Source: an optimization exercise on an open RTL-to-GDS flow (aim: small area, a short achievable clock period and few clock cycles per item). Production flows keep margins and buffers that such runs may drop. Function was checked by simulation only, so behaviour that the tests miss may differ from the original. The series may have gaps, and a smaller design here may also do less where the tests do not look.

===== design/flow/config.mk =====
export PLATFORM = sky130hd
export DESIGN_NAME = ntt_core
export DESIGN_NICKNAME = ntt_core
export VERILOG_FILES = /design/flow/design.v
export SDC_FILE = /design/flow/constraint.sdc
export NUM_CORES = 4
export LEC_CHECK = 0
export CAP_MARGIN = 20
export CORE_MARGIN = 2
export CORE_UTILIZATION = 40
export PLACE_DENSITY = 0.6
export SLEW_MARGIN = 20

===== design/flow/constraint.sdc =====
create_clock -name core_clock -period 10.0 [get_ports {clk}]
set_input_delay 2.0000 -clock core_clock [delete_from_list [all_inputs] [get_ports {clk}]]
set_output_delay 2.0000 -clock core_clock [all_outputs]
set_load 0.01 [all_outputs]

===== design/flow/design.v =====
`timescale 1ns / 1ps
module mod_add #(
    parameter WIDTH = 24
)(
    input  wire [WIDTH-1:0] a,
    input  wire [WIDTH-1:0] b,
    input  wire [WIDTH-1:0] q,
    output wire [WIDTH-1:0] res
);
    wire [WIDTH:0] sum;
    assign sum = a + b;
    assign res = (sum >= q) ? (sum - q) : sum[WIDTH-1:0];
endmodule
`timescale 1ns / 1ps
module mod_sub #(
    parameter WIDTH = 24
)(
    input  wire [WIDTH-1:0] a,
    input  wire [WIDTH-1:0] b,
    input  wire [WIDTH-1:0] q,
    output wire [WIDTH-1:0] res
);
    wire [WIDTH:0] sub_res;
    assign sub_res = (a >= b) ? (a - b) : (a + q - b);
    assign res = sub_res[WIDTH-1:0];
endmodule
`timescale 1ns / 1ps
(* use_dsp48="no" *)
module g1_rom(
    g1,
    mid,
    clk
);
    output reg [23:0] g1;
    input      [8:0]  mid;
    input             clk;
    reg [23:0] lut_val;
    always @(*) begin
        case(mid)
            9'd1:   lut_val = 24'd8380416; 
            9'd2:   lut_val = 24'd4808194;   
            9'd4:   lut_val = 24'd3765607; 
            9'd8:   lut_val = 24'd5178923;  
            9'd16:  lut_val = 24'd7778734; 
            9'd32:  lut_val = 24'd5010068; 
            9'd64:  lut_val = 24'd3602218; 
            9'd128: lut_val = 24'd3073009; 
            default: lut_val = 24'd1;
        endcase
    end
    always @(posedge clk) begin
        g1 <= lut_val;
    end
endmodule
`timescale 1ns / 1ps
module Barrett_reduce #(
    parameter WIDTH = 24
)(
    input  wire               clk,
    input  wire [2*WIDTH-1:0] prod,
    input  wire [WIDTH-1:0]   q,
    input  wire [WIDTH+1:0]   mu,
    output reg  [WIDTH-1:0]   res
);
    (* use_dsp = "yes" *) reg [3*WIDTH+1:0] r1_big_prod;
    reg [2*WIDTH-1:0] r1_prod;
    reg [WIDTH-1:0]   r1_q;
    always @(posedge clk) begin
        r1_big_prod <= prod * mu;
        r1_prod     <= prod;
        r1_q        <= q;
    end
    (* use_dsp = "yes" *) reg [WIDTH+2:0] r2_q_times_qhat;
    reg [WIDTH+2:0]   r2_prod_low;
    reg [WIDTH-1:0]   r2_q;
    wire [WIDTH+2:0] q_hat;
    assign q_hat = r1_big_prod >> 48; 
    always @(posedge clk) begin
        r2_q_times_qhat <= q_hat * r1_q;
        r2_prod_low     <= r1_prod[WIDTH+2:0]; 
        r2_q            <= r1_q;
    end
    wire [WIDTH+2:0] r_raw;
    wire [WIDTH+2:0] r_corr;
    wire [WIDTH-1:0] r_final;
    assign r_raw = r2_prod_low - r2_q_times_qhat;
    assign r_corr  = (r_raw >= r2_q) ? (r_raw - r2_q) : r_raw;
    assign r_final = (r_corr >= r2_q) ? (r_corr - r2_q) : r_corr[WIDTH-1:0];
    always @(posedge clk) begin
        res <= r_final;
    end
endmodule
`timescale 1ns / 1ps
module ntt_core #(
    parameter WIDTH = 24
)(
    input  wire          clk,
    input  wire          rst_n,
    input  wire          start,
    output reg           done,
    output reg  [7:0]    ram_addr_a,
    output reg           ram_we_a,
    output reg  [WIDTH-1:0] ram_wdata_a,
    input  wire [WIDTH-1:0] ram_rdata_a,
    output reg  [7:0]    ram_addr_b,
    output reg           ram_we_b,
    output reg  [WIDTH-1:0] ram_wdata_b,
    input  wire [WIDTH-1:0] ram_rdata_b
);
    localparam [WIDTH-1:0] Q = 24'd8380417;
    localparam [WIDTH-1:0] G = 24'd1753;
    localparam [25:0]      MU = 26'd33587228;
    localparam [2:0]       MUL_LATENCY = 3'd5;
    localparam S_IDLE           = 6'd0;
    localparam S_PRE_READ       = 6'd1;
    localparam S_PRE_READ_WAIT  = 6'd2;
    localparam S_PRE_MUL_DAT    = 6'd3;
    localparam S_PRE_WAIT_DAT   = 6'd4;
    localparam S_PRE_MUL_G      = 6'd5;
    localparam S_PRE_WAIT_G     = 6'd6;
    localparam S_BR_CHECK       = 6'd7;
    localparam S_BR_READ_AB     = 6'd8;
    localparam S_BR_WAIT_AB     = 6'd9;
    localparam S_BR_WRITE_AB    = 6'd10;
    localparam S_STAGE_INIT     = 6'd11;
    localparam S_STAGE_INIT_WAIT= 6'd12;
    localparam S_LOOP_I         = 6'd13;
    localparam S_LOOP_J         = 6'd14;
    localparam S_READ_UV        = 6'd15;
    localparam S_READ_UV_WAIT   = 6'd16;
    localparam S_CALC_MUL_REQ   = 6'd17;
    localparam S_CALC_MUL_WAIT  = 6'd18;
    localparam S_CALC_ADD       = 6'd19;
    localparam S_WRITE_UV       = 6'd20;
    localparam S_UPD_GK_REQ     = 6'd21;
    localparam S_UPD_GK_WAIT    = 6'd22;
    localparam S_DONE           = 6'd23;
    reg [5:0] state;
    reg [2:0] wait_cnt;
    reg [8:0] cnt;
    reg [WIDTH-1:0] g_pow;
    reg [7:0] idx_u, idx_rev;
    reg [8:0] mid;
    reg [8:0] i, j;
    reg [WIDTH-1:0] g1, gk;
    reg [WIDTH-1:0] val_u, val_v, prod_y, res_u, res_v;
    reg [WIDTH-1:0] pre_cal_data;
    wire [WIDTH-1:0] mod_add_out, mod_sub_out;
    mod_add #( .WIDTH(WIDTH) ) u_mod_add ( .a(val_u), .b(prod_y), .q(Q), .res(mod_add_out) );
    mod_sub #( .WIDTH(WIDTH) ) u_mod_sub ( .a(val_u), .b(prod_y), .q(Q), .res(mod_sub_out) );
    wire [WIDTH-1:0] g1_rom_out;
    g1_rom u_g1_rom ( .clk(clk), .mid(mid), .g1(g1_rom_out) );
    reg  [WIDTH-1:0] mul_op1, mul_op2;
    wire [WIDTH-1:0] mul_res;
    (* use_dsp = "yes" *) reg [47:0] prod_reg;
    always @(posedge clk) prod_reg <= mul_op1 * mul_op2;
    Barrett_reduce #( .WIDTH(WIDTH) ) u_barrett (
        .clk(clk), .prod(prod_reg), .q(Q), .mu(MU), .res(mul_res)
    );
    function [7:0] bit_reverse(input [7:0] in);
        integer k;
        begin
            for (k = 0; k < 8; k = k + 1) bit_reverse[k] = in[7-k];
        end
    endfunction
    always @(posedge clk or negedge rst_n) begin
        if (!rst_n) begin
            state <= S_IDLE;
            done <= 0;
            ram_we_a <= 0; ram_addr_a <= 0; ram_wdata_a <= 0;
            ram_we_b <= 0; ram_addr_b <= 0; ram_wdata_b <= 0;
            cnt <= 0; g_pow <= 1;
            mid <= 1; mul_op1 <= 0; mul_op2 <= 0;
            val_u <= 0; val_v <= 0;
        end else begin
            case (state)
                S_IDLE: begin
                    done <= 0;
                    ram_we_a <= 0; ram_we_b <= 0;
                    if (start) begin
                        cnt <= 0;
                        g_pow <= 24'd1; 
                        state <= S_PRE_READ;
                    end
                end
                S_PRE_READ: begin
                    ram_we_a <= 0;
                    ram_addr_a <= cnt[7:0];
                    state <= S_PRE_READ_WAIT;
                end
                S_PRE_READ_WAIT: begin
                    state <= S_PRE_MUL_DAT;
                end
                S_PRE_MUL_DAT: begin
                    mul_op1 <= ram_rdata_a;
                    mul_op2 <= g_pow; 
                    wait_cnt <= MUL_LATENCY;
                    state <= S_PRE_WAIT_DAT;
                end
                S_PRE_WAIT_DAT: begin
                    if (wait_cnt == 0) begin
                        pre_cal_data <= mul_res;
                        mul_op1 <= g_pow; mul_op2 <= G;
                        wait_cnt <= MUL_LATENCY;
                        state <= S_PRE_MUL_G;
                    end else wait_cnt <= wait_cnt - 1;
                end
                S_PRE_MUL_G: begin
                    ram_we_a <= 1;
                    ram_addr_a <= cnt[7:0];
                    ram_wdata_a <= pre_cal_data;
                    state <= S_PRE_WAIT_G;
                end
                S_PRE_WAIT_G: begin
                    ram_we_a <= 0;
                    if (wait_cnt == 0) begin
                        g_pow <= mul_res;
                        cnt <= cnt + 1;
                        if (cnt == 255) begin
                            cnt <= 0;
                            state <= S_BR_CHECK; 
                        end else state <= S_PRE_READ;
                    end else wait_cnt <= wait_cnt - 1;
                end
                S_BR_CHECK: begin
                    ram_we_a <= 0; ram_we_b <= 0;
                    if (cnt > 255) begin
                        mid <= 1;
                        state <= S_STAGE_INIT;
                    end else begin
                        idx_u = cnt[7:0];
                        idx_rev = bit_reverse(idx_u);
                        if (idx_u < idx_rev) begin
                            state <= S_BR_READ_AB;
                        end else begin
                            cnt <= cnt + 1;
                            state <= S_BR_CHECK;
                        end
                    end
                end
                S_BR_READ_AB: begin
                    ram_addr_a <= idx_u;
                    ram_addr_b <= idx_rev;
                    state <= S_BR_WAIT_AB;
                end
                S_BR_WAIT_AB: begin
                    state <= S_BR_WRITE_AB;
                end
                S_BR_WRITE_AB: begin
                    ram_we_a <= 1;
                    ram_addr_a <= idx_u;
                    ram_wdata_a <= ram_rdata_b;
                    ram_we_b <= 1;
                    ram_addr_b <= idx_rev;
                    ram_wdata_b <= ram_rdata_a;
                    cnt <= cnt + 1;
                    state <= S_BR_CHECK;
                end
                S_STAGE_INIT: begin
                    ram_we_a <= 0; ram_we_b <= 0;
                    if (mid < 256) state <= S_STAGE_INIT_WAIT;
                    else state <= S_DONE;
                end
                S_STAGE_INIT_WAIT: begin
                    g1 <= g1_rom_out;
                    i <= 0;
                    state <= S_LOOP_I;
                end
                S_LOOP_I: begin
                    if (i < 256) begin
                        gk <= 24'd1;
                        j <= 0; state <= S_LOOP_J;
                    end else begin
                        mid <= mid << 1;
                        state <= S_STAGE_INIT;
                    end
                end
                S_LOOP_J: begin
                    if (j < mid) state <= S_READ_UV;
                    else begin 
                        i <= i + (mid << 1); 
                        state <= S_LOOP_I;
                    end
                end
                S_READ_UV: begin
                    ram_addr_a <= i + j;
                    ram_addr_b <= i + j + mid;
                    state <= S_READ_UV_WAIT;
                end
                S_READ_UV_WAIT: begin
                    state <= S_CALC_MUL_REQ;
                end
                S_CALC_MUL_REQ: begin
                    val_u <= ram_rdata_a;
                    val_v <= ram_rdata_b;
                    mul_op1 <= ram_rdata_b; 
                    mul_op2 <= gk; 
                    wait_cnt <= MUL_LATENCY;
                    state <= S_CALC_MUL_WAIT;
                end
                S_CALC_MUL_WAIT: begin
                    if (wait_cnt == 0) begin
                        prod_y <= mul_res;
                        state <= S_CALC_ADD;
                    end else wait_cnt <= wait_cnt - 1;
                end
                S_CALC_ADD: begin
                    res_u <= mod_add_out;
                    res_v <= mod_sub_out;
                    state <= S_WRITE_UV;
                end
                S_WRITE_UV: begin
                    ram_we_a <= 1;
                    ram_addr_a <= i + j;
                    ram_wdata_a <= res_u;
                    ram_we_b <= 1;
                    ram_addr_b <= i + j + mid;
                    ram_wdata_b <= res_v;
                    state <= S_UPD_GK_REQ;
                end
                S_UPD_GK_REQ: begin
                    ram_we_a <= 0; ram_we_b <= 0;
                    mul_op1 <= gk; mul_op2 <= g1; 
                    wait_cnt <= MUL_LATENCY;
                    state <= S_UPD_GK_WAIT;
                end
                S_UPD_GK_WAIT: begin
                    if (wait_cnt == 0) begin
                        gk <= mul_res;
                        j <= j + 1;
                        state <= S_LOOP_J;
                    end else wait_cnt <= wait_cnt - 1;
                end
                S_DONE: begin
                    done <= 1;
                    if (start == 0) state <= S_IDLE;
                end
                default: state <= S_IDLE;
            endcase
        end
    end
endmodule

===== design/flow/run.sh =====
#!/bin/bash
# synth_recipe.tcl (not shown) runs the flow's synth.tcl, then flattens the netlist and writes it again
# the make line also repeats each setting of config.mk as NAME=value (left out here)
make -C /OpenROAD-flow-scripts/flow DESIGN_CONFIG=/design/flow/config.mk WORK_HOME=/design/flow/orfs CLKGATE_MAP_FILE= SYNTH_SCRIPT=/design/flow/synth_recipe.tcl finish

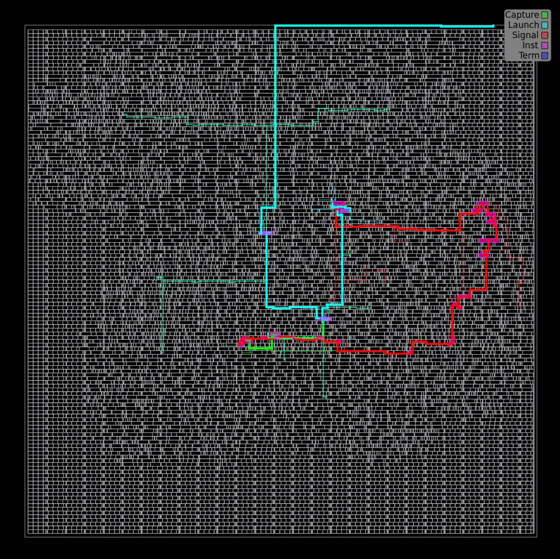
**Above:** run 1 (the worst timing path).
total negative slack: 0 ps
final core occ: 44.28%
final setup margin: 1402 ps
Finished Layout Cells: 7465
clock period minus worst slack: 8598 ps

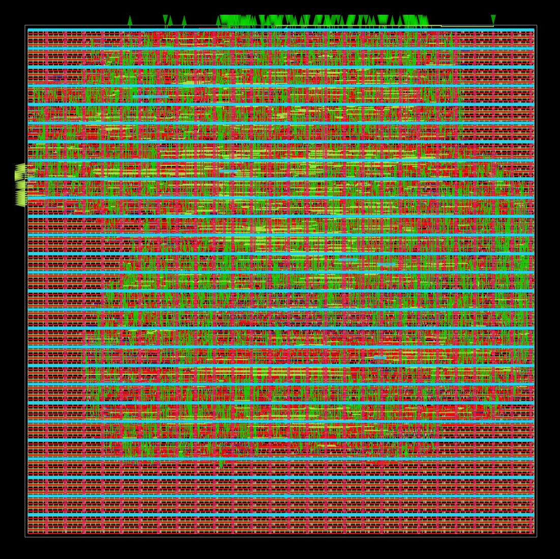
**Above:** run 1 (finished layout with every layer on).
design area: 0.05999 mm²
row count: 135
Vert. Die Dim: 373.4 µm
DRT Wirelength: 150300 µm
die width: 373.4 µm

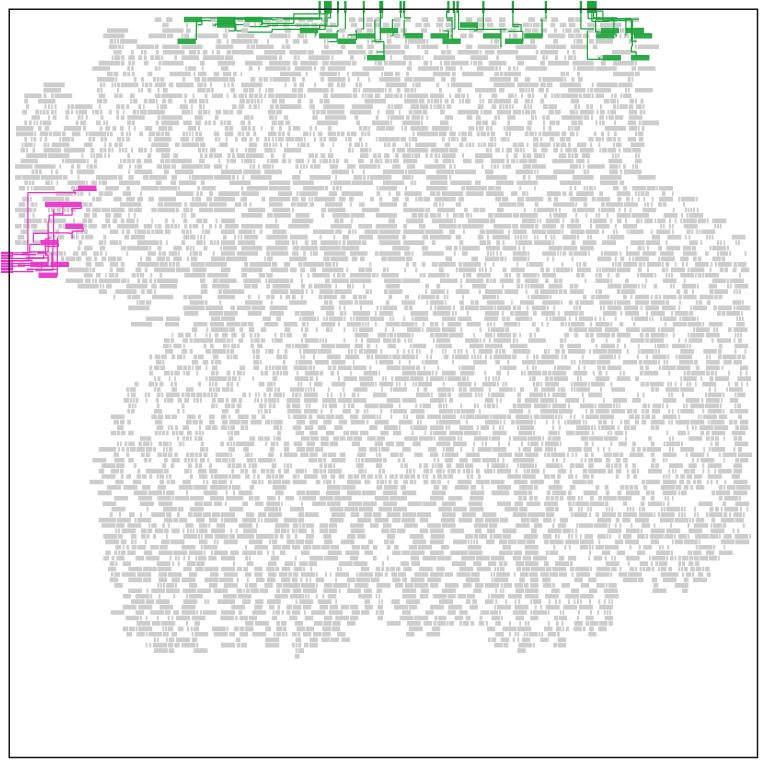
**Above:** run 1 (I/O nets highlighted).
Drawn at 2 px/µm.
Key: magenta = ram_addr_b [bits 8, direction output, end cells 8, buffers 8, wire 423 µm]; green = ram_wdata_b [bits 24, direction output, end cells 24, buffers 24, wire 846 µm]
I/O pin cnt: 118
Buffers on Ports: 117

==> impl_results.md, run 1 <==
- Status: no timing/DRC/antenna violations
- Worst path max stage delay: 1060 ps
- Largest cells by area after synthesis: fa_1, ha_1, edfxtp_1
- Area share of the largest cell type after synthesis: 24.25%
- Mean post-synth cell area: 9.720 µm²
- Antenna Nets Post-Route: 0
- Crit path top cell by count: fa_1
- Hold-fix buffers, CTS: 0
- Crit path DAT: 9170 ps
- WL/cell: 20.13 µm
- Clock Sinks: 559
- Final setup vio count: 0
- Fill cells: 12976
- Max Fanout on Critical Path: 25
- Die ar.: 0.1394 mm²
- Maximum root-to-sink buffer count: 3
- Residual DRC count: 0
- Vias per std cell: 5.337
- Slowest stage cell, crit path: dfrtp_1
- Netlist cell types: 103
- Worst slew pin tran: 1096 ps
- First-pass GRT wire length: 236500 µm
- Initial antenna violation count: 10
- Leading cell type in the layout, fill and taps excluded: inv_1
- Yosys warnings: 3
- GRT Util Overall: 21.78%
- Largest register FFs: 48
- CORE AREA: 0.1355 mm²
- Clock skew: 25.44 ps
- Data required time of the critical path: 10570 ps
- Via count: 39842
- Register bit total from synthesis: 559
- Number of global-route vias before repair: 40503
- Synthesized instance count: 5614
- First-pass DRT Iterations: 8
- Grt ovf: 0
- Primary FF master, synth: dfxtp_1
- Synthesized area: 0.05457 mm²
- CTS tree: built
- Max Cap Viol: 0
- Post-CTS setup buffers: 0
- CTS resizes: 0
- H-tree depth: 3
- Post-synth EDFFs: 171
- Final nets: 6930
- Clock insertion delay at the later pin of the skew report: 650 ps
- Seq/Total Area, Yosys: 25.36%
- Layout area overhead: 9.933%
- Clock transition at the registers of the reported paths: 70 ps
- Global placer's final weighted congestion: 0.8910
- Most frequent cells in the layout: inv_1, fa_1, ha_1
- Slew headroom: 26.28%
- HPWL after DPL: 117600 µm
- Share of flip-flops with an asynchronous set or reset: 33.27%
- First DRT Iteration DRCs: 3077
- CTS buffer count: 67
- Worst setup EP type: register
- Worst setup SP type: register
- Hold/Removal Path Class: reg -> reg
- Leading area contributor after synthesis: fa_1
- Critical path class: reg -> reg
- Pins Over Slew Limit: 0
- Final Hold Viols: 0
- Final period utilization: 85.98%
- Layout cells sized above 1: 4.312%
- Pin count of the biggest net entering global routing: 75
- Initial cell density of the core: 40.28%
- Max Fclk: 0.1163 GHz
- RSZ-0062 raised after global routing: no
- Clock root cell: clkbuf_16
Testbench counts for the RTL of run 1, summed over its fixed seeds: cycles 592,992, transforms 24.
run 1: cell usage after synthesis (8+ instances only):
cell / number
o211ai_1: 18
o31ai_1: 15
a2111oi_0: 8
buf_1: 19
nand4_1: 30
a31oi_1: 67
or2_2: 11
dfxtp_1: 202
a222oi_1: 40
o22ai_1: 9
nor4_1: 24
o21a_1: 21
fa_1: 661
xor2_1: 79
mux2i_1: 8
edfxtp_1: 171
a22o_1: 34
clkbuf_1: 202
o21bai_1: 38
nor3b_1: 11
ha_1: 589
nor2_1: 253
or3_1: 26
a211oi_1: 14
nand2_1: 577
nor3_1: 77
inv_1: 890
xnor2_1: 189
and2_1: 323
a21oi_1: 210
nand3b_1: 10
dfrtp_1: 184
a22oi_1: 58
nand3_1: 57
nor2b_1: 36
o21ai_0: 159
nand2b_1: 29
a21o_1: 80
and3_1: 26
run 1: worst max-delay path, delay by kind of cell (launching register included):
| kind | cells | cell delay, ps |
|---|---|---|
| AOI/OAI and AO/OA | 13 | 2930 |
| and+or+nand+nor | 2 | 260 |
| xor gates and xnor gates | 1 | 130 |
| DFF | 1 | 1060 |
| buffers and inverters | 5 | 260 |
| adders and majority gates | 8 | 3870 |
run 1: metrics by stage:
stage / worst slack (ps) / std cells / area (µm²) / hold slack, ps
6_report: 1402 / 7465 / 59990 / 324.4
5_1_grt: 913.0 / 7463 / 59980 / 331.6
4_1_cts: 1430 / 7463 / 59980 / 325.6
3_5_place_dp: 1443 / 7341 / 57650 / 312.1
3_3_place_gp: 1525 / 7340 / 57640 / 311.1
2_1_floorplan: 2505 / 5614 / 54570 / 309.6
run 1: path summary, 6_finish.rpt:
check | from | to | slack [ps] | cells after the start
worst max-delay path | mul_op2[9] | prod_reg[45] | 1400 | 29
worst min register to register | u_barrett.r1_prod[24] | u_barrett.r2_prod_low[24] | 320 | 0
min in group asynchronous | rst_n | ram_wdata_b[4] | 1390 | 1
worst max register to register | mul_op2[9] | prod_reg[45] | 1400 | 29
worst min-delay path | u_barrett.r1_prod[24] | u_barrett.r2_prod_low[24] | 320 | 0
max in group asynchronous | rst_n | mul_op2[20] | 6580 | 3
run 1: per-layer routing:
metal,track usage (%),routed length (µm)
met1,30.18,66140
met2,34.69,69080
met3,4.129,10450
met4,6.241,4523
met5,0,65
run 1: layout make-up:
cell class	count	area [µm²]	area share [%]
Multi-Input combinational cell	3935	36630	61.07
Sequential cell	559	13840	23.06
Inverter	892	3348	5.582
Clock buffer	84	1832	3.054
Antenna cell	2	5.005	0.008343
Clock inverter	38	495.5	0.8260
Tap cell	1781	2228	3.715
Timing Repair Buffer	174	1610	2.684
run 1: cell families after synthesis:
group                    after synthesis  share of synthesized area [%]
adder cells (fa/ha/maj)             1250                          37.76
multiplexers                          11                         0.2132
buffers and inverters               1120                          7.736
XOR/XNOR                             272                          4.421
AND/OR/NAND/NOR                     1527                          13.62
flip-flops                           559                          25.36
AO/OA/AOI/OAI                        875                          10.90
**Run 1: signal wires by layer**

Drawn at 1 px/µm.
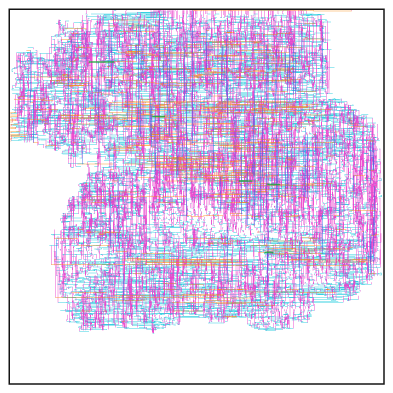

--- run 2 (changed files replaced; the others as in run 1) ---
==> design/flow/design.v <==
`timescale 1ns / 1ps
module mod_add #(
    parameter WIDTH = 23
)(
    input  wire [WIDTH-1:0] a,
    input  wire [WIDTH-1:0] b,
    input  wire [WIDTH-1:0] q,
    output wire [WIDTH-1:0] res
);
    wire [WIDTH:0]   sum = {1'b0, a} + {1'b0, b};
    wire [WIDTH+1:0] red = {1'b0, sum} - {2'b0, q};
    assign res = red[WIDTH+1] ? sum[WIDTH-1:0] : red[WIDTH-1:0];
endmodule
`timescale 1ns / 1ps
module mod_sub #(
    parameter WIDTH = 23
)(
    input  wire [WIDTH-1:0] a,
    input  wire [WIDTH-1:0] b,
    input  wire [WIDTH-1:0] q,
    output wire [WIDTH-1:0] res
);
    wire [WIDTH:0] dif = {1'b0, a} - {1'b0, b};
    wire [WIDTH:0] cor = dif + {1'b0, q};
    assign res = dif[WIDTH] ? cor[WIDTH-1:0] : dif[WIDTH-1:0];
endmodule
`timescale 1ns / 1ps
module g1_rom(
    input  wire        clk,
    input  wire [7:0]  k,
    output reg  [22:0] z
);
    reg [22:0] z0;
    always @(*) begin
        case (k[6:0])
            7'd0: z0 = 23'd8191;
            7'd1: z0 = 23'd4337571;
            7'd2: z0 = 23'd4152377;
            7'd3: z0 = 23'd4140091;
            7'd4: z0 = 23'd7267856;
            7'd5: z0 = 23'd3795857;
            7'd6: z0 = 23'd3533777;
            7'd7: z0 = 23'd7792080;
            7'd8: z0 = 23'd7680160;
            7'd9: z0 = 23'd3490981;
            7'd10: z0 = 23'd5548051;
            7'd11: z0 = 23'd6297595;
            7'd12: z0 = 23'd6471454;
            7'd13: z0 = 23'd4037262;
            7'd14: z0 = 23'd7191630;
            7'd15: z0 = 23'd3557091;
            7'd16: z0 = 23'd6945356;
            7'd17: z0 = 23'd6549201;
            7'd18: z0 = 23'd1503747;
            7'd19: z0 = 23'd1971164;
            7'd20: z0 = 23'd1832143;
            7'd21: z0 = 23'd5759350;
            7'd22: z0 = 23'd2493053;
            7'd23: z0 = 23'd2172826;
            7'd24: z0 = 23'd683319;
            7'd25: z0 = 23'd4591870;
            7'd26: z0 = 23'd4334787;
            7'd27: z0 = 23'd5886079;
            7'd28: z0 = 23'd7516345;
            7'd29: z0 = 23'd7823867;
            7'd30: z0 = 23'd8371882;
            7'd31: z0 = 23'd966259;
            7'd32: z0 = 23'd6699798;
            7'd33: z0 = 23'd7856828;
            7'd34: z0 = 23'd5030987;
            7'd35: z0 = 23'd5162816;
            7'd36: z0 = 23'd4137859;
            7'd37: z0 = 23'd7653209;
            7'd38: z0 = 23'd715236;
            7'd39: z0 = 23'd5523664;
            7'd40: z0 = 23'd2005723;
            7'd41: z0 = 23'd6344840;
            7'd42: z0 = 23'd5932198;
            7'd43: z0 = 23'd7310896;
            7'd44: z0 = 23'd6914;
            7'd45: z0 = 23'd7119494;
            7'd46: z0 = 23'd5831596;
            7'd47: z0 = 23'd2666931;
            7'd48: z0 = 23'd7378650;
            7'd49: z0 = 23'd4874454;
            7'd50: z0 = 23'd7896224;
            7'd51: z0 = 23'd2725992;
            7'd52: z0 = 23'd7356083;
            7'd53: z0 = 23'd7999772;
            7'd54: z0 = 23'd6871435;
            7'd55: z0 = 23'd1905914;
            7'd56: z0 = 23'd1441970;
            7'd57: z0 = 23'd1670574;
            7'd58: z0 = 23'd2260648;
            7'd59: z0 = 23'd7029453;
            7'd60: z0 = 23'd3346691;
            7'd61: z0 = 23'd7589759;
            7'd62: z0 = 23'd2819343;
            7'd63: z0 = 23'd3448184;
            7'd64: z0 = 23'd4624468;
            7'd65: z0 = 23'd6265959;
            7'd66: z0 = 23'd794849;
            7'd67: z0 = 23'd7965277;
            7'd68: z0 = 23'd6855356;
            7'd69: z0 = 23'd301413;
            7'd70: z0 = 23'd937227;
            7'd71: z0 = 23'd1126296;
            7'd72: z0 = 23'd2272696;
            7'd73: z0 = 23'd2328044;
            7'd74: z0 = 23'd6506489;
            7'd75: z0 = 23'd4351935;
            7'd76: z0 = 23'd6279082;
            7'd77: z0 = 23'd5526218;
            7'd78: z0 = 23'd4706889;
            7'd79: z0 = 23'd884120;
            7'd80: z0 = 23'd4426025;
            7'd81: z0 = 23'd6201552;
            7'd82: z0 = 23'd7468004;
            7'd83: z0 = 23'd5783208;
            7'd84: z0 = 23'd1516428;
            7'd85: z0 = 23'd7145603;
            7'd86: z0 = 23'd6595502;
            7'd87: z0 = 23'd8228267;
            7'd88: z0 = 23'd6251266;
            7'd89: z0 = 23'd3876817;
            7'd90: z0 = 23'd7414660;
            7'd91: z0 = 23'd144757;
            7'd92: z0 = 23'd572134;
            7'd93: z0 = 23'd722827;
            7'd94: z0 = 23'd2573395;
            7'd95: z0 = 23'd6773559;
            7'd96: z0 = 23'd369934;
            7'd97: z0 = 23'd4452614;
            7'd98: z0 = 23'd8004947;
            7'd99: z0 = 23'd1970211;
            7'd100: z0 = 23'd4190295;
            7'd101: z0 = 23'd5268348;
            7'd102: z0 = 23'd3078951;
            7'd103: z0 = 23'd2724820;
            7'd104: z0 = 23'd876598;
            7'd105: z0 = 23'd6318032;
            7'd106: z0 = 23'd3014941;
            7'd107: z0 = 23'd1041205;
            7'd108: z0 = 23'd2427131;
            7'd109: z0 = 23'd539732;
            7'd110: z0 = 23'd5746653;
            7'd111: z0 = 23'd8246901;
            7'd112: z0 = 23'd6613043;
            7'd113: z0 = 23'd8242533;
            7'd114: z0 = 23'd5211196;
            7'd115: z0 = 23'd160064;
            7'd116: z0 = 23'd5969615;
            7'd117: z0 = 23'd4713638;
            7'd118: z0 = 23'd4110938;
            7'd119: z0 = 23'd1803100;
            7'd120: z0 = 23'd7777312;
            7'd121: z0 = 23'd4710889;
            7'd122: z0 = 23'd3075597;
            7'd123: z0 = 23'd8344869;
            7'd124: z0 = 23'd5722904;
            7'd125: z0 = 23'd1629220;
            7'd126: z0 = 23'd6949313;
            7'd127: z0 = 23'd645852;
            default: z0 = 23'd0;
        endcase
    end
    reg [22:0] z1;
    always @(*) begin
        case (k[6:0])
            7'd0: z1 = 23'd5978406;
            7'd1: z1 = 23'd2723744;
            7'd2: z1 = 23'd4914925;
            7'd3: z1 = 23'd138401;
            7'd4: z1 = 23'd2317728;
            7'd5: z1 = 23'd86223;
            7'd6: z1 = 23'd1582918;
            7'd7: z1 = 23'd7816947;
            7'd8: z1 = 23'd4370778;
            7'd9: z1 = 23'd1985283;
            7'd10: z1 = 23'd4449683;
            7'd11: z1 = 23'd2674846;
            7'd12: z1 = 23'd5754661;
            7'd13: z1 = 23'd4248338;
            7'd14: z1 = 23'd2780222;
            7'd15: z1 = 23'd550275;
            7'd16: z1 = 23'd6843584;
            7'd17: z1 = 23'd7958480;
            7'd18: z1 = 23'd4617553;
            7'd19: z1 = 23'd2718688;
            7'd20: z1 = 23'd2046968;
            7'd21: z1 = 23'd6118482;
            7'd22: z1 = 23'd4124652;
            7'd23: z1 = 23'd4254660;
            7'd24: z1 = 23'd7838993;
            7'd25: z1 = 23'd4347790;
            7'd26: z1 = 23'd6223809;
            7'd27: z1 = 23'd2003160;
            7'd28: z1 = 23'd2137261;
            7'd29: z1 = 23'd4876639;
            7'd30: z1 = 23'd1798979;
            7'd31: z1 = 23'd1007793;
            7'd32: z1 = 23'd3781677;
            7'd33: z1 = 23'd3994353;
            7'd34: z1 = 23'd3121527;
            7'd35: z1 = 23'd7946505;
            7'd36: z1 = 23'd4606122;
            7'd37: z1 = 23'd7408177;
            7'd38: z1 = 23'd5126575;
            7'd39: z1 = 23'd3601357;
            7'd40: z1 = 23'd4637696;
            7'd41: z1 = 23'd1691161;
            7'd42: z1 = 23'd7426014;
            7'd43: z1 = 23'd2343095;
            7'd44: z1 = 23'd3739825;
            7'd45: z1 = 23'd2032069;
            7'd46: z1 = 23'd7059465;
            7'd47: z1 = 23'd7237774;
            7'd48: z1 = 23'd3790019;
            7'd49: z1 = 23'd5272939;
            7'd50: z1 = 23'd6012205;
            7'd51: z1 = 23'd1826286;
            7'd52: z1 = 23'd6132153;
            7'd53: z1 = 23'd3162675;
            7'd54: z1 = 23'd2966326;
            7'd55: z1 = 23'd5661276;
            7'd56: z1 = 23'd5267893;
            7'd57: z1 = 23'd3750689;
            7'd58: z1 = 23'd7359120;
            7'd59: z1 = 23'd3418119;
            7'd60: z1 = 23'd457423;
            7'd61: z1 = 23'd5125748;
            7'd62: z1 = 23'd6242666;
            7'd63: z1 = 23'd2385895;
            7'd64: z1 = 23'd2829165;
            7'd65: z1 = 23'd5879857;
            7'd66: z1 = 23'd2221075;
            7'd67: z1 = 23'd1355859;
            7'd68: z1 = 23'd8301507;
            7'd69: z1 = 23'd410718;
            7'd70: z1 = 23'd397199;
            7'd71: z1 = 23'd4998893;
            7'd72: z1 = 23'd3338013;
            7'd73: z1 = 23'd8178470;
            7'd74: z1 = 23'd127680;
            7'd75: z1 = 23'd2762585;
            7'd76: z1 = 23'd3743225;
            7'd77: z1 = 23'd8078519;
            7'd78: z1 = 23'd4846089;
            7'd79: z1 = 23'd7865632;
            7'd80: z1 = 23'd6936100;
            7'd81: z1 = 23'd1919807;
            7'd82: z1 = 23'd1199658;
            7'd83: z1 = 23'd6039471;
            7'd84: z1 = 23'd1706095;
            7'd85: z1 = 23'd5899061;
            7'd86: z1 = 23'd5319963;
            7'd87: z1 = 23'd1454394;
            7'd88: z1 = 23'd5264279;
            7'd89: z1 = 23'd7922431;
            7'd90: z1 = 23'd8252630;
            7'd91: z1 = 23'd2346511;
            7'd92: z1 = 23'd5681279;
            7'd93: z1 = 23'd1672764;
            7'd94: z1 = 23'd2497089;
            7'd95: z1 = 23'd7378455;
            7'd96: z1 = 23'd3202193;
            7'd97: z1 = 23'd3264115;
            7'd98: z1 = 23'd3854033;
            7'd99: z1 = 23'd1048079;
            7'd100: z1 = 23'd4341843;
            7'd101: z1 = 23'd194510;
            7'd102: z1 = 23'd412555;
            7'd103: z1 = 23'd8152187;
            7'd104: z1 = 23'd3059983;
            7'd105: z1 = 23'd4979239;
            7'd106: z1 = 23'd5528863;
            7'd107: z1 = 23'd6681876;
            7'd108: z1 = 23'd5889224;
            7'd109: z1 = 23'd7543492;
            7'd110: z1 = 23'd621475;
            7'd111: z1 = 23'd598128;
            7'd112: z1 = 23'd2547668;
            7'd113: z1 = 23'd1321441;
            7'd114: z1 = 23'd572058;
            7'd115: z1 = 23'd4038431;
            7'd116: z1 = 23'd5974679;
            7'd117: z1 = 23'd8296669;
            7'd118: z1 = 23'd7696111;
            7'd119: z1 = 23'd1417091;
            7'd120: z1 = 23'd7069894;
            7'd121: z1 = 23'd3477672;
            7'd122: z1 = 23'd2913410;
            7'd123: z1 = 23'd4727692;
            7'd124: z1 = 23'd891563;
            7'd125: z1 = 23'd6680880;
            7'd126: z1 = 23'd5399788;
            7'd127: z1 = 23'd822261;
            default: z1 = 23'd0;
        endcase
    end
    always @(posedge clk) z <= k[7] ? z1 : z0;
endmodule
`timescale 1ns / 1ps
module mont_mul (
    input  wire        clk,
    input  wire [22:0] a,
    input  wire [22:0] b,
    output reg  [22:0] res
);
    localparam [23:0] Q = 24'd8380417;
    reg [34:0] pl;
    reg [33:0] ph;
    always @(posedge clk) begin
        pl <= a * b[11:0];
        ph <= a * b[22:12];
    end
    wire [45:0] p  = {11'd0, pl} + {ph, 12'd0};
    wire [22:0] lo = p[22:0];
    wire [22:0] m  = 23'd0 - lo - {lo[9:0], 13'd0};
    wire [23:0] lm = {1'b0, lo} + {1'b0, m};
    reg [22:0] hi_r, m_r;
    reg        c_r;
    always @(posedge clk) begin
        hi_r <= p[45:23];
        m_r  <= m;
        c_r  <= lm[23];
    end
    wire [23:0] t  = {1'b0, hi_r} + {1'b0, m_r} - {11'd0, m_r[22:10]} + {23'd0, c_r};
    wire [24:0] t2 = {1'b0, t} - {1'b0, Q};
    always @(posedge clk) res <= t2[24] ? t[22:0] : t2[22:0];
endmodule
`timescale 1ns / 1ps
module ntt_core #(
    parameter WIDTH = 24
)(
    input  wire          clk,
    input  wire          rst_n,
    input  wire          start,
    output reg           done,
    output reg  [7:0]    ram_addr_a,
    output reg           ram_we_a,
    output wire [WIDTH-1:0] ram_wdata_a,
    input  wire [WIDTH-1:0] ram_rdata_a,
    output reg  [7:0]    ram_addr_b,
    output reg           ram_we_b,
    output wire [WIDTH-1:0] ram_wdata_b,
    input  wire [WIDTH-1:0] ram_rdata_b
);
    localparam [22:0] Q = 23'd8380417;
    localparam [10:0] PERM_RD = 11'd1036;    
    localparam [10:0] PERM_WR = 11'd1040;    
    localparam [10:0] LAST    = 11'd1279;    
    localparam [1:0] S_IDLE = 2'd0, S_RUN = 2'd1, S_DONE = 2'd2;
    reg [1:0]  state;
    reg [10:0] cyc;
    function [7:0] bitrev8(input [7:0] x);
        integer i;
        begin
            for (i = 0; i < 8; i = i + 1) bitrev8[i] = x[7-i];
        end
    endfunction
    function [7:0] elem(input [7:0] G, input [1:0] t);
        begin
            case (G[7:6])
                2'd0: elem = {t, G[5:0]};
                2'd1: elem = {G[5:4], t, G[3:0]};
                2'd2: elem = {G[5:2], t, G[1:0]};
                default: elem = {G[5:0], t};
            endcase
        end
    endfunction
    function [7:0] zk1(input [7:0] G);
        begin
            case (G[7:6])
                2'd0: zk1 = 8'd1;
                2'd1: zk1 = {5'd0, 1'b1, G[5:4]};
                2'd2: zk1 = {3'd0, 1'b1, G[5:2]};
                default: zk1 = {1'b0, 1'b1, G[5:0]};
            endcase
        end
    endfunction
    function [7:0] pair_lo(input [6:0] i);
        reg [6:0] j;
        begin
            if (!i[6]) begin
                pair_lo = {1'b0, i[5:0], 1'b1};
            end else if (!i[5]) begin
                j = i - 7'd64;
                pair_lo = {j[4], 1'b0, j[3:0], 1'b1, j[4]};
            end else if (!i[4]) begin
                j = i - 7'd96;
                pair_lo = {j[3], j[2], 1'b0, j[1], j[0], 1'b1, j[2], j[3]};
            end else begin
                j = i - 7'd112;
                pair_lo = {j[2], j[1], j[0], 1'b0, 1'b1, j[0], j[1], j[2]};
            end
        end
    endfunction
    wire        going = (state == S_RUN) || (state == S_IDLE && start);
    wire [10:0] x     = (state == S_RUN) ? cyc + 11'd1 : 11'd1;
    wire [8:0]  xk    = x[10:2];
    wire [1:0]  xph   = x[1:0];
    wire [8:0]  xk1   = xk - 9'd1;
    wire [8:0]  xk3   = xk - 9'd3;
    wire [8:0]  xg    = (xph == 2'd1) ? xk : (xph == 2'd0) ? xk1 : xk3;
    wire [1:0]  tA    = {x[0], 1'b0};
    wire [1:0]  tB    = {x[0], 1'b1};
    wire        r4_rd = (xph == 2'd1) ? (xk <= 9'd255) :
                        (xph == 2'd0) ? (xk >= 9'd1 && xk <= 9'd256) : 1'b0;
    wire        r4_wr = (xph[1]) && (xk >= 9'd3) && (xk <= 9'd258);
    wire [10:0] prd   = x - PERM_RD;
    wire [10:0] pwr   = x - PERM_WR;
    wire        p_wr  = (x >= PERM_WR) && (x <= LAST);
    wire [7:0]  prd_k = pair_lo(prd[7:1]);
    wire [7:0]  pwr_k = pair_lo(pwr[7:1]);
    wire [7:0]  prd_a = prd[0] ? bitrev8(prd_k) : prd_k;
    wire [7:0]  pwr_a = pwr[0] ? pwr_k : bitrev8(pwr_k);
    wire        perm_x = (x >= PERM_RD);
    always @(posedge clk or negedge rst_n) begin
        if (!rst_n) begin
            ram_addr_a <= 8'd0;
            ram_addr_b <= 8'd0;
            ram_we_a   <= 1'b0;
            ram_we_b   <= 1'b0;
        end else begin
            if (perm_x) begin
                ram_addr_a <= pwr_a;
                ram_addr_b <= prd_a;
                ram_we_a   <= going && p_wr;
                ram_we_b   <= 1'b0;
            end else begin
                ram_addr_a <= elem(xg[7:0], tA);
                ram_addr_b <= elem(xg[7:0], tB);
                ram_we_a   <= going && r4_wr;
                ram_we_b   <= going && r4_wr;
            end
        end
    end
    always @(posedge clk or negedge rst_n) begin
        if (!rst_n) begin
            state <= S_IDLE;
            cyc   <= 11'd0;
            done  <= 1'b0;
        end else begin
            case (state)
                S_IDLE: begin
                    done <= 1'b0;
                    if (start) begin
                        state <= S_RUN;
                        cyc   <= 11'd1;
                    end
                end
                S_RUN: begin
                    cyc <= cyc + 11'd1;
                    if (cyc == LAST) begin
                        state <= S_DONE;
                        done  <= 1'b1;
                    end
                end
                default: begin
                    if (!start) begin
                        state <= S_IDLE;
                        done  <= 1'b0;
                    end
                end
            endcase
        end
    end
    wire [8:0]  zg   = x[1] ? (xk - 9'd2) : xk1;
    wire [7:0]  z1k  = zk1(zg[7:0]);
    wire [7:0]  zidx = x[1] ? {z1k[6:0], x[0]} : z1k;
    wire [22:0] zreg;
    g1_rom u_rom (.clk(clk), .k(zidx), .z(zreg));
    wire [1:0] ph   = cyc[1:0];
    wire       perm = (cyc >= PERM_RD);
    reg [22:0] rA, rB, dA, dB;
    reg [22:0] H1, H3, H0a, H0b, H2a, H2b;
    reg [22:0] wdA, wdB;
    assign ram_wdata_a = {1'b0, wdA};
    assign ram_wdata_b = {1'b0, wdB};
    always @(posedge clk) begin
        if (perm || ph == 2'd1 || ph == 2'd2) begin
            rA <= ram_rdata_a[22:0];
            rB <= ram_rdata_b[22:0];
        end
        if (perm || ph == 2'd2) begin
            dA <= rA;
            dB <= rB;
        end
        if (ph == 2'd1) begin
            H1 <= wdA;
            H3 <= wdB;
        end
        if (ph == 2'd0) begin
            H0a <= wdA;
            H2a <= wdB;
            H0b <= H0a;
            H2b <= H2a;
        end
    end
    reg [22:0] mop;
    always @(*) begin
        case (ph)
            2'd0: mop = rA;
            2'd1: mop = rB;
            2'd2: mop = H1;
            default: mop = H3;
        endcase
    end
    wire [22:0] mp;
    mont_mul u_mul (.clk(clk), .a(mop), .b(zreg), .res(mp));
    reg [22:0] bu;
    always @(*) begin
        if (perm) bu = dB;
        else case (ph)
            2'd0: bu = dB;
            2'd1: bu = H0b;
            2'd2: bu = H2b;
            default: bu = dA;
        endcase
    end
    wire [22:0] bv = perm ? 23'd0 : mp;
    wire [22:0] bsum, bdif;
    mod_add #(.WIDTH(23)) u_add (.a(bu), .b(bv), .q(Q), .res(bsum));
    mod_sub #(.WIDTH(23)) u_sub (.a(bu), .b(bv), .q(Q), .res(bdif));
    always @(posedge clk) begin
        wdA <= bsum;
        wdB <= bdif;
    end
endmodule
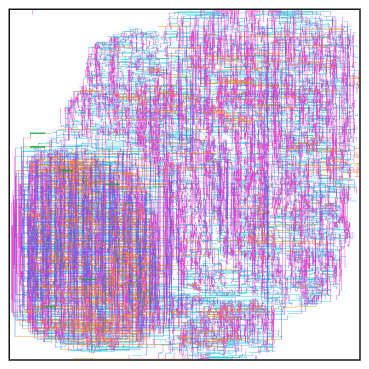
**Above:** run 2 (signal wires by layer).
Drawn at 1 px/µm.
Key: blue = met4 [wire length 13400 µm]; orange = met3 [wire length 16800 µm]; magenta = met2 [wire length 87.5 mm]; cyan = met1 [wire length 79.0 mm]; green = met5 [wire length 77.3 µm]
GRT Util Overall: 32.01%
DRT Wirelength: 196700 µm

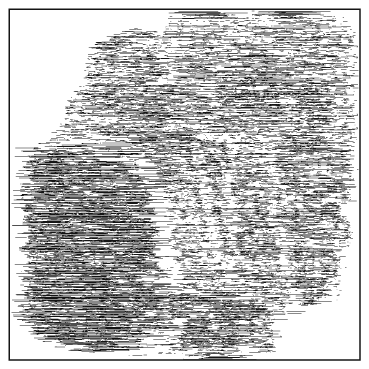
**Above:** run 2 (met1 routing).
Drawn at 1 px/µm.
The layer carries 79.0 mm of wire. The longest straight run is 104 µm. The wires run mostly horizontal.
met1 Usage GRT: 41.27%
via count: 43448

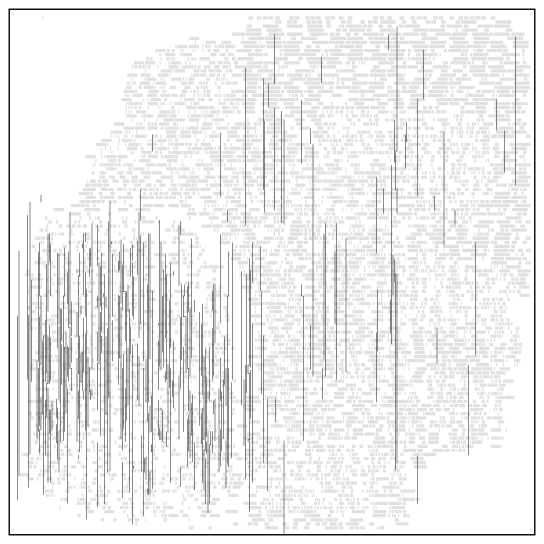
**Above:** run 2 (the metal 4 layer).
Drawn at 1.5 px/µm.
193 nets have wire on it. The wires run mostly vertical. The longest straight run is 179 µm. The layer carries 13400 µm of wire.

==> impl_results.md, run 2 <==
- Residual DRC count: 0
- Worst setup SP type: register
- Yosys warnings: 3
- Primary FF master, synth: edfxtp_1
- CTS resizes: 0
- Slew headroom: 15.92%
- Compound-Gate Fraction of Synth Area: 19.02%
- Synthesized area: 0.04771 mm²
- Pins Over Slew Limit: 0
- CTS tree: built
- Largest registers: u_mul.pl (35), u_mul.ph (34)
- Total negative slack: 0 ps
- Netlist cell types: 113
- Crit. Startpoint: cyc[0]
- Largest family of logic cells by synthesized area: adder cells
- Clock Sinks: 470
- Clock insertion delay at the later pin of the skew report: 670 ps
- Grt ovf: 0
- Post-synth EDFFs: 230
- Leading cell type in the layout, fill and taps excluded: inv_1
- Buf/Inv on CP: 7
- Vert. Die Dim: 349.4 µm
- I/O pin cnt: 118
- Number of global-route vias before repair: 42667
- Register bit total from synthesis: 470
- Multiplexer area fraction after synthesis: 0.7736%
- Layout area overhead: 13.14%
- Maximum root-to-sink buffer count: 3
- Final Hold Viols: 0
- Final nets: 6418
- Initial cell density of the core: 40.35%
- Reg2reg start: cyc[0]
- Antenna Nets Post-Route: 0
- WL/cell: 27.33 µm
- Met2 Use GR: 50.18%
- Clock transition at the registers of the reported paths: 60 ps
- First DRT Iteration DRCs: 5012
- Vias per std cell: 6.036
- Die ar.: 0.1221 mm²
- Hold/Removal Path Class: reg -> reg
- Met3 usage: 6.368%
- Worst setup EP type: register
- Reg2Reg Setup Slack: 910 ps
- Row count: 126
- Final period utilization: 90.85%
- Max Cap Viol: 0
- Global placer's final weighted congestion: 1.084
- Max Fanout on Critical Path: 24
- Crit path DAT: 9630 ps
- Share of flip-flops with an asynchronous set or reset: 6.809%
- Worst slew pin tran: 1253 ps
- Post-Synth Simple-Gate Area: 16.25%
- RSZ-0062 raised after global routing: no
- Worst Hold Launch: u_mul.pl[0]
- Most frequent cells after synthesis: inv_1, nand2_1, fa_1
- Hold-fix buffers, CTS: 0
- First-pass GRT wire length: 289600 µm
- Leading area contributor after synthesis: fa_1
- Slowest stage cell, crit path: a211oi_1
- Critical path class: reg -> reg
- Seq/Total Area, Yosys: 24.88%
- Adder-cell share of the synthesized area: 26.33%
- Mean post-synth cell area: 8.742 µm²
- Fill cells: 11536
- HPWL after DPL: 148300 µm
- Clock period minus worst slack: 9085 ps
- Post-Synth XOR/XNOR Area: 4.450%
- Cell with the most instances after synthesis: inv_1
- H-tree depth: 2
- Final setup vio count: 0
- Most frequent cells in the layout: inv_1, nand2_1, fa_1
- Buffers on Ports: 113
- Clock root cell: clkbuf_16
- Kind of cell adding the most delay to the critical path: adder cells
- CORE AREA: 0.1182 mm²
- CTS buffer count: 52
- Post-CTS setup buffers: 0
- Synthesized instance count: 5458
- Layout cells sized above 1: 9.353%
- Max Fclk: 0.1101 GHz
- Worst hold slack: 404.4 ps
- Area share of the largest cell type after synthesis: 17.41%
- GRT Max-Usage Layer: met2
- Data required time of the critical path: 10540 ps
- Largest register FFs: 35
- First-pass DRT Iterations: 8
- Pin count of the biggest net entering global routing: 119
- Initial antenna violation count: 10
- Largest cells by area after synthesis: fa_1, edfxtp_1, ha_1
- Die width: 349.4 µm
- Status: no timing/DRC/antenna violations
- Worst path max stage delay: 710 ps
- Clock skew: 57.45 ps
Testbench counts for the RTL of run 2, summed over its fixed seeds: cycles 30,744, transforms 24.
[run 2: area by class of cell]
cell class,instances,area (µm²),area share [%]
multi-input combinational,3990,32150,59.55
sequential,470,11870,21.99
timing repair buffer,431,3706,6.865
inverter,667,2506,4.642
tap,1536,1922,3.560
clock buffer,71,1513,2.802
clock inverter,27,302.8,0.5609
antenna,6,15.01,0.02781
[run 2: per-stage QoR]
step                utilization (%)  cells  setup slack, ps  instance area [µm²]
floorplan                         -   5459            512.3                47720
global placement              44.09   7094             1061                52130
detailed placement            44.10   7094             1010                52140
CTS                           45.63   7192            995.8                53960
global route                  45.65   7193            560.7                53970
finish                        45.66   7198            914.5                53980
[run 2: cells by family (layout without fill, tap and decap cells)]
| family | after synthesis | after routing |
|---|---|---|
| xor+xnor | 240 | 240 |
| other cells | 1 | 8 |
| flops | 470 | 470 |
| fa+ha+maj | 755 | 755 |
| buf+inv | 999 | 1196 |
| mux | 36 | 36 |
| simple gates | 1618 | 1618 |
| compound gates | 1339 | 1339 |
[run 2: layer usage]
metal,vias up,part of all wire [%]
li1,19158,-
met1,21478,40
met2,2159,44
met3,641,8.5
met4,12,6.8
met5,-,0.039
[run 2: worst paths after layout]
kind / to / depth (start not counted)
worst min register to register: u_mul.m_r[0] / 0
worst max-delay path: u_mul.pl[34] / 29
worst max register to register: u_mul.pl[34] / 29
max in group asynchronous: cyc[1] / 2
min in group asynchronous: ram_addr_a[1] / 2
worst min-delay path: u_mul.m_r[0] / 0
**Run 2: the worst timing path**

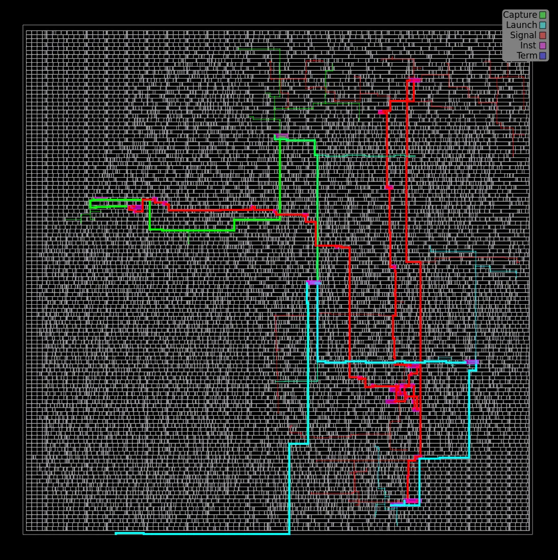

==> run 3, diff against run 2 <==
--- a/design/flow/design.v
+++ b/design/flow/design.v
@@ -308,22 +308,68 @@
     output reg  [22:0] res
 );
     localparam [23:0] Q = 24'd8380417;
-    reg [34:0] pl;
-    reg [33:0] ph;
+    localparam [45:0] K = 46'h2AAAAB000000;
+    wire [24:0] bx = {1'b0, b, 1'b0};
+    wire [45:0] row [0:12];
+    wire [11:0] neg;
+    genvar i;
+    generate
+        for (i = 0; i < 12; i = i + 1) begin : g_pp
+            wire b2 = bx[2*i+2];
+            wire b1 = bx[2*i+1];
+            wire b0 = bx[2*i];
+            wire one = b1 ^ b0;
+            wire two = (b2 & ~b1 & ~b0) | (~b2 & b1 & b0);
+            wire [23:0] mag = ({24{one}} & {1'b0, a}) | ({24{two}} & {a, 1'b0});
+            wire [23:0] y = mag ^ {24{b2}};
+            wire [24:0] r = {~b2, y};
+            assign neg[i] = b2;
+            if (i == 0) begin : g_r0
+                assign row[i] = {21'd0, r};
+            end else begin : g_ri
+                wire [46+2*i:0] sh = {21'd0, r, 1'b0, neg[i-1], {(2*i-2){1'b0}}};
+                assign row[i] = sh[45:0];
+            end
+        end
+    endgenerate
+    assign row[12] = K | ({45'd0, neg[11]} << 22);
+    function [91:0] csa(input [45:0] x, input [45:0] y, input [45:0] z);
+        reg [45:0] s, c;
+        begin
+            s = x ^ y ^ z;
+            c = (x & y) | (x & z) | (y & z);
+            csa = {s, c[44:0], 1'b0};
+        end
+    endfunction
+    wire [91:0] l1a = csa(row[0], row[1], row[2]);
+    wire [91:0] l1b = csa(row[3], row[4], row[5]);
+    wire [91:0] l1c = csa(row[6], row[7], row[8]);
+    wire [91:0] l1d = csa(row[9], row[10], row[11]);
+    wire [91:0] l2a = csa(l1a[91:46], l1a[45:0], l1b[91:46]);
+    wire [91:0] l2b = csa(l1b[45:0], l1c[91:46], l1c[45:0]);
+    wire [91:0] l2c = csa(l1d[91:46], l1d[45:0], row[12]);
+    wire [91:0] l3a = csa(l2a[91:46], l2a[45:0], l2b[91:46]);
+    wire [91:0] l3b = csa(l2b[45:0], l2c[91:46], l2c[45:0]);
+    wire [91:0] l4a = csa(l3a[91:46], l3a[45:0], l3b[91:46]);
+    wire [91:0] l5a = csa(l4a[91:46], l4a[45:0], l3b[45:0]);
+    reg [45:0] ps, pc;
     always @(posedge clk) begin
-        pl <= a * b[11:0];
-        ph <= a * b[22:12];
+        ps <= l5a[91:46];
+        pc <= l5a[45:0];
     end
-    wire [45:0] p  = {11'd0, pl} + {ph, 12'd0};
+    wire [45:0] p  = ps + pc;
     wire [22:0] lo = p[22:0];
-    wire [22:0] m  = 23'd0 - lo - {lo[9:0], 13'd0};
-    wire [23:0] lm = {1'b0, lo} + {1'b0, m};
+    wire [9:0]  sh = lo[22:13] + lo[9:0];             
+    wire [10:0] shc = {1'b0, lo[22:13]} + {1'b0, lo[9:0]};
+    wire [22:0] m  = 23'd0 - {sh, lo[12:0]};           
+    wire        s_zero = (lo[12:0] == 13'd0) && (sh == 10'd0);
+    wire        c  = !s_zero && (shc[10] || lo[9:0] == 10'd0);
     reg [22:0] hi_r, m_r;
     reg        c_r;
     always @(posedge clk) begin
         hi_r <= p[45:23];
         m_r  <= m;
-        c_r  <= lm[23];
+        c_r  <= c;
     end
     wire [23:0] t  = {1'b0, hi_r} + {1'b0, m_r} - {11'd0, m_r[22:10]} + {23'd0, c_r};
     wire [24:0] t2 = {1'b0, t} - {1'b0, Q};
@@ -466,59 +512,55 @@
             endcase
         end
     end
-    wire [8:0]  zg   = x[1] ? (xk - 9'd2) : xk1;
+    wire [10:0] x2   = cyc + 11'd2;
+    wire [8:0]  zg   = x2[1] ? (x2[10:2] - 9'd2) : (x2[10:2] - 9'd1);
     wire [7:0]  z1k  = zk1(zg[7:0]);
-    wire [7:0]  zidx = x[1] ? {z1k[6:0], x[0]} : z1k;
+    reg  [7:0]  zidx;
+    always @(posedge clk) zidx <= x2[1] ? {z1k[6:0], x2[0]} : z1k;
     wire [22:0] zreg;
     g1_rom u_rom (.clk(clk), .k(zidx), .z(zreg));
-    wire [1:0] ph   = cyc[1:0];
-    wire       perm = (cyc >= PERM_RD);
+    reg [3:0] ph;
+    reg       perm;
+    always @(posedge clk or negedge rst_n) begin
+        if (!rst_n) begin
+            ph   <= 4'b0001;
+            perm <= 1'b0;
+        end else if (state != S_RUN) begin
+            ph   <= 4'b0010;
+            perm <= 1'b0;
+        end else begin
+            ph   <= {ph[2:0], ph[3]};
+            if (cyc == PERM_RD - 11'd1) perm <= 1'b1;
+        end
+    end
     reg [22:0] rA, rB, dA, dB;
     reg [22:0] H1, H3, H0a, H0b, H2a, H2b;
     reg [22:0] wdA, wdB;
     assign ram_wdata_a = {1'b0, wdA};
     assign ram_wdata_b = {1'b0, wdB};
     always @(posedge clk) begin
-        if (perm || ph == 2'd1 || ph == 2'd2) begin
+        if (perm || ph[1] || ph[2]) begin
             rA <= ram_rdata_a[22:0];
             rB <= ram_rdata_b[22:0];
         end
-        if (perm || ph == 2'd2) begin
-            dA <= rA;
-            dB <= rB;
-        end
-        if (ph == 2'd1) begin
-            H1 <= wdA;
-            H3 <= wdB;
-        end
-        if (ph == 2'd0) begin
+        dA <= rA;
+        if (perm || ph[2]) dB <= rB;
+        H1 <= wdA;
+        if (ph[1]) H3 <= wdB;
+        if (ph[0]) begin
             H0a <= wdA;
             H2a <= wdB;
             H0b <= H0a;
             H2b <= H2a;
         end
     end
-    reg [22:0] mop;
-    always @(*) begin
-        case (ph)
-            2'd0: mop = rA;
-            2'd1: mop = rB;
-            2'd2: mop = H1;
-            default: mop = H3;
-        endcase
-    end
+    wire [22:0] mop = ({23{ph[0]}} & rA) | ({23{ph[1]}} & rB) |
+                      ({23{ph[2]}} & H1) | ({23{ph[3]}} & H3);
     wire [22:0] mp;
     mont_mul u_mul (.clk(clk), .a(mop), .b(zreg), .res(mp));
-    reg [22:0] bu;
-    always @(*) begin
-        if (perm) bu = dB;
-        else case (ph)
-            2'd0: bu = dB;
-            2'd1: bu = H0b;
-            2'd2: bu = H2b;
-            default: bu = dA;
-        endcase
-    end
+    wire [22:0] bu = perm ? dB :
+                     (({23{ph[0]}} & dB) | ({23{ph[1]}} & H0b) |
+                      ({23{ph[2]}} & H2b) | ({23{ph[3]}} & dA));
     wire [22:0] bv = perm ? 23'd0 : mp;
     wire [22:0] bsum, bdif;
     mod_add #(.WIDTH(23)) u_add (.a(bu), .b(bv), .q(Q), .res(bsum));
--- a/design/flow/config.mk
+++ b/design/flow/config.mk
@@ -9,4 +9,5 @@
 export CORE_MARGIN = 2
 export CORE_UTILIZATION = 40
 export PLACE_DENSITY = 0.6
+export SETUP_SLACK_MARGIN = 5
 export SLEW_MARGIN = 20
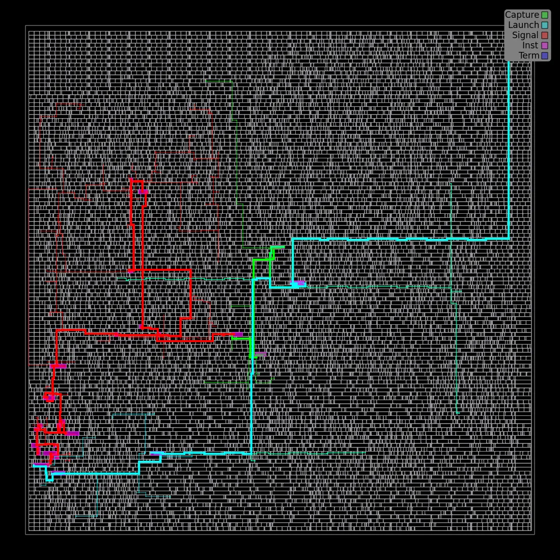
**Above:** run 3 (the worst timing path).
final core occ: 47.42%
Finished Layout Cells: 7413

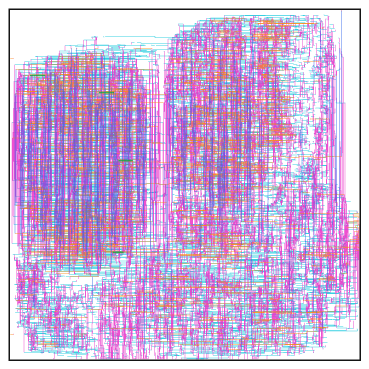
**Above:** run 3 (signal wires by layer).
Drawn at 1 px/µm.
DRT Wirelength: 228900 µm
GRT Util Overall: 35.44%
WL/cell: 30.88 µm
via count: 48041

==> impl_results.md, run 3 <==
- Area share of the largest cell type after synthesis: 13.34%
- Global placer's final weighted congestion: 1.026
- Total negative slack: 0 ps
- Status: no timing/DRC/antenna violations
- Register bit total from synthesis: 539
- Cell with the most instances after synthesis: nand2_1
- Synthesized area: 0.04773 mm²
- Final nets: 6364
- Primary FF master, synth: dfxtp_1
- Final Hold Viols: 0
- Most frequent cells in the layout: a21oi_1, nand2_1, nor2_1
- Crit-path cells: ha_4 > xor2_2 > inv_2 > ha_1 > nand3_1 > nand2_2 > nand4b_1 > buf_4 > o211ai_1 > mux2i_1 > a221oi_4 > a32o_4 > clkinv_16 > nand2_2 > buf_4 > nor2_1 > o311ai_2 > o21ai_0 > a22oi_1
- Share of flip-flops with an asynchronous set or reset: 6.865%
- CORE AREA: 0.1182 mm²
- Setup slack at placement: 2797 ps
- Max Fclk: 0.1997 GHz
- Clock root cell: clkbuf_16
- Leading area contributor after synthesis: dfxtp_1
- Met3 usage: 7.564%
- GRT Max-Usage Layer: met2
- Pin count of the biggest net entering global routing: 123
- CTS buffer count: 67
- Clock Sinks: 539
- Kind of cell adding the most delay to the critical path: compound AO/OA/AOI/OAI gates
- Worst path max stage delay: 490 ps
- Row count: 126
- Grt ovf: 0
- First-pass GRT wire length: 317500 µm
- Crit path DAT: 5550 ps
- Number of global-route vias before repair: 43811
- Clock period minus worst slack: 5008 ps
- Buf/Inv on CP: 4
- Max Fanout on Critical Path: 65
- Layout cells sized above 1: 14.44%
- Met2 Use GR: 53.74%
- Mean post-synth cell area: 8.120 µm²
- Clock skew: 75.79 ps
- Vias per std cell: 6.481
- Final period utilization: 50.08%
- Slowest stage cell, crit path: dfrtp_4
- Critical path class: reg -> reg
- Largest cells by area after synthesis: dfxtp_1, edfxtp_1, fa_1
- Fill cells: 11524
- Largest registers: u_mul.ps (46), u_mul.pc (40)
- CTS tree: built
- Clock insertion delay at the later pin of the skew report: 720 ps
- Seq/Total Area, Yosys: 26.86%
- Pins Over Slew Limit: 0
- Slew headroom: 27.39%
- Largest register FFs: 46
- First-pass DRT Iterations: 9
- Residual DRC count: 0
- Data required time of the critical path: 10550 ps
- Leading cell type in the layout, fill and taps excluded: a21oi_1
- Post-synth EDFFs: 184
- Worst setup SP type: register
- Layout area overhead: 17.46%
- Worst slew pin tran: 1088 ps
- Maximum root-to-sink buffer count: 3
- Vert. Die Dim: 349.4 µm
- RSZ-0062 raised after global routing: yes
- HPWL after DPL: 150100 µm
- Hold/Removal Path Class: reg -> reg
- Final setup margin: 4992 ps
- Synthesized instance count: 5878
- I/O pin cnt: 118
- Die width: 349.4 µm
- Yosys warnings: 3
- Initial cell density of the core: 40.37%
- Antenna Nets Post-Route: 0
- Die ar.: 0.1221 mm²
- First DRT Iteration DRCs: 6389
- Final setup vio count: 0
- Worst setup EP type: register
- Buffers on Ports: 113
- Clock transition at the registers of the reported paths: 60 ps
- Netlist cell types: 121
- H-tree depth: 3
- Met1 Usage GRT: 46.14%
- Most frequent cells after synthesis: nand2_1, a21oi_1, nor2_1
- Initial antenna violation count: 15
- Max Cap Viol: 0
Testbench counts for the RTL of run 3, summed over its fixed seeds: cycles 30,744, transforms 24.
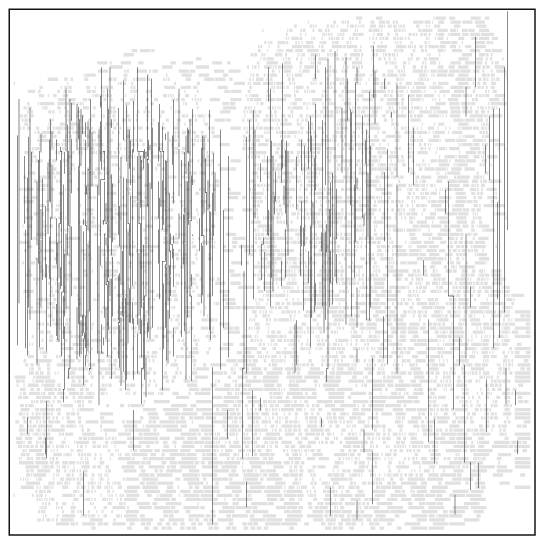
**Above:** run 3 (the metal 4 layer).
Drawn at 1.5 px/µm.

[run 3: layout make-up]
type / instances / area [µm²] / area share [%]
diodes: 12 / 30.03 / 0.05356
clock buffers: 83 / 1828 / 3.260
clock inverters: 40 / 409.1 / 0.7297
inverters: 443 / 1709 / 3.048
multi-input cells: 4366 / 33150 / 59.12
flip-flops and latches: 539 / 12860 / 22.94
well taps: 1536 / 1922 / 3.428
repair buffers: 393 / 4156 / 7.414
repair inverters: 1 / 5.005 / 0.008927
[run 3: worst register-to-register path: cells and delay by family (launching register included)]
family	cells	cell delay (ps)
AO/OA/AOI/OAI	6	1950
flip-flops	1	490
adder cells (fa/ha/maj)	2	400
AND/OR/NAND/NOR	5	880
multiplexers	1	140
buffers and inverters	4	840
XOR/XNOR	1	190
[run 3: worst paths after layout]
path | startpoint | endpoint | slack (ps) | depth (start not counted)
min in group asynchronous | rst_n | cyc[6] | 1430 | 1
min | rA[10] | dA[10] | 360 | 0
max | cyc[1] | u_rom.z1[2] | 4990 | 19
min reg2reg | rA[10] | dA[10] | 360 | 0
max reg2reg | cyc[1] | u_rom.z1[2] | 4990 | 19
max in group asynchronous | rst_n | ph[2] | 7960 | 1
[run 3: metal layers]
metal | up-vias | routed length, µm | share of wire (%)
li1 | 20983 | - | -
met4 | 8 | 17930 | 7.8
met1 | 23416 | 88940 | 39
met3 | 736 | 22770 | 9.9
met2 | 2898 | 99200 | 43
met5 | - | 49 | 0.021
[run 3: kinds of logic after synthesis]
family                   count (synthesis)  share of synthesized area, %
AND/OR/NAND/NOR                       1512                         14.45
XOR/XNOR                               263                         4.897
other                                    1                      0.007856
adder cells (fa/ha/maj)                545                         17.76
AO/OA/AOI/OAI                         1993                         26.98
flip-flops                             539                         26.86
multiplexers                            40                        0.9227
buffers and inverters                  985                         8.131
[run 3: per-stage QoR]
stage	instances	instance area (µm²)	hold slack, ps
5_1_grt	7407	56050	374.6
4_1_cts	7308	53950	342.2
3_5_place_dp	7116	49990	355.7
2_1_floorplan	5879	48200	349.0
3_3_place_gp	7116	49970	354.7
6_report	7413	56070	358.6
[run 3: what timing repair did]
| action | 4_1_cts | 5_1_grt |
|---|---|---|
| endpoints found under the hold margin | 0 | 0 |
| pin swaps | 27 | 71 |
| hold buffers | 0 | 0 |
| endpoints found under the setup margin | 178 | 128 |
| cloned | 12 | 17 |
| setup buffers | 57 | 76 |
| resized for setup | 254 | 243 |
**Run 3: finished layout with every layer on**

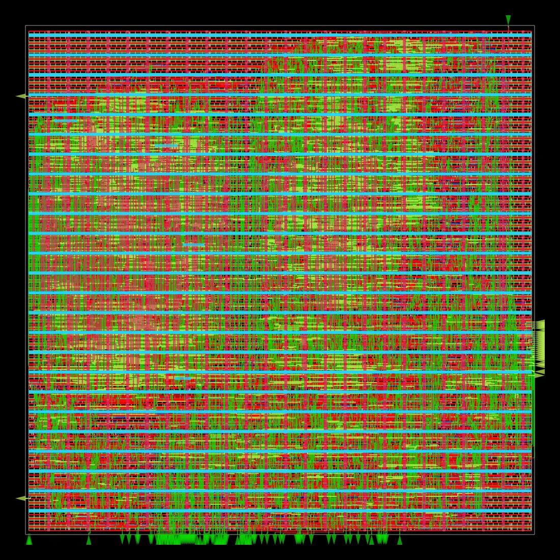

==> run 4, diff against run 3 <==
--- a/design/flow/design.v
+++ b/design/flow/design.v
@@ -28,7 +28,7 @@
 module g1_rom(
     input  wire        clk,
     input  wire [7:0]  k,
-    output reg  [22:0] z
+    output reg  [35:0] bd
 );
     reg [22:0] z0;
     always @(*) begin
@@ -298,32 +298,39 @@
             default: z1 = 23'd0;
         endcase
     end
-    always @(posedge clk) z <= k[7] ? z1 : z0;
+    wire [22:0] z = k[7] ? z1 : z0;
+    wire [24:0] bx = {1'b0, z, 1'b0};
+    integer i;
+    reg [35:0] enc;
+    always @(*) begin
+        for (i = 0; i < 12; i = i + 1) begin
+            enc[i]    = bx[2*i+1] ^ bx[2*i];
+            enc[12+i] = (bx[2*i+2] & ~bx[2*i+1] & ~bx[2*i]) | (~bx[2*i+2] & bx[2*i+1] & bx[2*i]);
+            enc[24+i] = bx[2*i+2];
+        end
+    end
+    always @(posedge clk) bd <= enc;
 endmodule
 `timescale 1ns / 1ps
 module mont_mul (
     input  wire        clk,
     input  wire [22:0] a,
-    input  wire [22:0] b,
+    input  wire [35:0] bd,       
     output reg  [22:0] res
 );
     localparam [23:0] Q = 24'd8380417;
     localparam [45:0] K = 46'h2AAAAB000000;
-    wire [24:0] bx = {1'b0, b, 1'b0};
     wire [45:0] row [0:12];
     wire [11:0] neg;
     genvar i;
     generate
         for (i = 0; i < 12; i = i + 1) begin : g_pp
-            wire b2 = bx[2*i+2];
-            wire b1 = bx[2*i+1];
-            wire b0 = bx[2*i];
-            wire one = b1 ^ b0;
-            wire two = (b2 & ~b1 & ~b0) | (~b2 & b1 & b0);
+            wire one = bd[i];
+            wire two = bd[12+i];
             wire [23:0] mag = ({24{one}} & {1'b0, a}) | ({24{two}} & {a, 1'b0});
-            wire [23:0] y = mag ^ {24{b2}};
-            wire [24:0] r = {~b2, y};
-            assign neg[i] = b2;
+            wire [23:0] y = mag ^ {24{neg[i]}};
+            wire [24:0] r = {~neg[i], y};
+            assign neg[i] = bd[24+i];
             if (i == 0) begin : g_r0
                 assign row[i] = {21'd0, r};
             end else begin : g_ri
@@ -371,8 +378,8 @@
         m_r  <= m;
         c_r  <= c;
     end
-    wire [23:0] t  = {1'b0, hi_r} + {1'b0, m_r} - {11'd0, m_r[22:10]} + {23'd0, c_r};
-    wire [24:0] t2 = {1'b0, t} - {1'b0, Q};
+    wire [24:0] t  = {2'b0, hi_r} + {2'b0, m_r} - {12'd0, m_r[22:10]} + {24'd0, c_r};
+    wire [24:0] t2 = {2'b0, hi_r} + {2'b0, m_r} - {12'd0, m_r[22:10]} + {24'd0, c_r} - {1'b0, Q};
     always @(posedge clk) res <= t2[24] ? t[22:0] : t2[22:0];
 endmodule
 `timescale 1ns / 1ps
@@ -393,95 +400,75 @@
     input  wire [WIDTH-1:0] ram_rdata_b
 );
     localparam [22:0] Q = 23'd8380417;
-    localparam [10:0] PERM_RD = 11'd1036;    
-    localparam [10:0] PERM_WR = 11'd1040;    
-    localparam [10:0] LAST    = 11'd1279;    
+    localparam [10:0] LAST    = 11'd1035;    
     localparam [1:0] S_IDLE = 2'd0, S_RUN = 2'd1, S_DONE = 2'd2;
     reg [1:0]  state;
     reg [10:0] cyc;
-    function [7:0] bitrev8(input [7:0] x);
-        integer i;
+    function [7:0] arr(input [7:0] G, input [1:0] t);
+        reg [5:0] n;
         begin
-            for (i = 0; i < 8; i = i + 1) bitrev8[i] = x[7-i];
+            n = G[5:0];
+            case (G[7:6])
+                2'd0: arr = {t, n};
+                2'd1: arr = {n[5], n[4], t, n[3], n[0], n[2], n[1]};
+                2'd2: arr = {n[5], n[4], n[3], n[0], t, n[2], n[1]};
+                default: arr = {n[5], n[0], n[4], n[3], n[2], n[1], t};
+            endcase
         end
     endfunction
-    function [7:0] elem(input [7:0] G, input [1:0] t);
+    function [7:0] maddr(input [2:0] s, input [7:0] j);
         begin
-            case (G[7:6])
-                2'd0: elem = {t, G[5:0]};
-                2'd1: elem = {G[5:4], t, G[3:0]};
-                2'd2: elem = {G[5:2], t, G[1:0]};
-                default: elem = {G[5:0], t};
+            case (s)
+                3'd0: maddr = j;
+                3'd1: maddr = {j[6], j[0], j[5], j[4], j[3], j[2], j[1], j[7]};
+                3'd2: maddr = {j[6], j[0], j[4], j[2], j[3], j[5], j[1], j[7]};
+                3'd3: maddr = {j[6], j[0], j[2], j[3], j[4], j[5], j[1], j[7]};
+                default: maddr = {j[0], j[1], j[2], j[3], j[4], j[5], j[6], j[7]};
             endcase
         end
     endfunction
     function [7:0] zk1(input [7:0] G);
+        reg [7:0] j;
         begin
+            j = arr(G, 2'd0);
             case (G[7:6])
                 2'd0: zk1 = 8'd1;
-                2'd1: zk1 = {5'd0, 1'b1, G[5:4]};
-                2'd2: zk1 = {3'd0, 1'b1, G[5:2]};
-                default: zk1 = {1'b0, 1'b1, G[5:0]};
+                2'd1: zk1 = {5'd0, 1'b1, j[7:6]};
+                2'd2: zk1 = {3'd0, 1'b1, j[7:4]};
+                default: zk1 = {1'b0, 1'b1, j[7:2]};
             endcase
         end
     endfunction
-    function [7:0] pair_lo(input [6:0] i);
-        reg [6:0] j;
-        begin
-            if (!i[6]) begin
-                pair_lo = {1'b0, i[5:0], 1'b1};
-            end else if (!i[5]) begin
-                j = i - 7'd64;
-                pair_lo = {j[4], 1'b0, j[3:0], 1'b1, j[4]};
-            end else if (!i[4]) begin
-                j = i - 7'd96;
-                pair_lo = {j[3], j[2], 1'b0, j[1], j[0], 1'b1, j[2], j[3]};
-            end else begin
-                j = i - 7'd112;
-                pair_lo = {j[2], j[1], j[0], 1'b0, 1'b1, j[0], j[1], j[2]};
-            end
-        end
-    endfunction
-    wire        going = (state == S_RUN) || (state == S_IDLE && start);
-    wire [10:0] x     = (state == S_RUN) ? cyc + 11'd1 : 11'd1;
-    wire [8:0]  xk    = x[10:2];
-    wire [1:0]  xph   = x[1:0];
-    wire [8:0]  xk1   = xk - 9'd1;
-    wire [8:0]  xk3   = xk - 9'd3;
-    wire [8:0]  xg    = (xph == 2'd1) ? xk : (xph == 2'd0) ? xk1 : xk3;
-    wire [1:0]  tA    = {x[0], 1'b0};
-    wire [1:0]  tB    = {x[0], 1'b1};
-    wire        r4_rd = (xph == 2'd1) ? (xk <= 9'd255) :
-                        (xph == 2'd0) ? (xk >= 9'd1 && xk <= 9'd256) : 1'b0;
+    wire [10:0] xa    = (state == S_RUN) ? cyc + 11'd2 : (start ? 11'd2 : 11'd1);
+    wire [8:0]  xk    = xa[10:2];
+    wire [1:0]  xph   = xa[1:0];
+    wire [8:0]  xg    = (xph == 2'd1) ? xk : (xph == 2'd0) ? xk - 9'd1 : xk - 9'd3;
+    wire [1:0]  tA    = {xa[0], 1'b0};
+    wire [1:0]  tB    = {xa[0], 1'b1};
     wire        r4_wr = (xph[1]) && (xk >= 9'd3) && (xk <= 9'd258);
-    wire [10:0] prd   = x - PERM_RD;
-    wire [10:0] pwr   = x - PERM_WR;
-    wire        p_wr  = (x >= PERM_WR) && (x <= LAST);
-    wire [7:0]  prd_k = pair_lo(prd[7:1]);
-    wire [7:0]  pwr_k = pair_lo(pwr[7:1]);
-    wire [7:0]  prd_a = prd[0] ? bitrev8(prd_k) : prd_k;
-    wire [7:0]  pwr_a = pwr[0] ? pwr_k : bitrev8(pwr_k);
-    wire        perm_x = (x >= PERM_RD);
+    reg  [7:0]  jA, jB;
+    reg  [2:0]  js;
+    reg         jwe;
     always @(posedge clk or negedge rst_n) begin
         if (!rst_n) begin
+            jwe        <= 1'b0;
             ram_addr_a <= 8'd0;
             ram_addr_b <= 8'd0;
             ram_we_a   <= 1'b0;
             ram_we_b   <= 1'b0;
         end else begin
-            if (perm_x) begin
-                ram_addr_a <= pwr_a;
-                ram_addr_b <= prd_a;
-                ram_we_a   <= going && p_wr;
-                ram_we_b   <= 1'b0;
-            end else begin
-                ram_addr_a <= elem(xg[7:0], tA);
-                ram_addr_b <= elem(xg[7:0], tB);
-                ram_we_a   <= going && r4_wr;
-                ram_we_b   <= going && r4_wr;
-            end
+            jwe        <= (state == S_RUN) && r4_wr;
+            ram_addr_a <= maddr(js, jA);
+            ram_addr_b <= maddr(js, jB);
+            ram_we_a   <= jwe && (state == S_RUN);
+            ram_we_b   <= jwe && (state == S_RUN);
         end
     end
+    always @(posedge clk) begin
+        jA <= arr(xg[7:0], tA);
+        jB <= arr(xg[7:0], tB);
+        js <= {1'b0, xg[7:6]} + {2'b0, xph[1]};    
+    end
     always @(posedge clk or negedge rst_n) begin
         if (!rst_n) begin
             state <= S_IDLE;
@@ -512,59 +499,55 @@
             endcase
         end
     end
-    wire [10:0] x2   = cyc + 11'd2;
-    wire [8:0]  zg   = x2[1] ? (x2[10:2] - 9'd2) : (x2[10:2] - 9'd1);
-    wire [7:0]  z1k  = zk1(zg[7:0]);
-    reg  [7:0]  zidx;
-    always @(posedge clk) zidx <= x2[1] ? {z1k[6:0], x2[0]} : z1k;
-    wire [22:0] zreg;
-    g1_rom u_rom (.clk(clk), .k(zidx), .z(zreg));
+    reg  [7:0]  zG;
+    reg  [1:0]  zph;
+    always @(posedge clk) begin
+        zG  <= xph[1] ? xk[7:0] - 8'd2 : xk[7:0] - 8'd1;
+        zph <= xph;
+    end
+    wire [7:0]  z1k  = zk1(zG);
+    wire [7:0]  zidx = zph[1] ? {z1k[6:0], zph[0]} : z1k;
+    wire [35:0] zbd;
+    g1_rom u_rom (.clk(clk), .k(zidx), .bd(zbd));
     reg [3:0] ph;
-    reg       perm;
     always @(posedge clk or negedge rst_n) begin
-        if (!rst_n) begin
-            ph   <= 4'b0001;
-            perm <= 1'b0;
-        end else if (state != S_RUN) begin
-            ph   <= 4'b0010;
-            perm <= 1'b0;
-        end else begin
-            ph   <= {ph[2:0], ph[3]};
-            if (cyc == PERM_RD - 11'd1) perm <= 1'b1;
-        end
+        if (!rst_n)
+            ph <= 4'b0001;
+        else if (state != S_RUN)
+            ph <= 4'b0010;
+        else
+            ph <= {ph[2:0], ph[3]};
     end
-    reg [22:0] rA, rB, dA, dB;
-    reg [22:0] H1, H3, H0a, H0b, H2a, H2b;
+    reg [22:0] rA, rB, dB;
+    reg [22:0] H3, H0a, H2a, H2b;
+    reg [22:0] mop, bu;
     reg [22:0] wdA, wdB;
     assign ram_wdata_a = {1'b0, wdA};
     assign ram_wdata_b = {1'b0, wdB};
     always @(posedge clk) begin
-        if (perm || ph[1] || ph[2]) begin
+        if (ph[1] || ph[2]) begin
             rA <= ram_rdata_a[22:0];
             rB <= ram_rdata_b[22:0];
         end
-        dA <= rA;
-        if (perm || ph[2]) dB <= rB;
-        H1 <= wdA;
+        if (ph[2]) dB <= rB;
         if (ph[1]) H3 <= wdB;
         if (ph[0]) begin
             H0a <= wdA;
             H2a <= wdB;
-            H0b <= H0a;
             H2b <= H2a;
         end
     end
-    wire [22:0] mop = ({23{ph[0]}} & rA) | ({23{ph[1]}} & rB) |
-                      ({23{ph[2]}} & H1) | ({23{ph[3]}} & H3);
+    always @(posedge clk) begin
+        mop <= ({23{ph[3]}} & rA) | ({23{ph[0]}} & rB) |
+               ({23{ph[1]}} & wdA) | ({23{ph[2]}} & H3);
+        bu  <= ({23{ph[3]}} & dB) | ({23{ph[0]}} & H0a) |
+               ({23{ph[1]}} & H2b) | ({23{ph[2]}} & rA);
+    end
     wire [22:0] mp;
-    mont_mul u_mul (.clk(clk), .a(mop), .b(zreg), .res(mp));
-    wire [22:0] bu = perm ? dB :
-                     (({23{ph[0]}} & dB) | ({23{ph[1]}} & H0b) |
-                      ({23{ph[2]}} & H2b) | ({23{ph[3]}} & dA));
-    wire [22:0] bv = perm ? 23'd0 : mp;
+    mont_mul u_mul (.clk(clk), .a(mop), .bd(zbd), .res(mp));
     wire [22:0] bsum, bdif;
-    mod_add #(.WIDTH(23)) u_add (.a(bu), .b(bv), .q(Q), .res(bsum));
-    mod_sub #(.WIDTH(23)) u_sub (.a(bu), .b(bv), .q(Q), .res(bdif));
+    mod_add #(.WIDTH(23)) u_add (.a(bu), .b(mp), .q(Q), .res(bsum));
+    mod_sub #(.WIDTH(23)) u_sub (.a(bu), .b(mp), .q(Q), .res(bdif));
     always @(posedge clk) begin
         wdA <= bsum;
         wdB <= bdif;
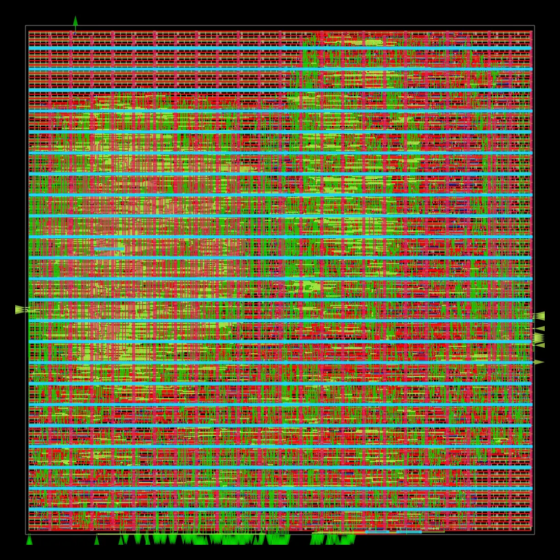
**Above:** run 4 (finished layout with every layer on).
die width: 330.2 µm
Vert. Die Dim: 330.2 µm
row count: 119
final core occ: 45.99%

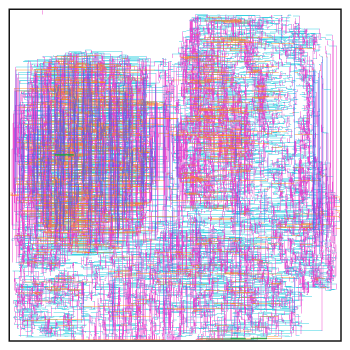
**Above:** run 4 (signal wires by layer).
Drawn at 1 px/µm.
Key: green = met5 [wire length 46.0 µm]; orange = met3 [wire length 17500 µm]; blue = met4 [wire length 12100 µm]; cyan = met1 [wire length 74.9 mm]; magenta = met2 [wire length 78.1 mm]
via count: 39011
WL/cell: 29.18 µm

==> impl_results.md, run 4 <==
- Status: no timing/DRC/antenna violations
- Clock period minus worst slack: 5172 ps
- Layout area overhead: 13.90%
- Final period utilization: 51.72%
- Most frequent cells in the layout: inv_1, xnor2_1, a22oi_1
- Largest cells by area after synthesis: dfxtp_1, edfxtp_1, fa_1
- Clock transition at the registers of the reported paths: 60 ps
- Worst setup SP type: register
- Worst slew pin tran: 1312 ps
- Largest register FFs: 46
- Slew headroom: 12.20%
- Yosys warnings: 3
- Residual DRC count: 0
- Pins Over Slew Limit: 0
- Largest family of logic cells by synthesized area: compound AO/OA/AOI/OAI gates
- Die ar.: 0.1090 mm²
- CTS tree: built
- Largest registers: u_mul.ps (46), u_mul.pc (40), u_rom.bd (35)
- H-tree depth: 2
- Netlist cell types: 92
- Max Fclk: 0.1933 GHz
- CTS buffer count: 55
- Post-Synth XOR/XNOR Area: 9.816%
- Compound-Gate Fraction of Synth Area: 22.57%
- Register bit total from synthesis: 505
- Buffers on Ports: 113
- Global placer's final weighted congestion: 1.070
- Seq/Total Area, Yosys: 27.97%
- Adder-cell share of the synthesized area: 19.03%
- Ant. Diodes: 0
- Multiplexer area fraction after synthesis: 1.246%
- Clock Sinks: 505
- Number of global-route vias before repair: 37077
- Mean post-synth cell area: 8.790 µm²
- Primary FF master, synth: dfxtp_1
- GRT Util Overall: 32.66%
- RSZ-0062 raised after global routing: yes
- Worst hold slack: 417.3 ps
- Data required time of the critical path: 10480 ps
- Max Fanout on Critical Path: 108
- Total negative slack: 0 ps
- Critical path class: reg -> reg
- Vias per std cell: 6.230
- Max Cap Viol: 0
- CORE AREA: 0.1054 mm²
- Leading cell type in the layout, fill and taps excluded: inv_1
- Final Hold Viols: 0
- Worst setup EP type: register
- First-pass GRT wire length: 261900 µm
- Grt ovf: 0
- Antenna Nets Post-Route: 0
- Final nets: 5383
- Hold-fix buffers, CTS: 0
- Post-Synth Simple-Gate Area: 12.26%
- Initial antenna violation count: 3
- Synthesized instance count: 4842
- Hold/Removal Path Class: reg -> reg
- Cell with the most instances after synthesis: inv_1
- Synthesized area: 0.04256 mm²
- Fill cells: 10258
- Area share of the largest cell type after synthesis: 14.49%
- Clock skew: 58.59 ps
- Leading area contributor after synthesis: dfxtp_1
- Share of flip-flops with an asynchronous set or reset: 7.129%
- Post-synth EDFFs: 161
- I/O pin cnt: 118
- Initial cell density of the core: 40.38%
- Maximum root-to-sink buffer count: 3
- Clock root cell: clkbuf_16
- Final setup vio count: 0
- Layout cells sized above 1: 9.505%
- Crit path DAT: 5660 ps
- Pin count of the biggest net entering global routing: 131
- First-pass DRT Iterations: 19
- First DRT Iteration DRCs: 4998
- Most frequent cells after synthesis: inv_1, xnor2_1, a22oi_1
- Clock insertion delay at the later pin of the skew report: 660 ps
- HPWL after DPL: 128400 µm
Testbench counts for the RTL of run 4, summed over its fixed seeds: cycles 24,888, transforms 24.
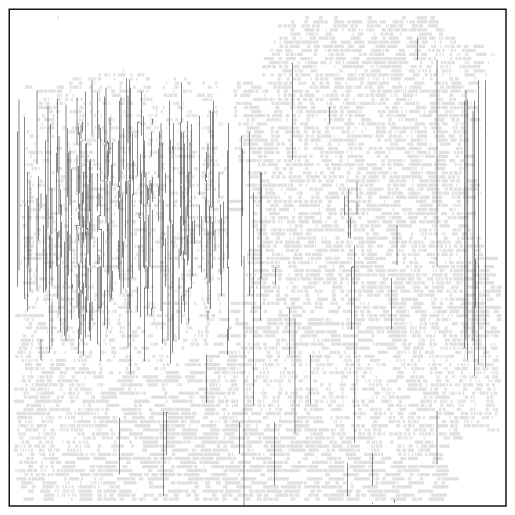
**Above:** run 4 (the metal 4 layer).
Drawn at 1.5 px/µm.
163 nets have wire on it. The longest straight run is 191 µm. The wires run mostly vertical. The layer holds 6.6% of the routed length.
DRT Wirelength: 182700 µm

-- run 4: changes by cell type in the layout (fill, tap and decap cells not counted), moves of 43 or more --
cell     change
a22oi_1    +177
nor2_1     -171
o21ai_0    -190
buf_4       -67
a21oi_1    -212
xnor2_1    +185
nand2_1    -125
o22ai_1    -188
maj3_1      -43
-- run 4: kinds of logic (layout without fill, tap and decap cells) --
kind of cell,count (synthesis),in the layout
AOI/OAI and AO/OA,1400,1400
xor gates and xnor gates,477,477
adders and majority gates,507,507
buffers and inverters,791,818
DFF,505,505
muxes,50,51
other,1,2
and+or+nand+nor,1111,1111
-- run 4: area by class of cell --
cell class              count  area, µm²  share of cell area [%]
inverters                 445       1719                   3.546
repair inverters            1      11.26                 0.02323
repair buffers            269       2564                   5.288
flip-flops and latches    505      11910                   24.57
multi-input cells        3548      28570                   58.93
clock buffers              71       1560                   3.218
clock inverters            32      405.4                  0.8362
well taps                1391       1740                   3.590
-- run 4: worst paths after layout --
kind	startpoint	endpoint	slack, ps	cells after the start
worst min-delay path	u_mul.ps[0]	u_mul.m_r[0]	420	0
min in group asynchronous	rst_n	ram_addr_b[5]	1430	1
worst max-delay path	zG[7]	u_rom.bd[11]	4830	14
max in group asynchronous	rst_n	ph[1]	8040	1
worst max register to register	zG[7]	u_rom.bd[11]	4830	14
worst min register to register	u_mul.ps[0]	u_mul.m_r[0]	420	0
-- run 4: metrics by stage --
step | utilization (%) | setup WS (ps) | instance area, µm² | cells
after floorplan | - | 5052 | 42570 | 4843
after global placement | 42.84 | 3449 | 45160 | 6127
after detailed placement | 42.86 | 3384 | 45180 | 6129
after CTS | 45.24 | 4948 | 47690 | 6240
after global routing | 45.99 | 4935 | 48480 | 6262
final | 45.99 | 4828 | 48480 | 6262
-- run 4: routing by layer --
metal / vias up / GRT usage [%] / share of wire (%)
li1: 17194 / - / -
met1: 19059 / 43.96 / 41
met2: 2207 / 48.87 / 43
met3: 545 / 6.918 / 9.6
met4: 6 / 17.85 / 6.6
met5: - / 0 / 0.025
-- run 4: critical path: stages, from the launching register on --
cell	delay (ps)
dfxtp_1	400
ha_4	330
buf_4	400
inv_1	70
buf_4	250
o31a_4	480
buf_12	220
xnor2_1	1010
nand2_1	170
o21ai_0	120
a311oi_1	120
a311oi_1	420
a21oi_1	140
o21ai_2	360
ha_1	310
-- run 4: timing repair --
item	CTS	global route
pin swaps	3	15
buffers inserted	6	17
cloned	2	4
resized for setup	117	119
endpoints found under the setup margin	55	60
endpoints found under the hold margin	0	0
**Run 4: met1 routing**

Drawn at 1 px/µm.
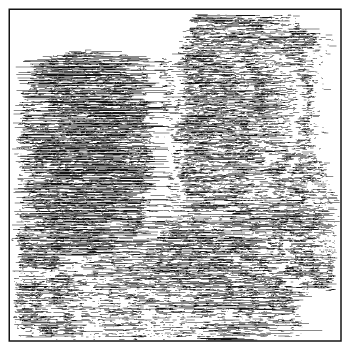

==> run 5, diff against run 4 <==
--- a/design/flow/design.v
+++ b/design/flow/design.v
@@ -7,8 +7,13 @@
     input  wire [WIDTH-1:0] q,
     output wire [WIDTH-1:0] res
 );
-    wire [WIDTH:0]   sum = {1'b0, a} + {1'b0, b};
-    wire [WIDTH+1:0] red = {1'b0, sum} - {2'b0, q};
+    wire [WIDTH+1:0] x = {2'b0, a};
+    wire [WIDTH+1:0] y = {2'b0, b};
+    wire [WIDTH+1:0] z = ~{2'b0, q};                     
+    wire [WIDTH+1:0] cs = x ^ y ^ z;
+    wire [WIDTH+1:0] cc = (x & y) | (x & z) | (y & z);
+    wire [WIDTH+1:0] sum = x + y;
+    wire [WIDTH+1:0] red = cs + {cc[WIDTH:0], 1'b1};     
     assign res = red[WIDTH+1] ? sum[WIDTH-1:0] : red[WIDTH-1:0];
 endmodule
 `timescale 1ns / 1ps
@@ -20,9 +25,14 @@
     input  wire [WIDTH-1:0] q,
     output wire [WIDTH-1:0] res
 );
-    wire [WIDTH:0] dif = {1'b0, a} - {1'b0, b};
-    wire [WIDTH:0] cor = dif + {1'b0, q};
-    assign res = dif[WIDTH] ? cor[WIDTH-1:0] : dif[WIDTH-1:0];
+    wire [WIDTH+1:0] x = {2'b0, a};
+    wire [WIDTH+1:0] y = ~{2'b0, b};                     
+    wire [WIDTH+1:0] z = {2'b0, q};
+    wire [WIDTH+1:0] cs = x ^ y ^ z;
+    wire [WIDTH+1:0] cc = (x & y) | (x & z) | (y & z);
+    wire [WIDTH+1:0] dif = x - {2'b0, b};
+    wire [WIDTH+1:0] cor = cs + {cc[WIDTH:0], 1'b1};     
+    assign res = dif[WIDTH+1] ? cor[WIDTH-1:0] : dif[WIDTH-1:0];
 endmodule
 `timescale 1ns / 1ps
 module g1_rom(
@@ -364,23 +374,29 @@
         ps <= l5a[91:46];
         pc <= l5a[45:0];
     end
-    wire [45:0] p  = ps + pc;
-    wire [22:0] lo = p[22:0];
-    wire [9:0]  sh = lo[22:13] + lo[9:0];             
+    wire [45:0] p   = ps + pc;
+    wire [22:0] lo  = p[22:0];
     wire [10:0] shc = {1'b0, lo[22:13]} + {1'b0, lo[9:0]};
-    wire [22:0] m  = 23'd0 - {sh, lo[12:0]};           
-    wire        s_zero = (lo[12:0] == 13'd0) && (sh == 10'd0);
-    wire        c  = !s_zero && (shc[10] || lo[9:0] == 10'd0);
-    reg [22:0] hi_r, m_r;
-    reg        c_r;
+    reg [22:0] hi_r, s_r;
+    reg        e_r;
     always @(posedge clk) begin
         hi_r <= p[45:23];
-        m_r  <= m;
-        c_r  <= c;
+        s_r  <= {shc[9:0], lo[12:0]};
+        e_r  <= shc[10] & (lo[9:0] != 10'd0);
     end
-    wire [24:0] t  = {2'b0, hi_r} + {2'b0, m_r} - {12'd0, m_r[22:10]} + {24'd0, c_r};
-    wire [24:0] t2 = {2'b0, hi_r} + {2'b0, m_r} - {12'd0, m_r[22:10]} + {24'd0, c_r} - {1'b0, Q};
-    always @(posedge clk) res <= t2[24] ? t[22:0] : t2[22:0];
+    function [49:0] csa25(input [24:0] x, input [24:0] y, input [24:0] z);
+        reg [24:0] c;
+        begin
+            c = (x & y) | (x & z) | (y & z);
+            csa25 = {x ^ y ^ z, c[23:0], 1'b0};
+        end
+    endfunction
+    wire [49:0] u1 = csa25({2'd0, hi_r}, {12'd0, s_r[22:10]}, ~{2'd0, s_r});
+    wire [49:0] u2 = csa25(u1[49:25], u1[24:0], {23'd0, e_r, ~e_r});
+    wire [49:0] v1 = csa25(u2[49:25], u2[24:0], {2'd0, Q[22:0]});
+    wire [24:0] u  = u2[49:25] + u2[24:0];
+    wire [24:0] v  = v1[49:25] + v1[24:0];
+    always @(posedge clk) res <= u[24] ? v[22:0] : u[22:0];
 endmodule
 `timescale 1ns / 1ps
 module ntt_core #(
@@ -403,7 +419,6 @@
     localparam [10:0] LAST    = 11'd1035;    
     localparam [1:0] S_IDLE = 2'd0, S_RUN = 2'd1, S_DONE = 2'd2;
     reg [1:0]  state;
-    reg [10:0] cyc;
     function [7:0] arr(input [7:0] G, input [1:0] t);
         reg [5:0] n;
         begin
@@ -439,13 +454,14 @@
             endcase
         end
     endfunction
-    wire [10:0] xa    = (state == S_RUN) ? cyc + 11'd2 : (start ? 11'd2 : 11'd1);
-    wire [8:0]  xk    = xa[10:2];
-    wire [1:0]  xph   = xa[1:0];
-    wire [8:0]  xg    = (xph == 2'd1) ? xk : (xph == 2'd0) ? xk - 9'd1 : xk - 9'd3;
-    wire [1:0]  tA    = {xa[0], 1'b0};
-    wire [1:0]  tB    = {xa[0], 1'b1};
-    wire        r4_wr = (xph[1]) && (xk >= 9'd3) && (xk <= 9'd258);
+    reg  [10:0] cx;
+    reg  [8:0]  kq0, kq1, kq2, kq3;
+    wire        run   = (state == S_RUN);
+    wire [1:0]  xph   = run ? cx[1:0] : 2'd1;
+    wire [8:0]  xg    = !run ? 9'd0 : (xph == 2'd1) ? kq0 : (xph == 2'd0) ? kq1 : kq3;
+    wire [1:0]  tA    = {xph[0], 1'b0};
+    wire [1:0]  tB    = {xph[0], 1'b1};
+    wire        r4_wr = xph[1] && !kq3[8];
     reg  [7:0]  jA, jB;
     reg  [2:0]  js;
     reg         jwe;
@@ -457,40 +473,57 @@
             ram_we_a   <= 1'b0;
             ram_we_b   <= 1'b0;
         end else begin
-            jwe        <= (state == S_RUN) && r4_wr;
+            jwe        <= run && r4_wr;
             ram_addr_a <= maddr(js, jA);
             ram_addr_b <= maddr(js, jB);
-            ram_we_a   <= jwe && (state == S_RUN);
-            ram_we_b   <= jwe && (state == S_RUN);
+            ram_we_a   <= jwe && run;
+            ram_we_b   <= jwe && run;
         end
     end
     always @(posedge clk) begin
         jA <= arr(xg[7:0], tA);
         jB <= arr(xg[7:0], tB);
-        js <= {1'b0, xg[7:6]} + {2'b0, xph[1]};    
+        js <= xph[1] ? {1'b0, kq3[7:6]} + 3'd1 : {1'b0, xg[7:6]};    
     end
     always @(posedge clk or negedge rst_n) begin
         if (!rst_n) begin
             state <= S_IDLE;
-            cyc   <= 11'd0;
+            cx    <= 11'd2;
+            kq0   <= 9'd0;
+            kq1   <= 9'h1FF;
+            kq2   <= 9'h1FE;
+            kq3   <= 9'h1FD;
             done  <= 1'b0;
         end else begin
             case (state)
                 S_IDLE: begin
                     done <= 1'b0;
-                    if (start) begin
-                        state <= S_RUN;
-                        cyc   <= 11'd1;
-                    end
+                    cx   <= 11'd2;
+                    kq0  <= 9'd0;
+                    kq1  <= 9'h1FF;
+                    kq2  <= 9'h1FE;
+                    kq3  <= 9'h1FD;
+                    if (start) state <= S_RUN;
                 end
                 S_RUN: begin
-                    cyc <= cyc + 11'd1;
-                    if (cyc == LAST) begin
+                    cx <= cx + 11'd1;
+                    if (cx[1:0] == 2'd3) begin
+                        kq0 <= kq0 + 9'd1;
+                        kq1 <= kq1 + 9'd1;
+                        kq2 <= kq2 + 9'd1;
+                        kq3 <= kq3 + 9'd1;
+                    end
+                    if (cx == LAST + 11'd2) begin
                         state <= S_DONE;
                         done  <= 1'b1;
                     end
                 end
                 default: begin
+                    cx   <= 11'd2;
+                    kq0  <= 9'd0;
+                    kq1  <= 9'h1FF;
+                    kq2  <= 9'h1FE;
+                    kq3  <= 9'h1FD;
                     if (!start) begin
                         state <= S_IDLE;
                         done  <= 1'b0;
@@ -499,14 +532,13 @@
             endcase
         end
     end
-    reg  [7:0]  zG;
+    reg  [7:0]  zK;
     reg  [1:0]  zph;
     always @(posedge clk) begin
-        zG  <= xph[1] ? xk[7:0] - 8'd2 : xk[7:0] - 8'd1;
+        zK  <= zk1(xph[1] ? kq2[7:0] : kq1[7:0]);
         zph <= xph;
     end
-    wire [7:0]  z1k  = zk1(zG);
-    wire [7:0]  zidx = zph[1] ? {z1k[6:0], zph[0]} : z1k;
+    wire [7:0]  zidx = zph[1] ? {zK[6:0], zph[0]} : zK;
     wire [35:0] zbd;
     g1_rom u_rom (.clk(clk), .k(zidx), .bd(zbd));
     reg [3:0] ph;
@@ -514,7 +546,7 @@
         if (!rst_n)
             ph <= 4'b0001;
         else if (state != S_RUN)
-            ph <= 4'b0010;
+            ph <= 4'b0001;
         else
             ph <= {ph[2:0], ph[3]};
     end
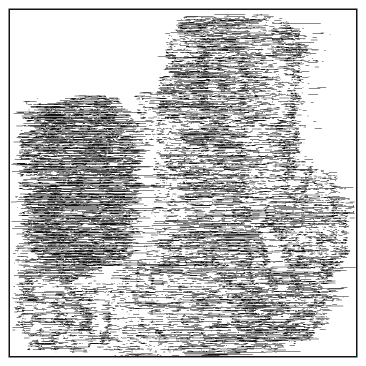
**Above:** run 5 (met1 routing).
Drawn at 1 px/µm.
The layer carries 70.6 mm of wire. The layer holds 41% of the routed length.
met1 Usage GRT: 36.91%
via count: 41063
DRT Wirelength: 174200 µm

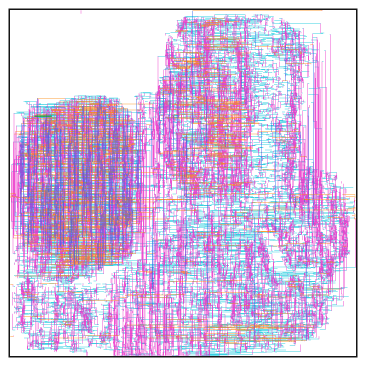
**Above:** run 5 (signal wires by layer).
Drawn at 1 px/µm.
Key: orange = met3 [wire length 17100 µm]; magenta = met2 [wire length 76.4 mm]; blue = met4 [wire length 10000 µm]; green = met5 [wire length 15.6 µm]; cyan = met1 [wire length 70.6 mm]
WL/cell: 25.75 µm
GRT Util Overall: 28.18%

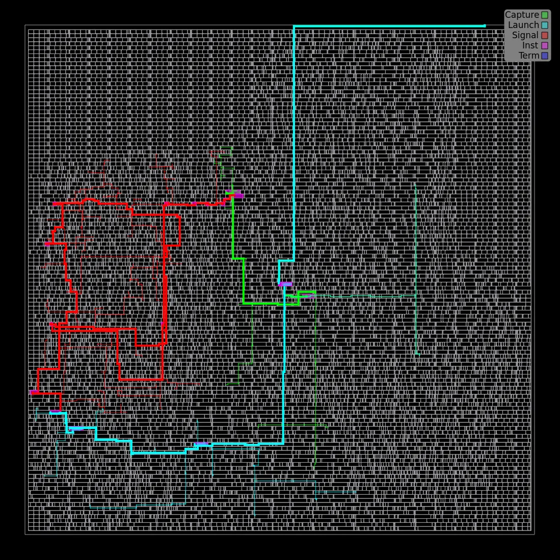
**Above:** run 5 (the worst timing path).
Finished Layout Cells: 6764
final core occ: 44.59%
clock period minus worst slack: 5128 ps
final setup margin: 4872 ps

==> impl_results.md, run 5 <==
- Status: no timing/DRC/antenna violations
- Crit path DAT: 5730 ps
- First-pass DRT Iterations: 10
- Area share of the largest cell type after synthesis: 13.14%
- Initial antenna violation count: 6
- Pin count of the biggest net entering global routing: 162
- Die ar.: 0.1197 mm²
- Antenna Nets Post-Route: 0
- Reg2reg start: zK[4]
- Vias per std cell: 6.071
- Slew headroom: 14.10%
- Post-DP Area: 0.04918 mm²
- Mean post-synth cell area: 8.892 µm²
- Fill cells: 11375
- Buf/Inv on CP: 1
- Hold path cells: 0
- Reg2Reg Setup Slack: 4870 ps
- Layout cells sized above 1: 7.011%
- Grt ovf: 0
- CTS buffer count: 61
- Setup slack at placement: 4457 ps
- Vert. Die Dim: 345.9 µm
- RSZ-0062 raised after global routing: yes
- Largest register FFs: 46
- Worst hold slack: 383.8 ps
- Critical path class: reg -> reg
- Post-synth EDFFs: 161
- Data required time of the critical path: 10610 ps
- Leading cell type in the layout, fill and taps excluded: inv_1
- Max Fclk: 0.1950 GHz
- Worst slew pin tran: 1287 ps
- Initial cell density of the core: 40.30%
- Crit. path cell count: 10
- Global placer's final weighted congestion: 1.042
- Total negative slack: 0 ps
- Final nets: 5887
- Clock root cell: clkbuf_16
- I/O pin cnt: 118
- Die width: 345.9 µm
- Design area: 0.05174 mm²
- Clock transition at the registers of the reported paths: 60 ps
- Clock insertion delay at the later pin of the skew report: 690 ps
- Slowest stage cell, crit path: nor2_2
- Worst path max stage delay: 1040 ps
- Pins Over Slew Limit: 0
- CORE AREA: 0.1160 mm²
- Clock Sinks: 537
- Leading area contributor after synthesis: dfxtp_1
- Kind of cell adding the most delay to the critical path: simple AND/OR/NAND/NOR gates
- Cell with the most instances after synthesis: inv_1
- First DRT Iteration DRCs: 5029
- Hold-fix buffers, CTS: 0
- Worst reg2reg path depth: 10
- Crit path to: u_rom.bd[19]
- Largest registers: u_mul.ps (46), u_mul.pc (40), u_rom.bd (35)
- Number of global-route vias before repair: 39426
- Clock skew: 53.88 ps
- Netlist cell types: 99
- First-pass GRT wire length: 257500 µm
- Worst setup SP type: register
- CTS tree: built
- Residual DRC count: 0
- Final Hold Viols: 0
- Yosys warnings: 3
- Hold/Removal Path Class: reg -> reg
- Crit-path cells: mux2_4 > buf_4 > nor2_2 > nand3_1 > o21ai_0 > nor4_1 > a211oi_1 > a21oi_1 > or3_1 > nand2_1
Testbench counts for the RTL of run 5, summed over its fixed seeds: cycles 24,912, transforms 24.
run 5: cell count changes after synthesis, moves of 31 or more:
cell,before,now
buf_2,31,73
o21ai_0,210,241
a21oi_1,265,307
ha_1,273,383
nand2_1,348,392
inv_1,436,538
fa_1,234,271
a211oi_1,41,76
run 5: worst min path at each step:
stage,start,endpoint,slack [ps]
after floorplan,u_mul.ps[4],u_mul.s_r[4],350
after global placement,u_mul.ps[0],u_mul.s_r[0],390
after detailed placement,u_mul.ps[2],u_mul.s_r[2],380
after CTS,u_mul.ps[2],u_mul.s_r[2],390
after global routing,u_mul.ps[2],u_mul.s_r[2],400
final,u_mul.ps[2],u_mul.s_r[2],380
run 5: final cells by class:
cell class	instances	area, µm²	area share (%)
well taps	1524	1907	3.685
repair buffers	225	1999	3.864
multi-input cells	3808	30690	59.30
clock inverters	41	639.4	1.236
diodes	5	12.51	0.02418
clock buffers	75	1683	3.252
flip-flops and latches	537	12750	24.64
inverters	549	2068	3.997
run 5: kinds of logic (layout without fill, tap and decap cells):
family          Yosys count  in the layout  synth area share (%)
compound gates         1545           1545                 22.54
xor+xnor                448            448                 8.406
fa+ha+maj               654            654                 21.85
buf+inv                 915            890                 7.708
flops                   537            537                 27.24
mux                      79             79                 1.892
other cells               1              7              0.008019
simple gates           1080           1080                 10.36
run 5: timing repair:
action,CTS,global route
cloned,0,0
resized for setup,17,31
endpoints found under the setup margin,27,59
buffers inserted,0,5
pin swaps,0,1
run 5: per-stage QoR:
stage               std cells
floorplan                5260
global placement         6637
global route             6759
detailed placement       6637
finish                   6764
CTS                      6753
run 5: metal layers:
layer / track usage, % / wire length (µm)
met2: 43.65 / 76430
met3: 6.852 / 17120
met4: 13.34 / 10020
met5: 0 / 15
met1: 36.91 / 70610
**Run 5: finished layout with every layer on**

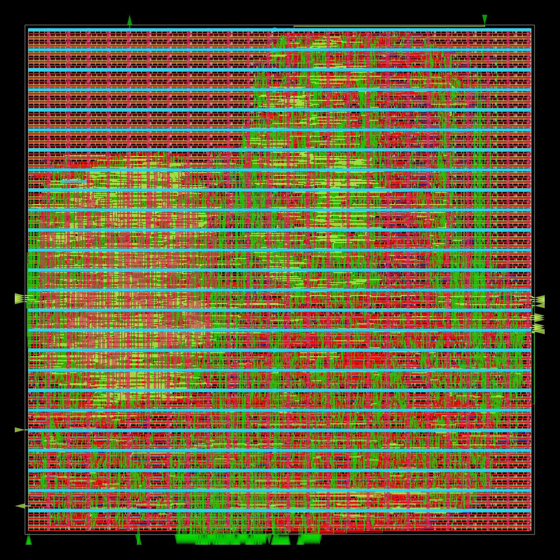

==> run 6, diff against run 5 <==
==> design/flow/flow/run.sh (new file) <==
#!/bin/bash
# The standard layout (standard.sh: standard synthesis, floorplan, place,
# CTS, route, finish), with the repair steps aiming at a setup slack margin of
# 6.3 ns instead of 0, so that they also work on paths shorter than the clock
# period. The constraints (constraint.sdc) are unchanged.
set -euo pipefail
bash standard.sh SETUP_SLACK_MARGIN=6.3 finish > standard.log 2>&1
==> design/flow/standard.sh (new file) <==
#!/bin/bash
# synth_recipe.tcl (not shown) runs the flow's synth.tcl, then flattens the netlist and writes it again
# the make line also repeats each setting of config.mk as NAME=value (left out here)
make -C /OpenROAD-flow-scripts/flow DESIGN_CONFIG=/design/flow/config.mk WORK_HOME=/design/flow/orfs CLKGATE_MAP_FILE= SYNTH_SCRIPT=/design/flow/synth_recipe.tcl "${@:-finish}"
--- a/design/flow/config.mk
+++ b/design/flow/config.mk
@@ -9,5 +9,4 @@
 export CORE_MARGIN = 2
 export CORE_UTILIZATION = 40
 export PLACE_DENSITY = 0.6
-export SETUP_SLACK_MARGIN = 5
 export SLEW_MARGIN = 20
removed: design/flow/run.sh
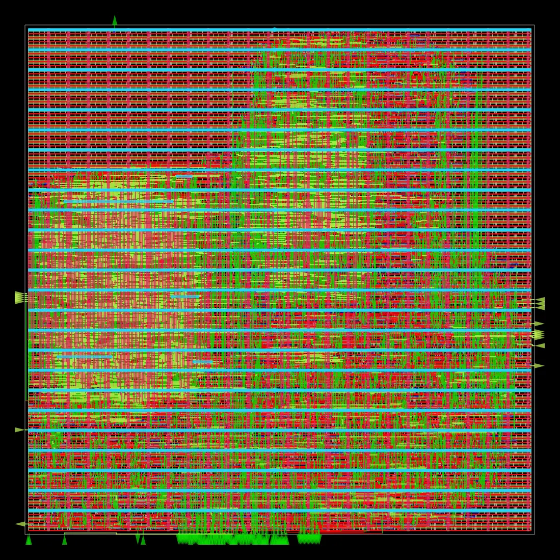
**Above:** run 6 (finished layout with every layer on).
Vert. Die Dim: 345.9 µm
row count: 125
die width: 345.9 µm
design area: 0.05757 mm²
final core occ: 49.60%

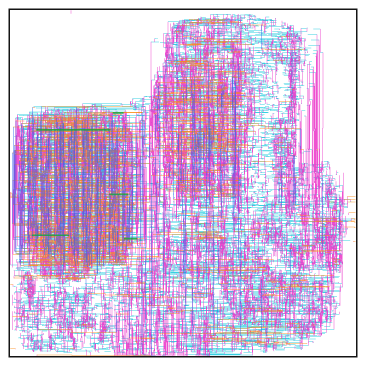
**Above:** run 6 (signal wires by layer).
Drawn at 1 px/µm.
Key: green = met5 [wire length 147 µm]; magenta = met2 [wire length 80.9 mm]; blue = met4 [wire length 13800 µm]; orange = met3 [wire length 21.6 mm]; cyan = met1 [wire length 72.4 mm]
DRT Wirelength: 188800 µm
WL/cell: 27.00 µm
via count: 43521
GRT Util Overall: 29.31%

==> impl_results.md, run 6 <==
- Data required time of the critical path: 10560 ps
- Setup slack at placement: 4397 ps
- Worst Hold Launch: u_mul.ps[0]
- Most frequent cells after synthesis: inv_1, nand2_1, ha_1
- Crit-path cells: fa_1 > fa_2 > ha_4 > ha_4 > inv_2 > fa_2 > nor2b_2 > o211ai_1 > a21oi_2 > o211ai_1 > a2111oi_2 > a2111o_1 > a31oi_1 > xor2_1 > mux2i_2
- Maximum root-to-sink buffer count: 3
- Final Hold Viols: 0
- Worst slew pin tran: 1026 ps
- Pin count of the biggest net entering global routing: 140
- Layout area overhead: 23.10%
- Worst reg2reg path depth: 15
- First DRT Iteration DRCs: 5674
- Netlist cell types: 99
- Post-synth EDFFs: 161
- Hold path endpoint: u_mul.s_r[0]
- Register bit total from synthesis: 537
- Hold path cells: 0
- Clock insertion delay at the later pin of the skew report: 680 ps
- Buf/Inv on CP: 1
- Clock skew: 75.93 ps
- Synthesized area: 0.04676 mm²
- First-pass GRT wire length: 267700 µm
- HPWL after DPL: 120500 µm
- Largest cells by area after synthesis: dfxtp_1, fa_1, edfxtp_1
- Residual DRC count: 0
- Initial antenna violation count: 12
- Leading area contributor after synthesis: dfxtp_1
- CTS buffer count: 59
- Mean post-synth cell area: 8.892 µm²
- Crit path DAT: 4690 ps
- Status: no timing/DRC/antenna violations
- Primary FF master, synth: dfxtp_1
- First-pass DRT Iterations: 10
- Final nets: 6122
- Hold-fix buffers, CTS: 0
- Max Cap Viol: 0
- Yosys warnings: 3
- Max Fanout on Critical Path: 2
- Pins Over Slew Limit: 0
- Final setup vio count: 0
- Initial cell density of the core: 40.30%
- Layout cells sized above 1: 18.14%
- Worst setup EP type: register
- Number of global-route vias before repair: 40879
- Leading cell type in the layout, fill and taps excluded: inv_1
- Cell with the most instances after synthesis: inv_1
- I/O pin cnt: 118
- Grt ovf: 0
- Critical path class: reg -> reg
- H-tree depth: 2
- Vias per std cell: 6.223
- Reg2reg start: u_mul.hi_r[1]
- Worst setup SP type: register
- Max Fclk: 0.2418 GHz
- Clock transition at the registers of the reported paths: 60 ps
- Hold/Removal Path Class: reg -> reg
- Fill cells: 10843
- Slew headroom: 31.59%
- CORE AREA: 0.1160 mm²
- RSZ-0062 raised after global routing: yes
- Clock Sinks: 537
- Clock root cell: clkbuf_16
- Most frequent cells in the layout: inv_1, nand2_1, ha_1
- Worst path max stage delay: 580 ps
- CTS tree: built
- Seq/Total Area, Yosys: 27.24%
- Reg2Reg Setup Slack: 5860 ps
- Largest register FFs: 46
- Total negative slack: 0 ps
- Largest registers: u_mul.ps (46), u_mul.pc (40), u_rom.bd (35)
- Clock period minus worst slack: 4136 ps
- Share of flip-flops with an asynchronous set or reset: 12.85%
- Worst hold slack: 367.9 ps
- Area share of the largest cell type after synthesis: 13.14%
- Global placer's final weighted congestion: 1.053
- Synthesized instance count: 5259
- Slowest stage cell, crit path: fa_1
- Worst R2R End: u_mul.res[21]
- Final setup margin: 5864 ps
- Die ar.: 0.1197 mm²
- Antenna Nets Post-Route: 0
- Kind of cell adding the most delay to the critical path: adder cells
- Final period utilization: 41.36%
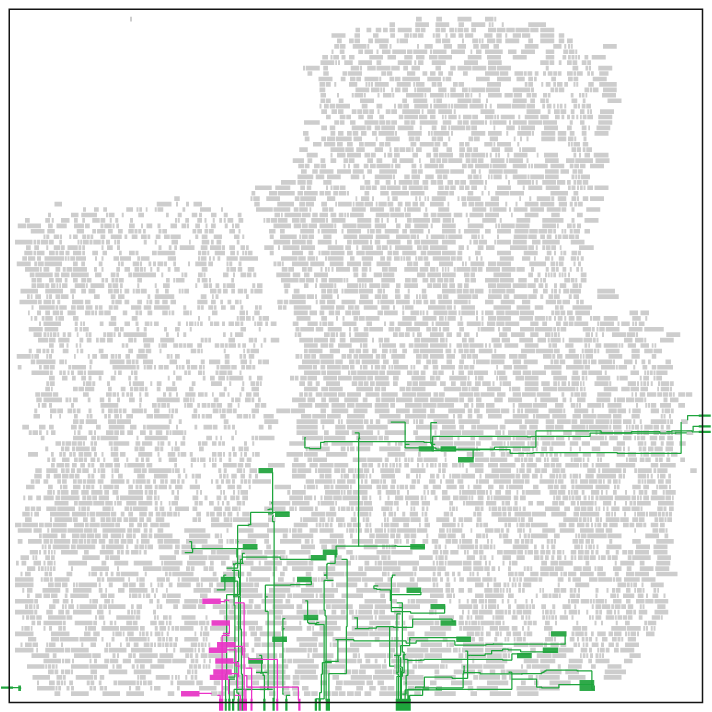
**Above:** run 6 (I/O nets highlighted).
Drawn at 2 px/µm.
Key: magenta = ram_addr_b [bits 8, direction output, end cells 8, buffers 8, wire 272 µm]; green = ram_wdata_b [bits 24, direction output, end cells 24, buffers 23, wire 2700 µm]
Buffers on Ports: 113

run 6: cell counts after synthesis:
No cell type changed its count.
run 6: area by class of cell:
type | count | area [µm²] | area share, %
multi-input combinational | 3815 | 33040 | 57.40
sequential | 537 | 12920 | 22.44
timing repair buffer | 455 | 5553 | 9.646
inverter | 549 | 2105 | 3.656
tap | 1524 | 1907 | 3.312
clock buffer | 71 | 1562 | 2.713
clock inverter | 37 | 460.4 | 0.7999
antenna | 6 | 15.01 | 0.02608
run 6: kinds of logic (layout without fill, tap and decap cells):
logic type | count (synthesis) | after routing | synth area share [%]
AOI/OAI and AO/OA | 1545 | 1550 | 22.54
xor gates and xnor gates | 448 | 448 | 8.406
adders and majority gates | 654 | 654 | 21.85
buffers and inverters | 915 | 1112 | 7.708
DFF | 537 | 537 | 27.24
muxes | 79 | 81 | 1.892
other | 1 | 8 | 0.008019
and+or+nand+nor | 1080 | 1080 | 10.36
run 6: worst max path at each step:
stage,startpoint,to,slack [ps],cells after the start
final,u_mul.hi_r[1],u_mul.res[21],5860,15
after global routing,u_mul.hi_r[1],u_mul.res[22],5690,14
after global placement,zph[1],u_rom.bd[6],4390,15
after detailed placement,zph[1],u_rom.bd[6],4400,15
after floorplan,u_mul.s_r[1],u_mul.res[22],6250,15
after CTS,u_mul.hi_r[1],u_mul.res[21],5830,15
run 6: per-stage QoR:
stage                     utilization [%]  cell area, µm²  std cells
final                               49.60           57570       6994
after floorplan                         -           46880       5260
after global routing                49.59           57550       6988
after CTS                           46.76           54260       6871
after detailed placement            42.46           49280       6642
after global placement              42.46           49280       6642
run 6: worst register-to-register path, delay by kind of cell (launching register included):
kind | cells | cell delay [ps]
muxes | 1 | 240
DFF | 1 | 360
xor gates and xnor gates | 1 | 180
and+or+nand+nor | 1 | 140
adders and majority gates | 5 | 1860
buffers and inverters | 1 | 40
AOI/OAI and AO/OA | 6 | 1220
run 6: metal layers:
layer | global-route usage, % | part of all wire (%) | up-vias
li1 | - | - | 18898
met1 | 37.62 | 38 | 21021
met2 | 44.67 | 43 | 2754
met3 | 8.735 | 11 | 838
met4 | 14.78 | 7.3 | 10
met5 | 0 | 0.077 | -
run 6: what timing repair did:
item	CTS	global route
pin swaps	61	127
resized for setup	423	451
buffers inserted	100	97
endpoints found under the setup margin	178	116
gates cloned	21	19
**Run 6: the worst timing path**

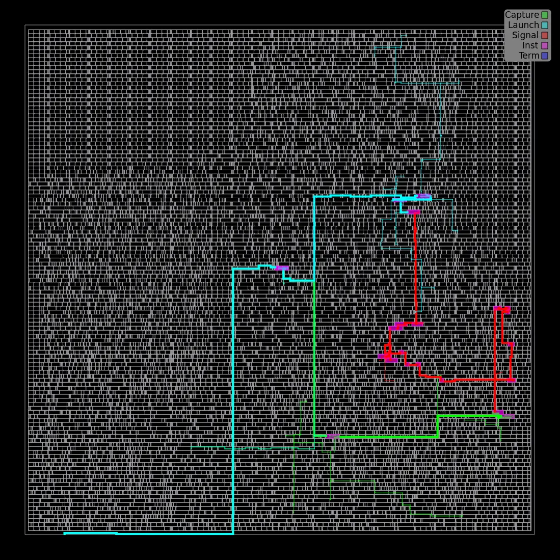

==> run 7, diff against run 6 <==
--- a/design/flow/config.mk
+++ b/design/flow/config.mk
@@ -7,6 +7,6 @@
 export LEC_CHECK = 0
 export CAP_MARGIN = 20
 export CORE_MARGIN = 2
-export CORE_UTILIZATION = 40
-export PLACE_DENSITY = 0.6
+export CORE_UTILIZATION = 60
+export PLACE_DENSITY = 0.75
 export SLEW_MARGIN = 20
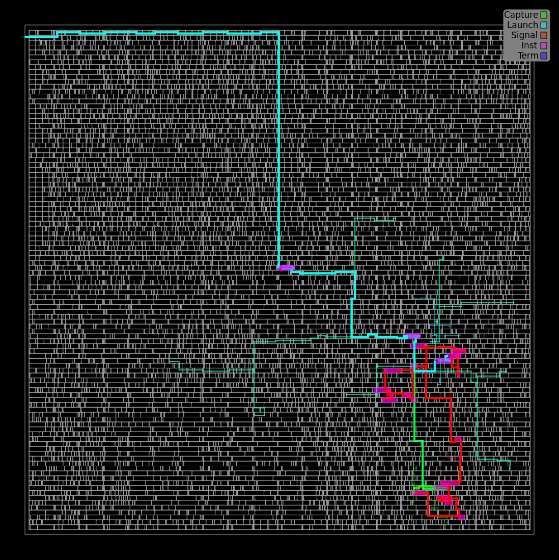
**Above:** run 7 (the worst timing path).
Finished Layout Cells: 6483
final core occ: 72.80%
clock period minus worst slack: 4110 ps

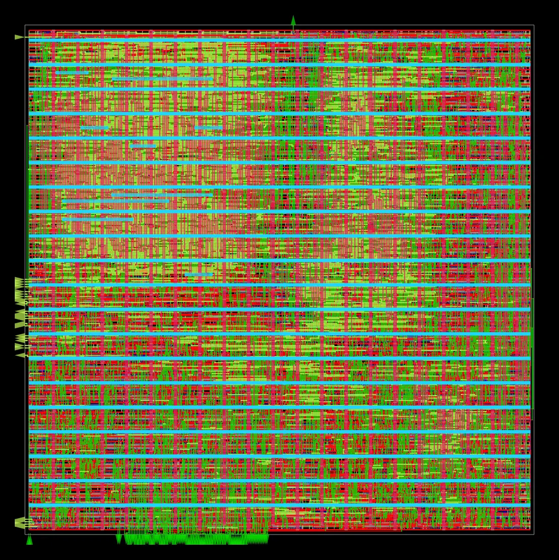
**Above:** run 7 (finished layout with every layer on).
Vert. Die Dim: 283.2 µm
Die ar.: 0.08019 mm²
die width: 283.2 µm
DRT Wirelength: 188300 µm

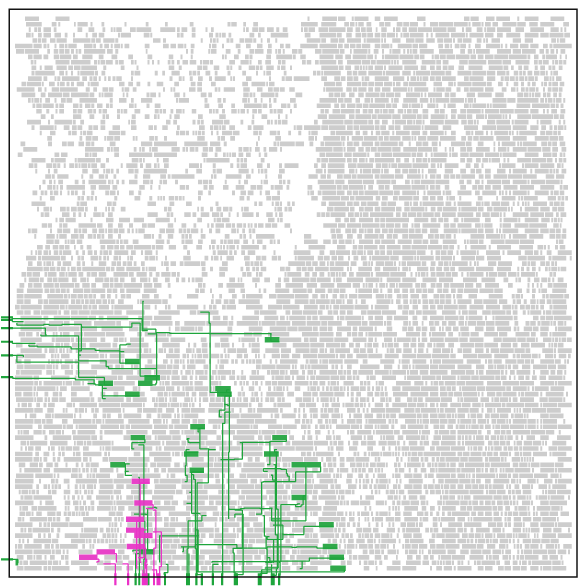
**Above:** run 7 (I/O nets highlighted).
Drawn at 2 px/µm.

==> impl_results.md, run 7 <==
- Design area: 0.05630 mm²
- Final setup margin: 5890 ps
- Total negative slack: 0 ps
- Seq/Total Area, Yosys: 27.24%
- Most frequent cells in the layout: inv_1, nand2_1, ha_1
- Pin count of the biggest net entering global routing: 140
- Clock transition at the registers of the reported paths: 60 ps
- Crit-path cells: inv_2 > fa_1 > fa_2 > ha_4 > ha_4 > inv_2 > fa_2 > nor2b_4 > o211ai_1 > a21oi_2 > o211ai_1 > a2111oi_4 > a2111o_1 > a21oi_2 > xor2_1 > mux2i_1
- Maximum root-to-sink buffer count: 3
- Netlist cell types: 99
- Clock insertion delay at the later pin of the skew report: 670 ps
- Buffers on Ports: 113
- Kind of cell adding the most delay to the critical path: adder cells
- Data required time of the critical path: 10560 ps
- First DRT Iteration DRCs: 7172
- Worst Hold Launch: u_mul.ps[4]
- Row count: 102
- Final nets: 6096
- Max Fanout on Critical Path: 3
- Layout area overhead: 20.39%
- H-tree depth: 2
- Register bit total from synthesis: 537
- Final setup vio count: 0
- Fill cells: 5527
- Worst path max stage delay: 580 ps
- Status: no timing/DRC/antenna violations
- Worst R2R End: u_mul.res[19]
- Largest register FFs: 46
- Final period utilization: 41.10%
- Yosys warnings: 3
- GRT Util Overall: 43.42%
- Clock root cell: clkbuf_16
- Pins Over Slew Limit: 0
- Residual DRC count: 0
- Initial cell density of the core: 60.47%
- CTS buffer count: 57
- Synthesized area: 0.04676 mm²
- Buf/Inv on CP: 2
- Worst hold slack: 393.5 ps
- WL/cell: 29.04 µm
- Most frequent cells after synthesis: inv_1, nand2_1, ha_1
- Cell with the most instances after synthesis: inv_1
- Setup slack at placement: 4374 ps
- Leading area contributor after synthesis: dfxtp_1
- Via count: 44931
- CTS tree: built
- Number of global-route vias before repair: 41809
## run 7: cell counts after synthesis
No cell type changed its count.
## run 7: worst max path at each step
stage	from	end	slack, ps	depth (start not counted)
after global routing	u_mul.s_r[1]	u_mul.res[19]	5740	16
after floorplan	u_mul.s_r[1]	u_mul.res[22]	6250	15
after global placement	zph[1]	u_rom.bd[21]	4360	15
final	u_mul.s_r[1]	u_mul.res[19]	5890	16
after CTS	u_mul.s_r[11]	u_mul.res[21]	6020	15
after detailed placement	zph[1]	u_rom.bd[21]	4370	15
## run 7: layout make-up
class	instances	area (µm²)	share of cell area [%]
Antenna cell	3	7.507	0.01333
Clock buffer	76	1639	2.911
Clock inverter	32	431.7	0.7667
Inverter	549	2121	3.767
Multi-Input combinational cell	3811	32740	58.16
Sequential cell	537	12930	22.97
Tap cell	1040	1301	2.311
Timing Repair Buffer	434	5120	9.094
Timing Repair inverter	1	7.507	0.01333
## run 7: metal layers
metal / track usage (%) / wire [µm] / up-vias
met3: 15.14 / 26570 / 1133
li1: - / - / 18812
met5: 1.369 / 274 / -
met4: 25.53 / 16500 / 18
met2: 62.84 / 77070 / 3527
met1: 55.98 / 67840 / 21441
## run 7: logic make-up (layout without fill, tap and decap cells)
family                   after synthesis  after routing  share of synthesized area, %
AO/OA/AOI/OAI                       1545           1545                         22.54
AND/OR/NAND/NOR                     1080           1081                         10.36
buffers and inverters                915           1092                         7.708
adder cells (fa/ha/maj)              654            654                         21.85
flip-flops                           537            537                         27.24
XOR/XNOR                             448            448                         8.406
multiplexers                          79             81                         1.892
other                                  1              5                      0.008019
## run 7: worst register-to-register path: stages (launching register included)
cell and delay, ps:
dfxtp_2 330, inv_2 40, fa_1 580, fa_2 490, ha_4 300, ha_4 120, inv_2 30, fa_2 360
nor2b_4 130, o211ai_1 110, a21oi_2 300, o211ai_1 250, a2111oi_4 380, a2111o_1 180, a21oi_2 60, xor2_1 150
mux2i_1 200
## run 7: timing repair
| item | CTS | global route |
|---|---|---|
| gates cloned | 22 | 15 |
| endpoints found under the hold margin | 0 | 0 |
| setup buffers | 94 | 94 |
| gates resized for setup | 410 | 384 |
| endpoints found under the setup margin | 182 | 125 |
| pin swaps | 58 | 153 |
| hold buffers | 0 | 0 |

## Gallery

Met1 routing.
picture 1
Drawn at 1 px/µm.
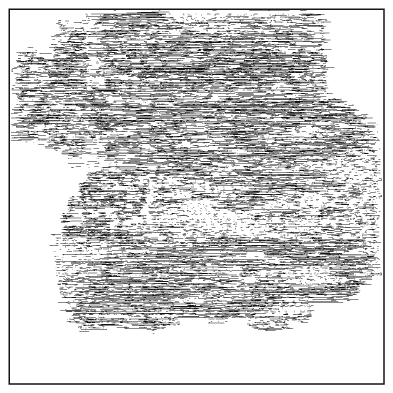
picture 2
Drawn at 1 px/µm.
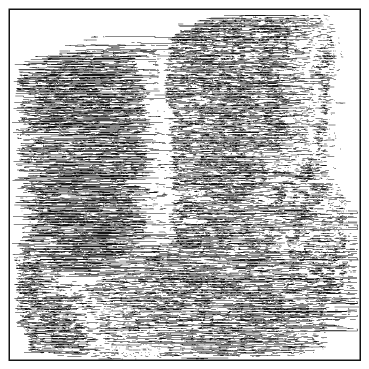
picture 3
Drawn at 1.5 px/µm.
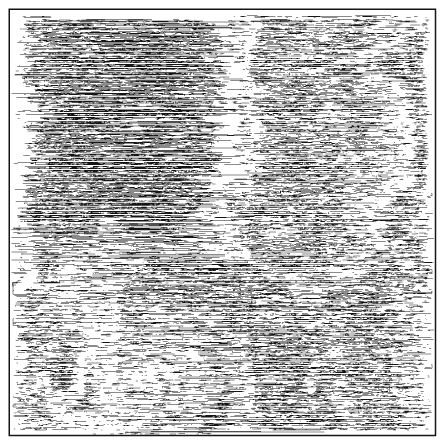
For run 1, see picture 1.
For run 3, see picture 2.
For run 7, see picture 3.
The one with the smallest die is picture 3.


==> gallery <==
The metal 4 layer.
Drawn at 1.5 px/µm.
image #1
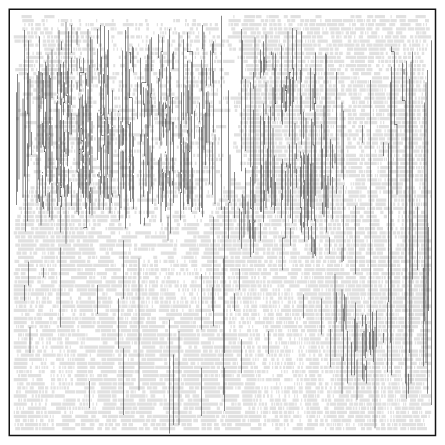
image #2
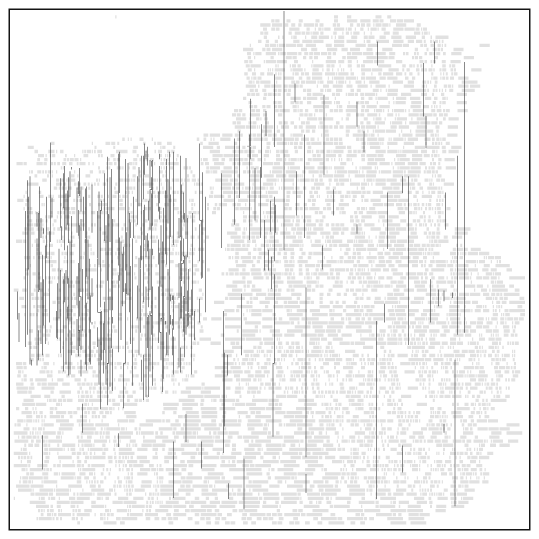
For run 7, see image #1.
For run 5, see image #2.

## port drivers added, routing unchanged
No port has a modelled driver above. Below, the same layouts with a new extraction and two added sets of constraints.
Step 1 (the two cells are an assumption about what drives the block):
set clk [get_ports {clk}]
set_driving_cell -lib_cell sky130_fd_sc_hd__clkbuf_16 $clk
set_driving_cell -lib_cell sky130_fd_sc_hd__buf_2 [delete_from_list [all_inputs] $clk]
Step 2 times the ports against the registers' clock, not the clock port: input delays grow and output delays shrink by t, the midpoint of the rising clock arrivals with the driver on.
Slacks: no drivers / after step 1 / after step 2; pairs: no drivers / after step 1.
| run | shift t [ns] | setup WS [ns] | clock arrival spread, ns | worst data-port slew with drivers (ns) |
|---|---|---|---|---|
| run 1 | 0.712 | 1.402 / 1.402 / 1.402 | 0.026 / 0.027 | 0.05 |
| run 2 | 0.709 | 0.915 / 0.915 / 0.915 | 0.058 / 0.057 | 0.08 |
| run 3 | 0.763 | 4.992 / 4.992 / 4.992 | 0.082 / 0.082 | 0.09 |
| run 4 | 0.694 | 4.828 / 4.828 / 4.828 | 0.061 / 0.061 | 0.10 |
| run 5 | 0.729 | 4.872 / 4.872 / 4.872 | 0.062 / 0.062 | 0.08 |
| run 6 | 0.720 | 5.864 / 5.864 / 5.864 | 0.076 / 0.076 | 0.07 |
| run 7 | 0.707 | 5.890 / 5.890 / 5.890 | 0.067 / 0.068 | 0.07 |
After both steps every run listed still meets setup and hold.
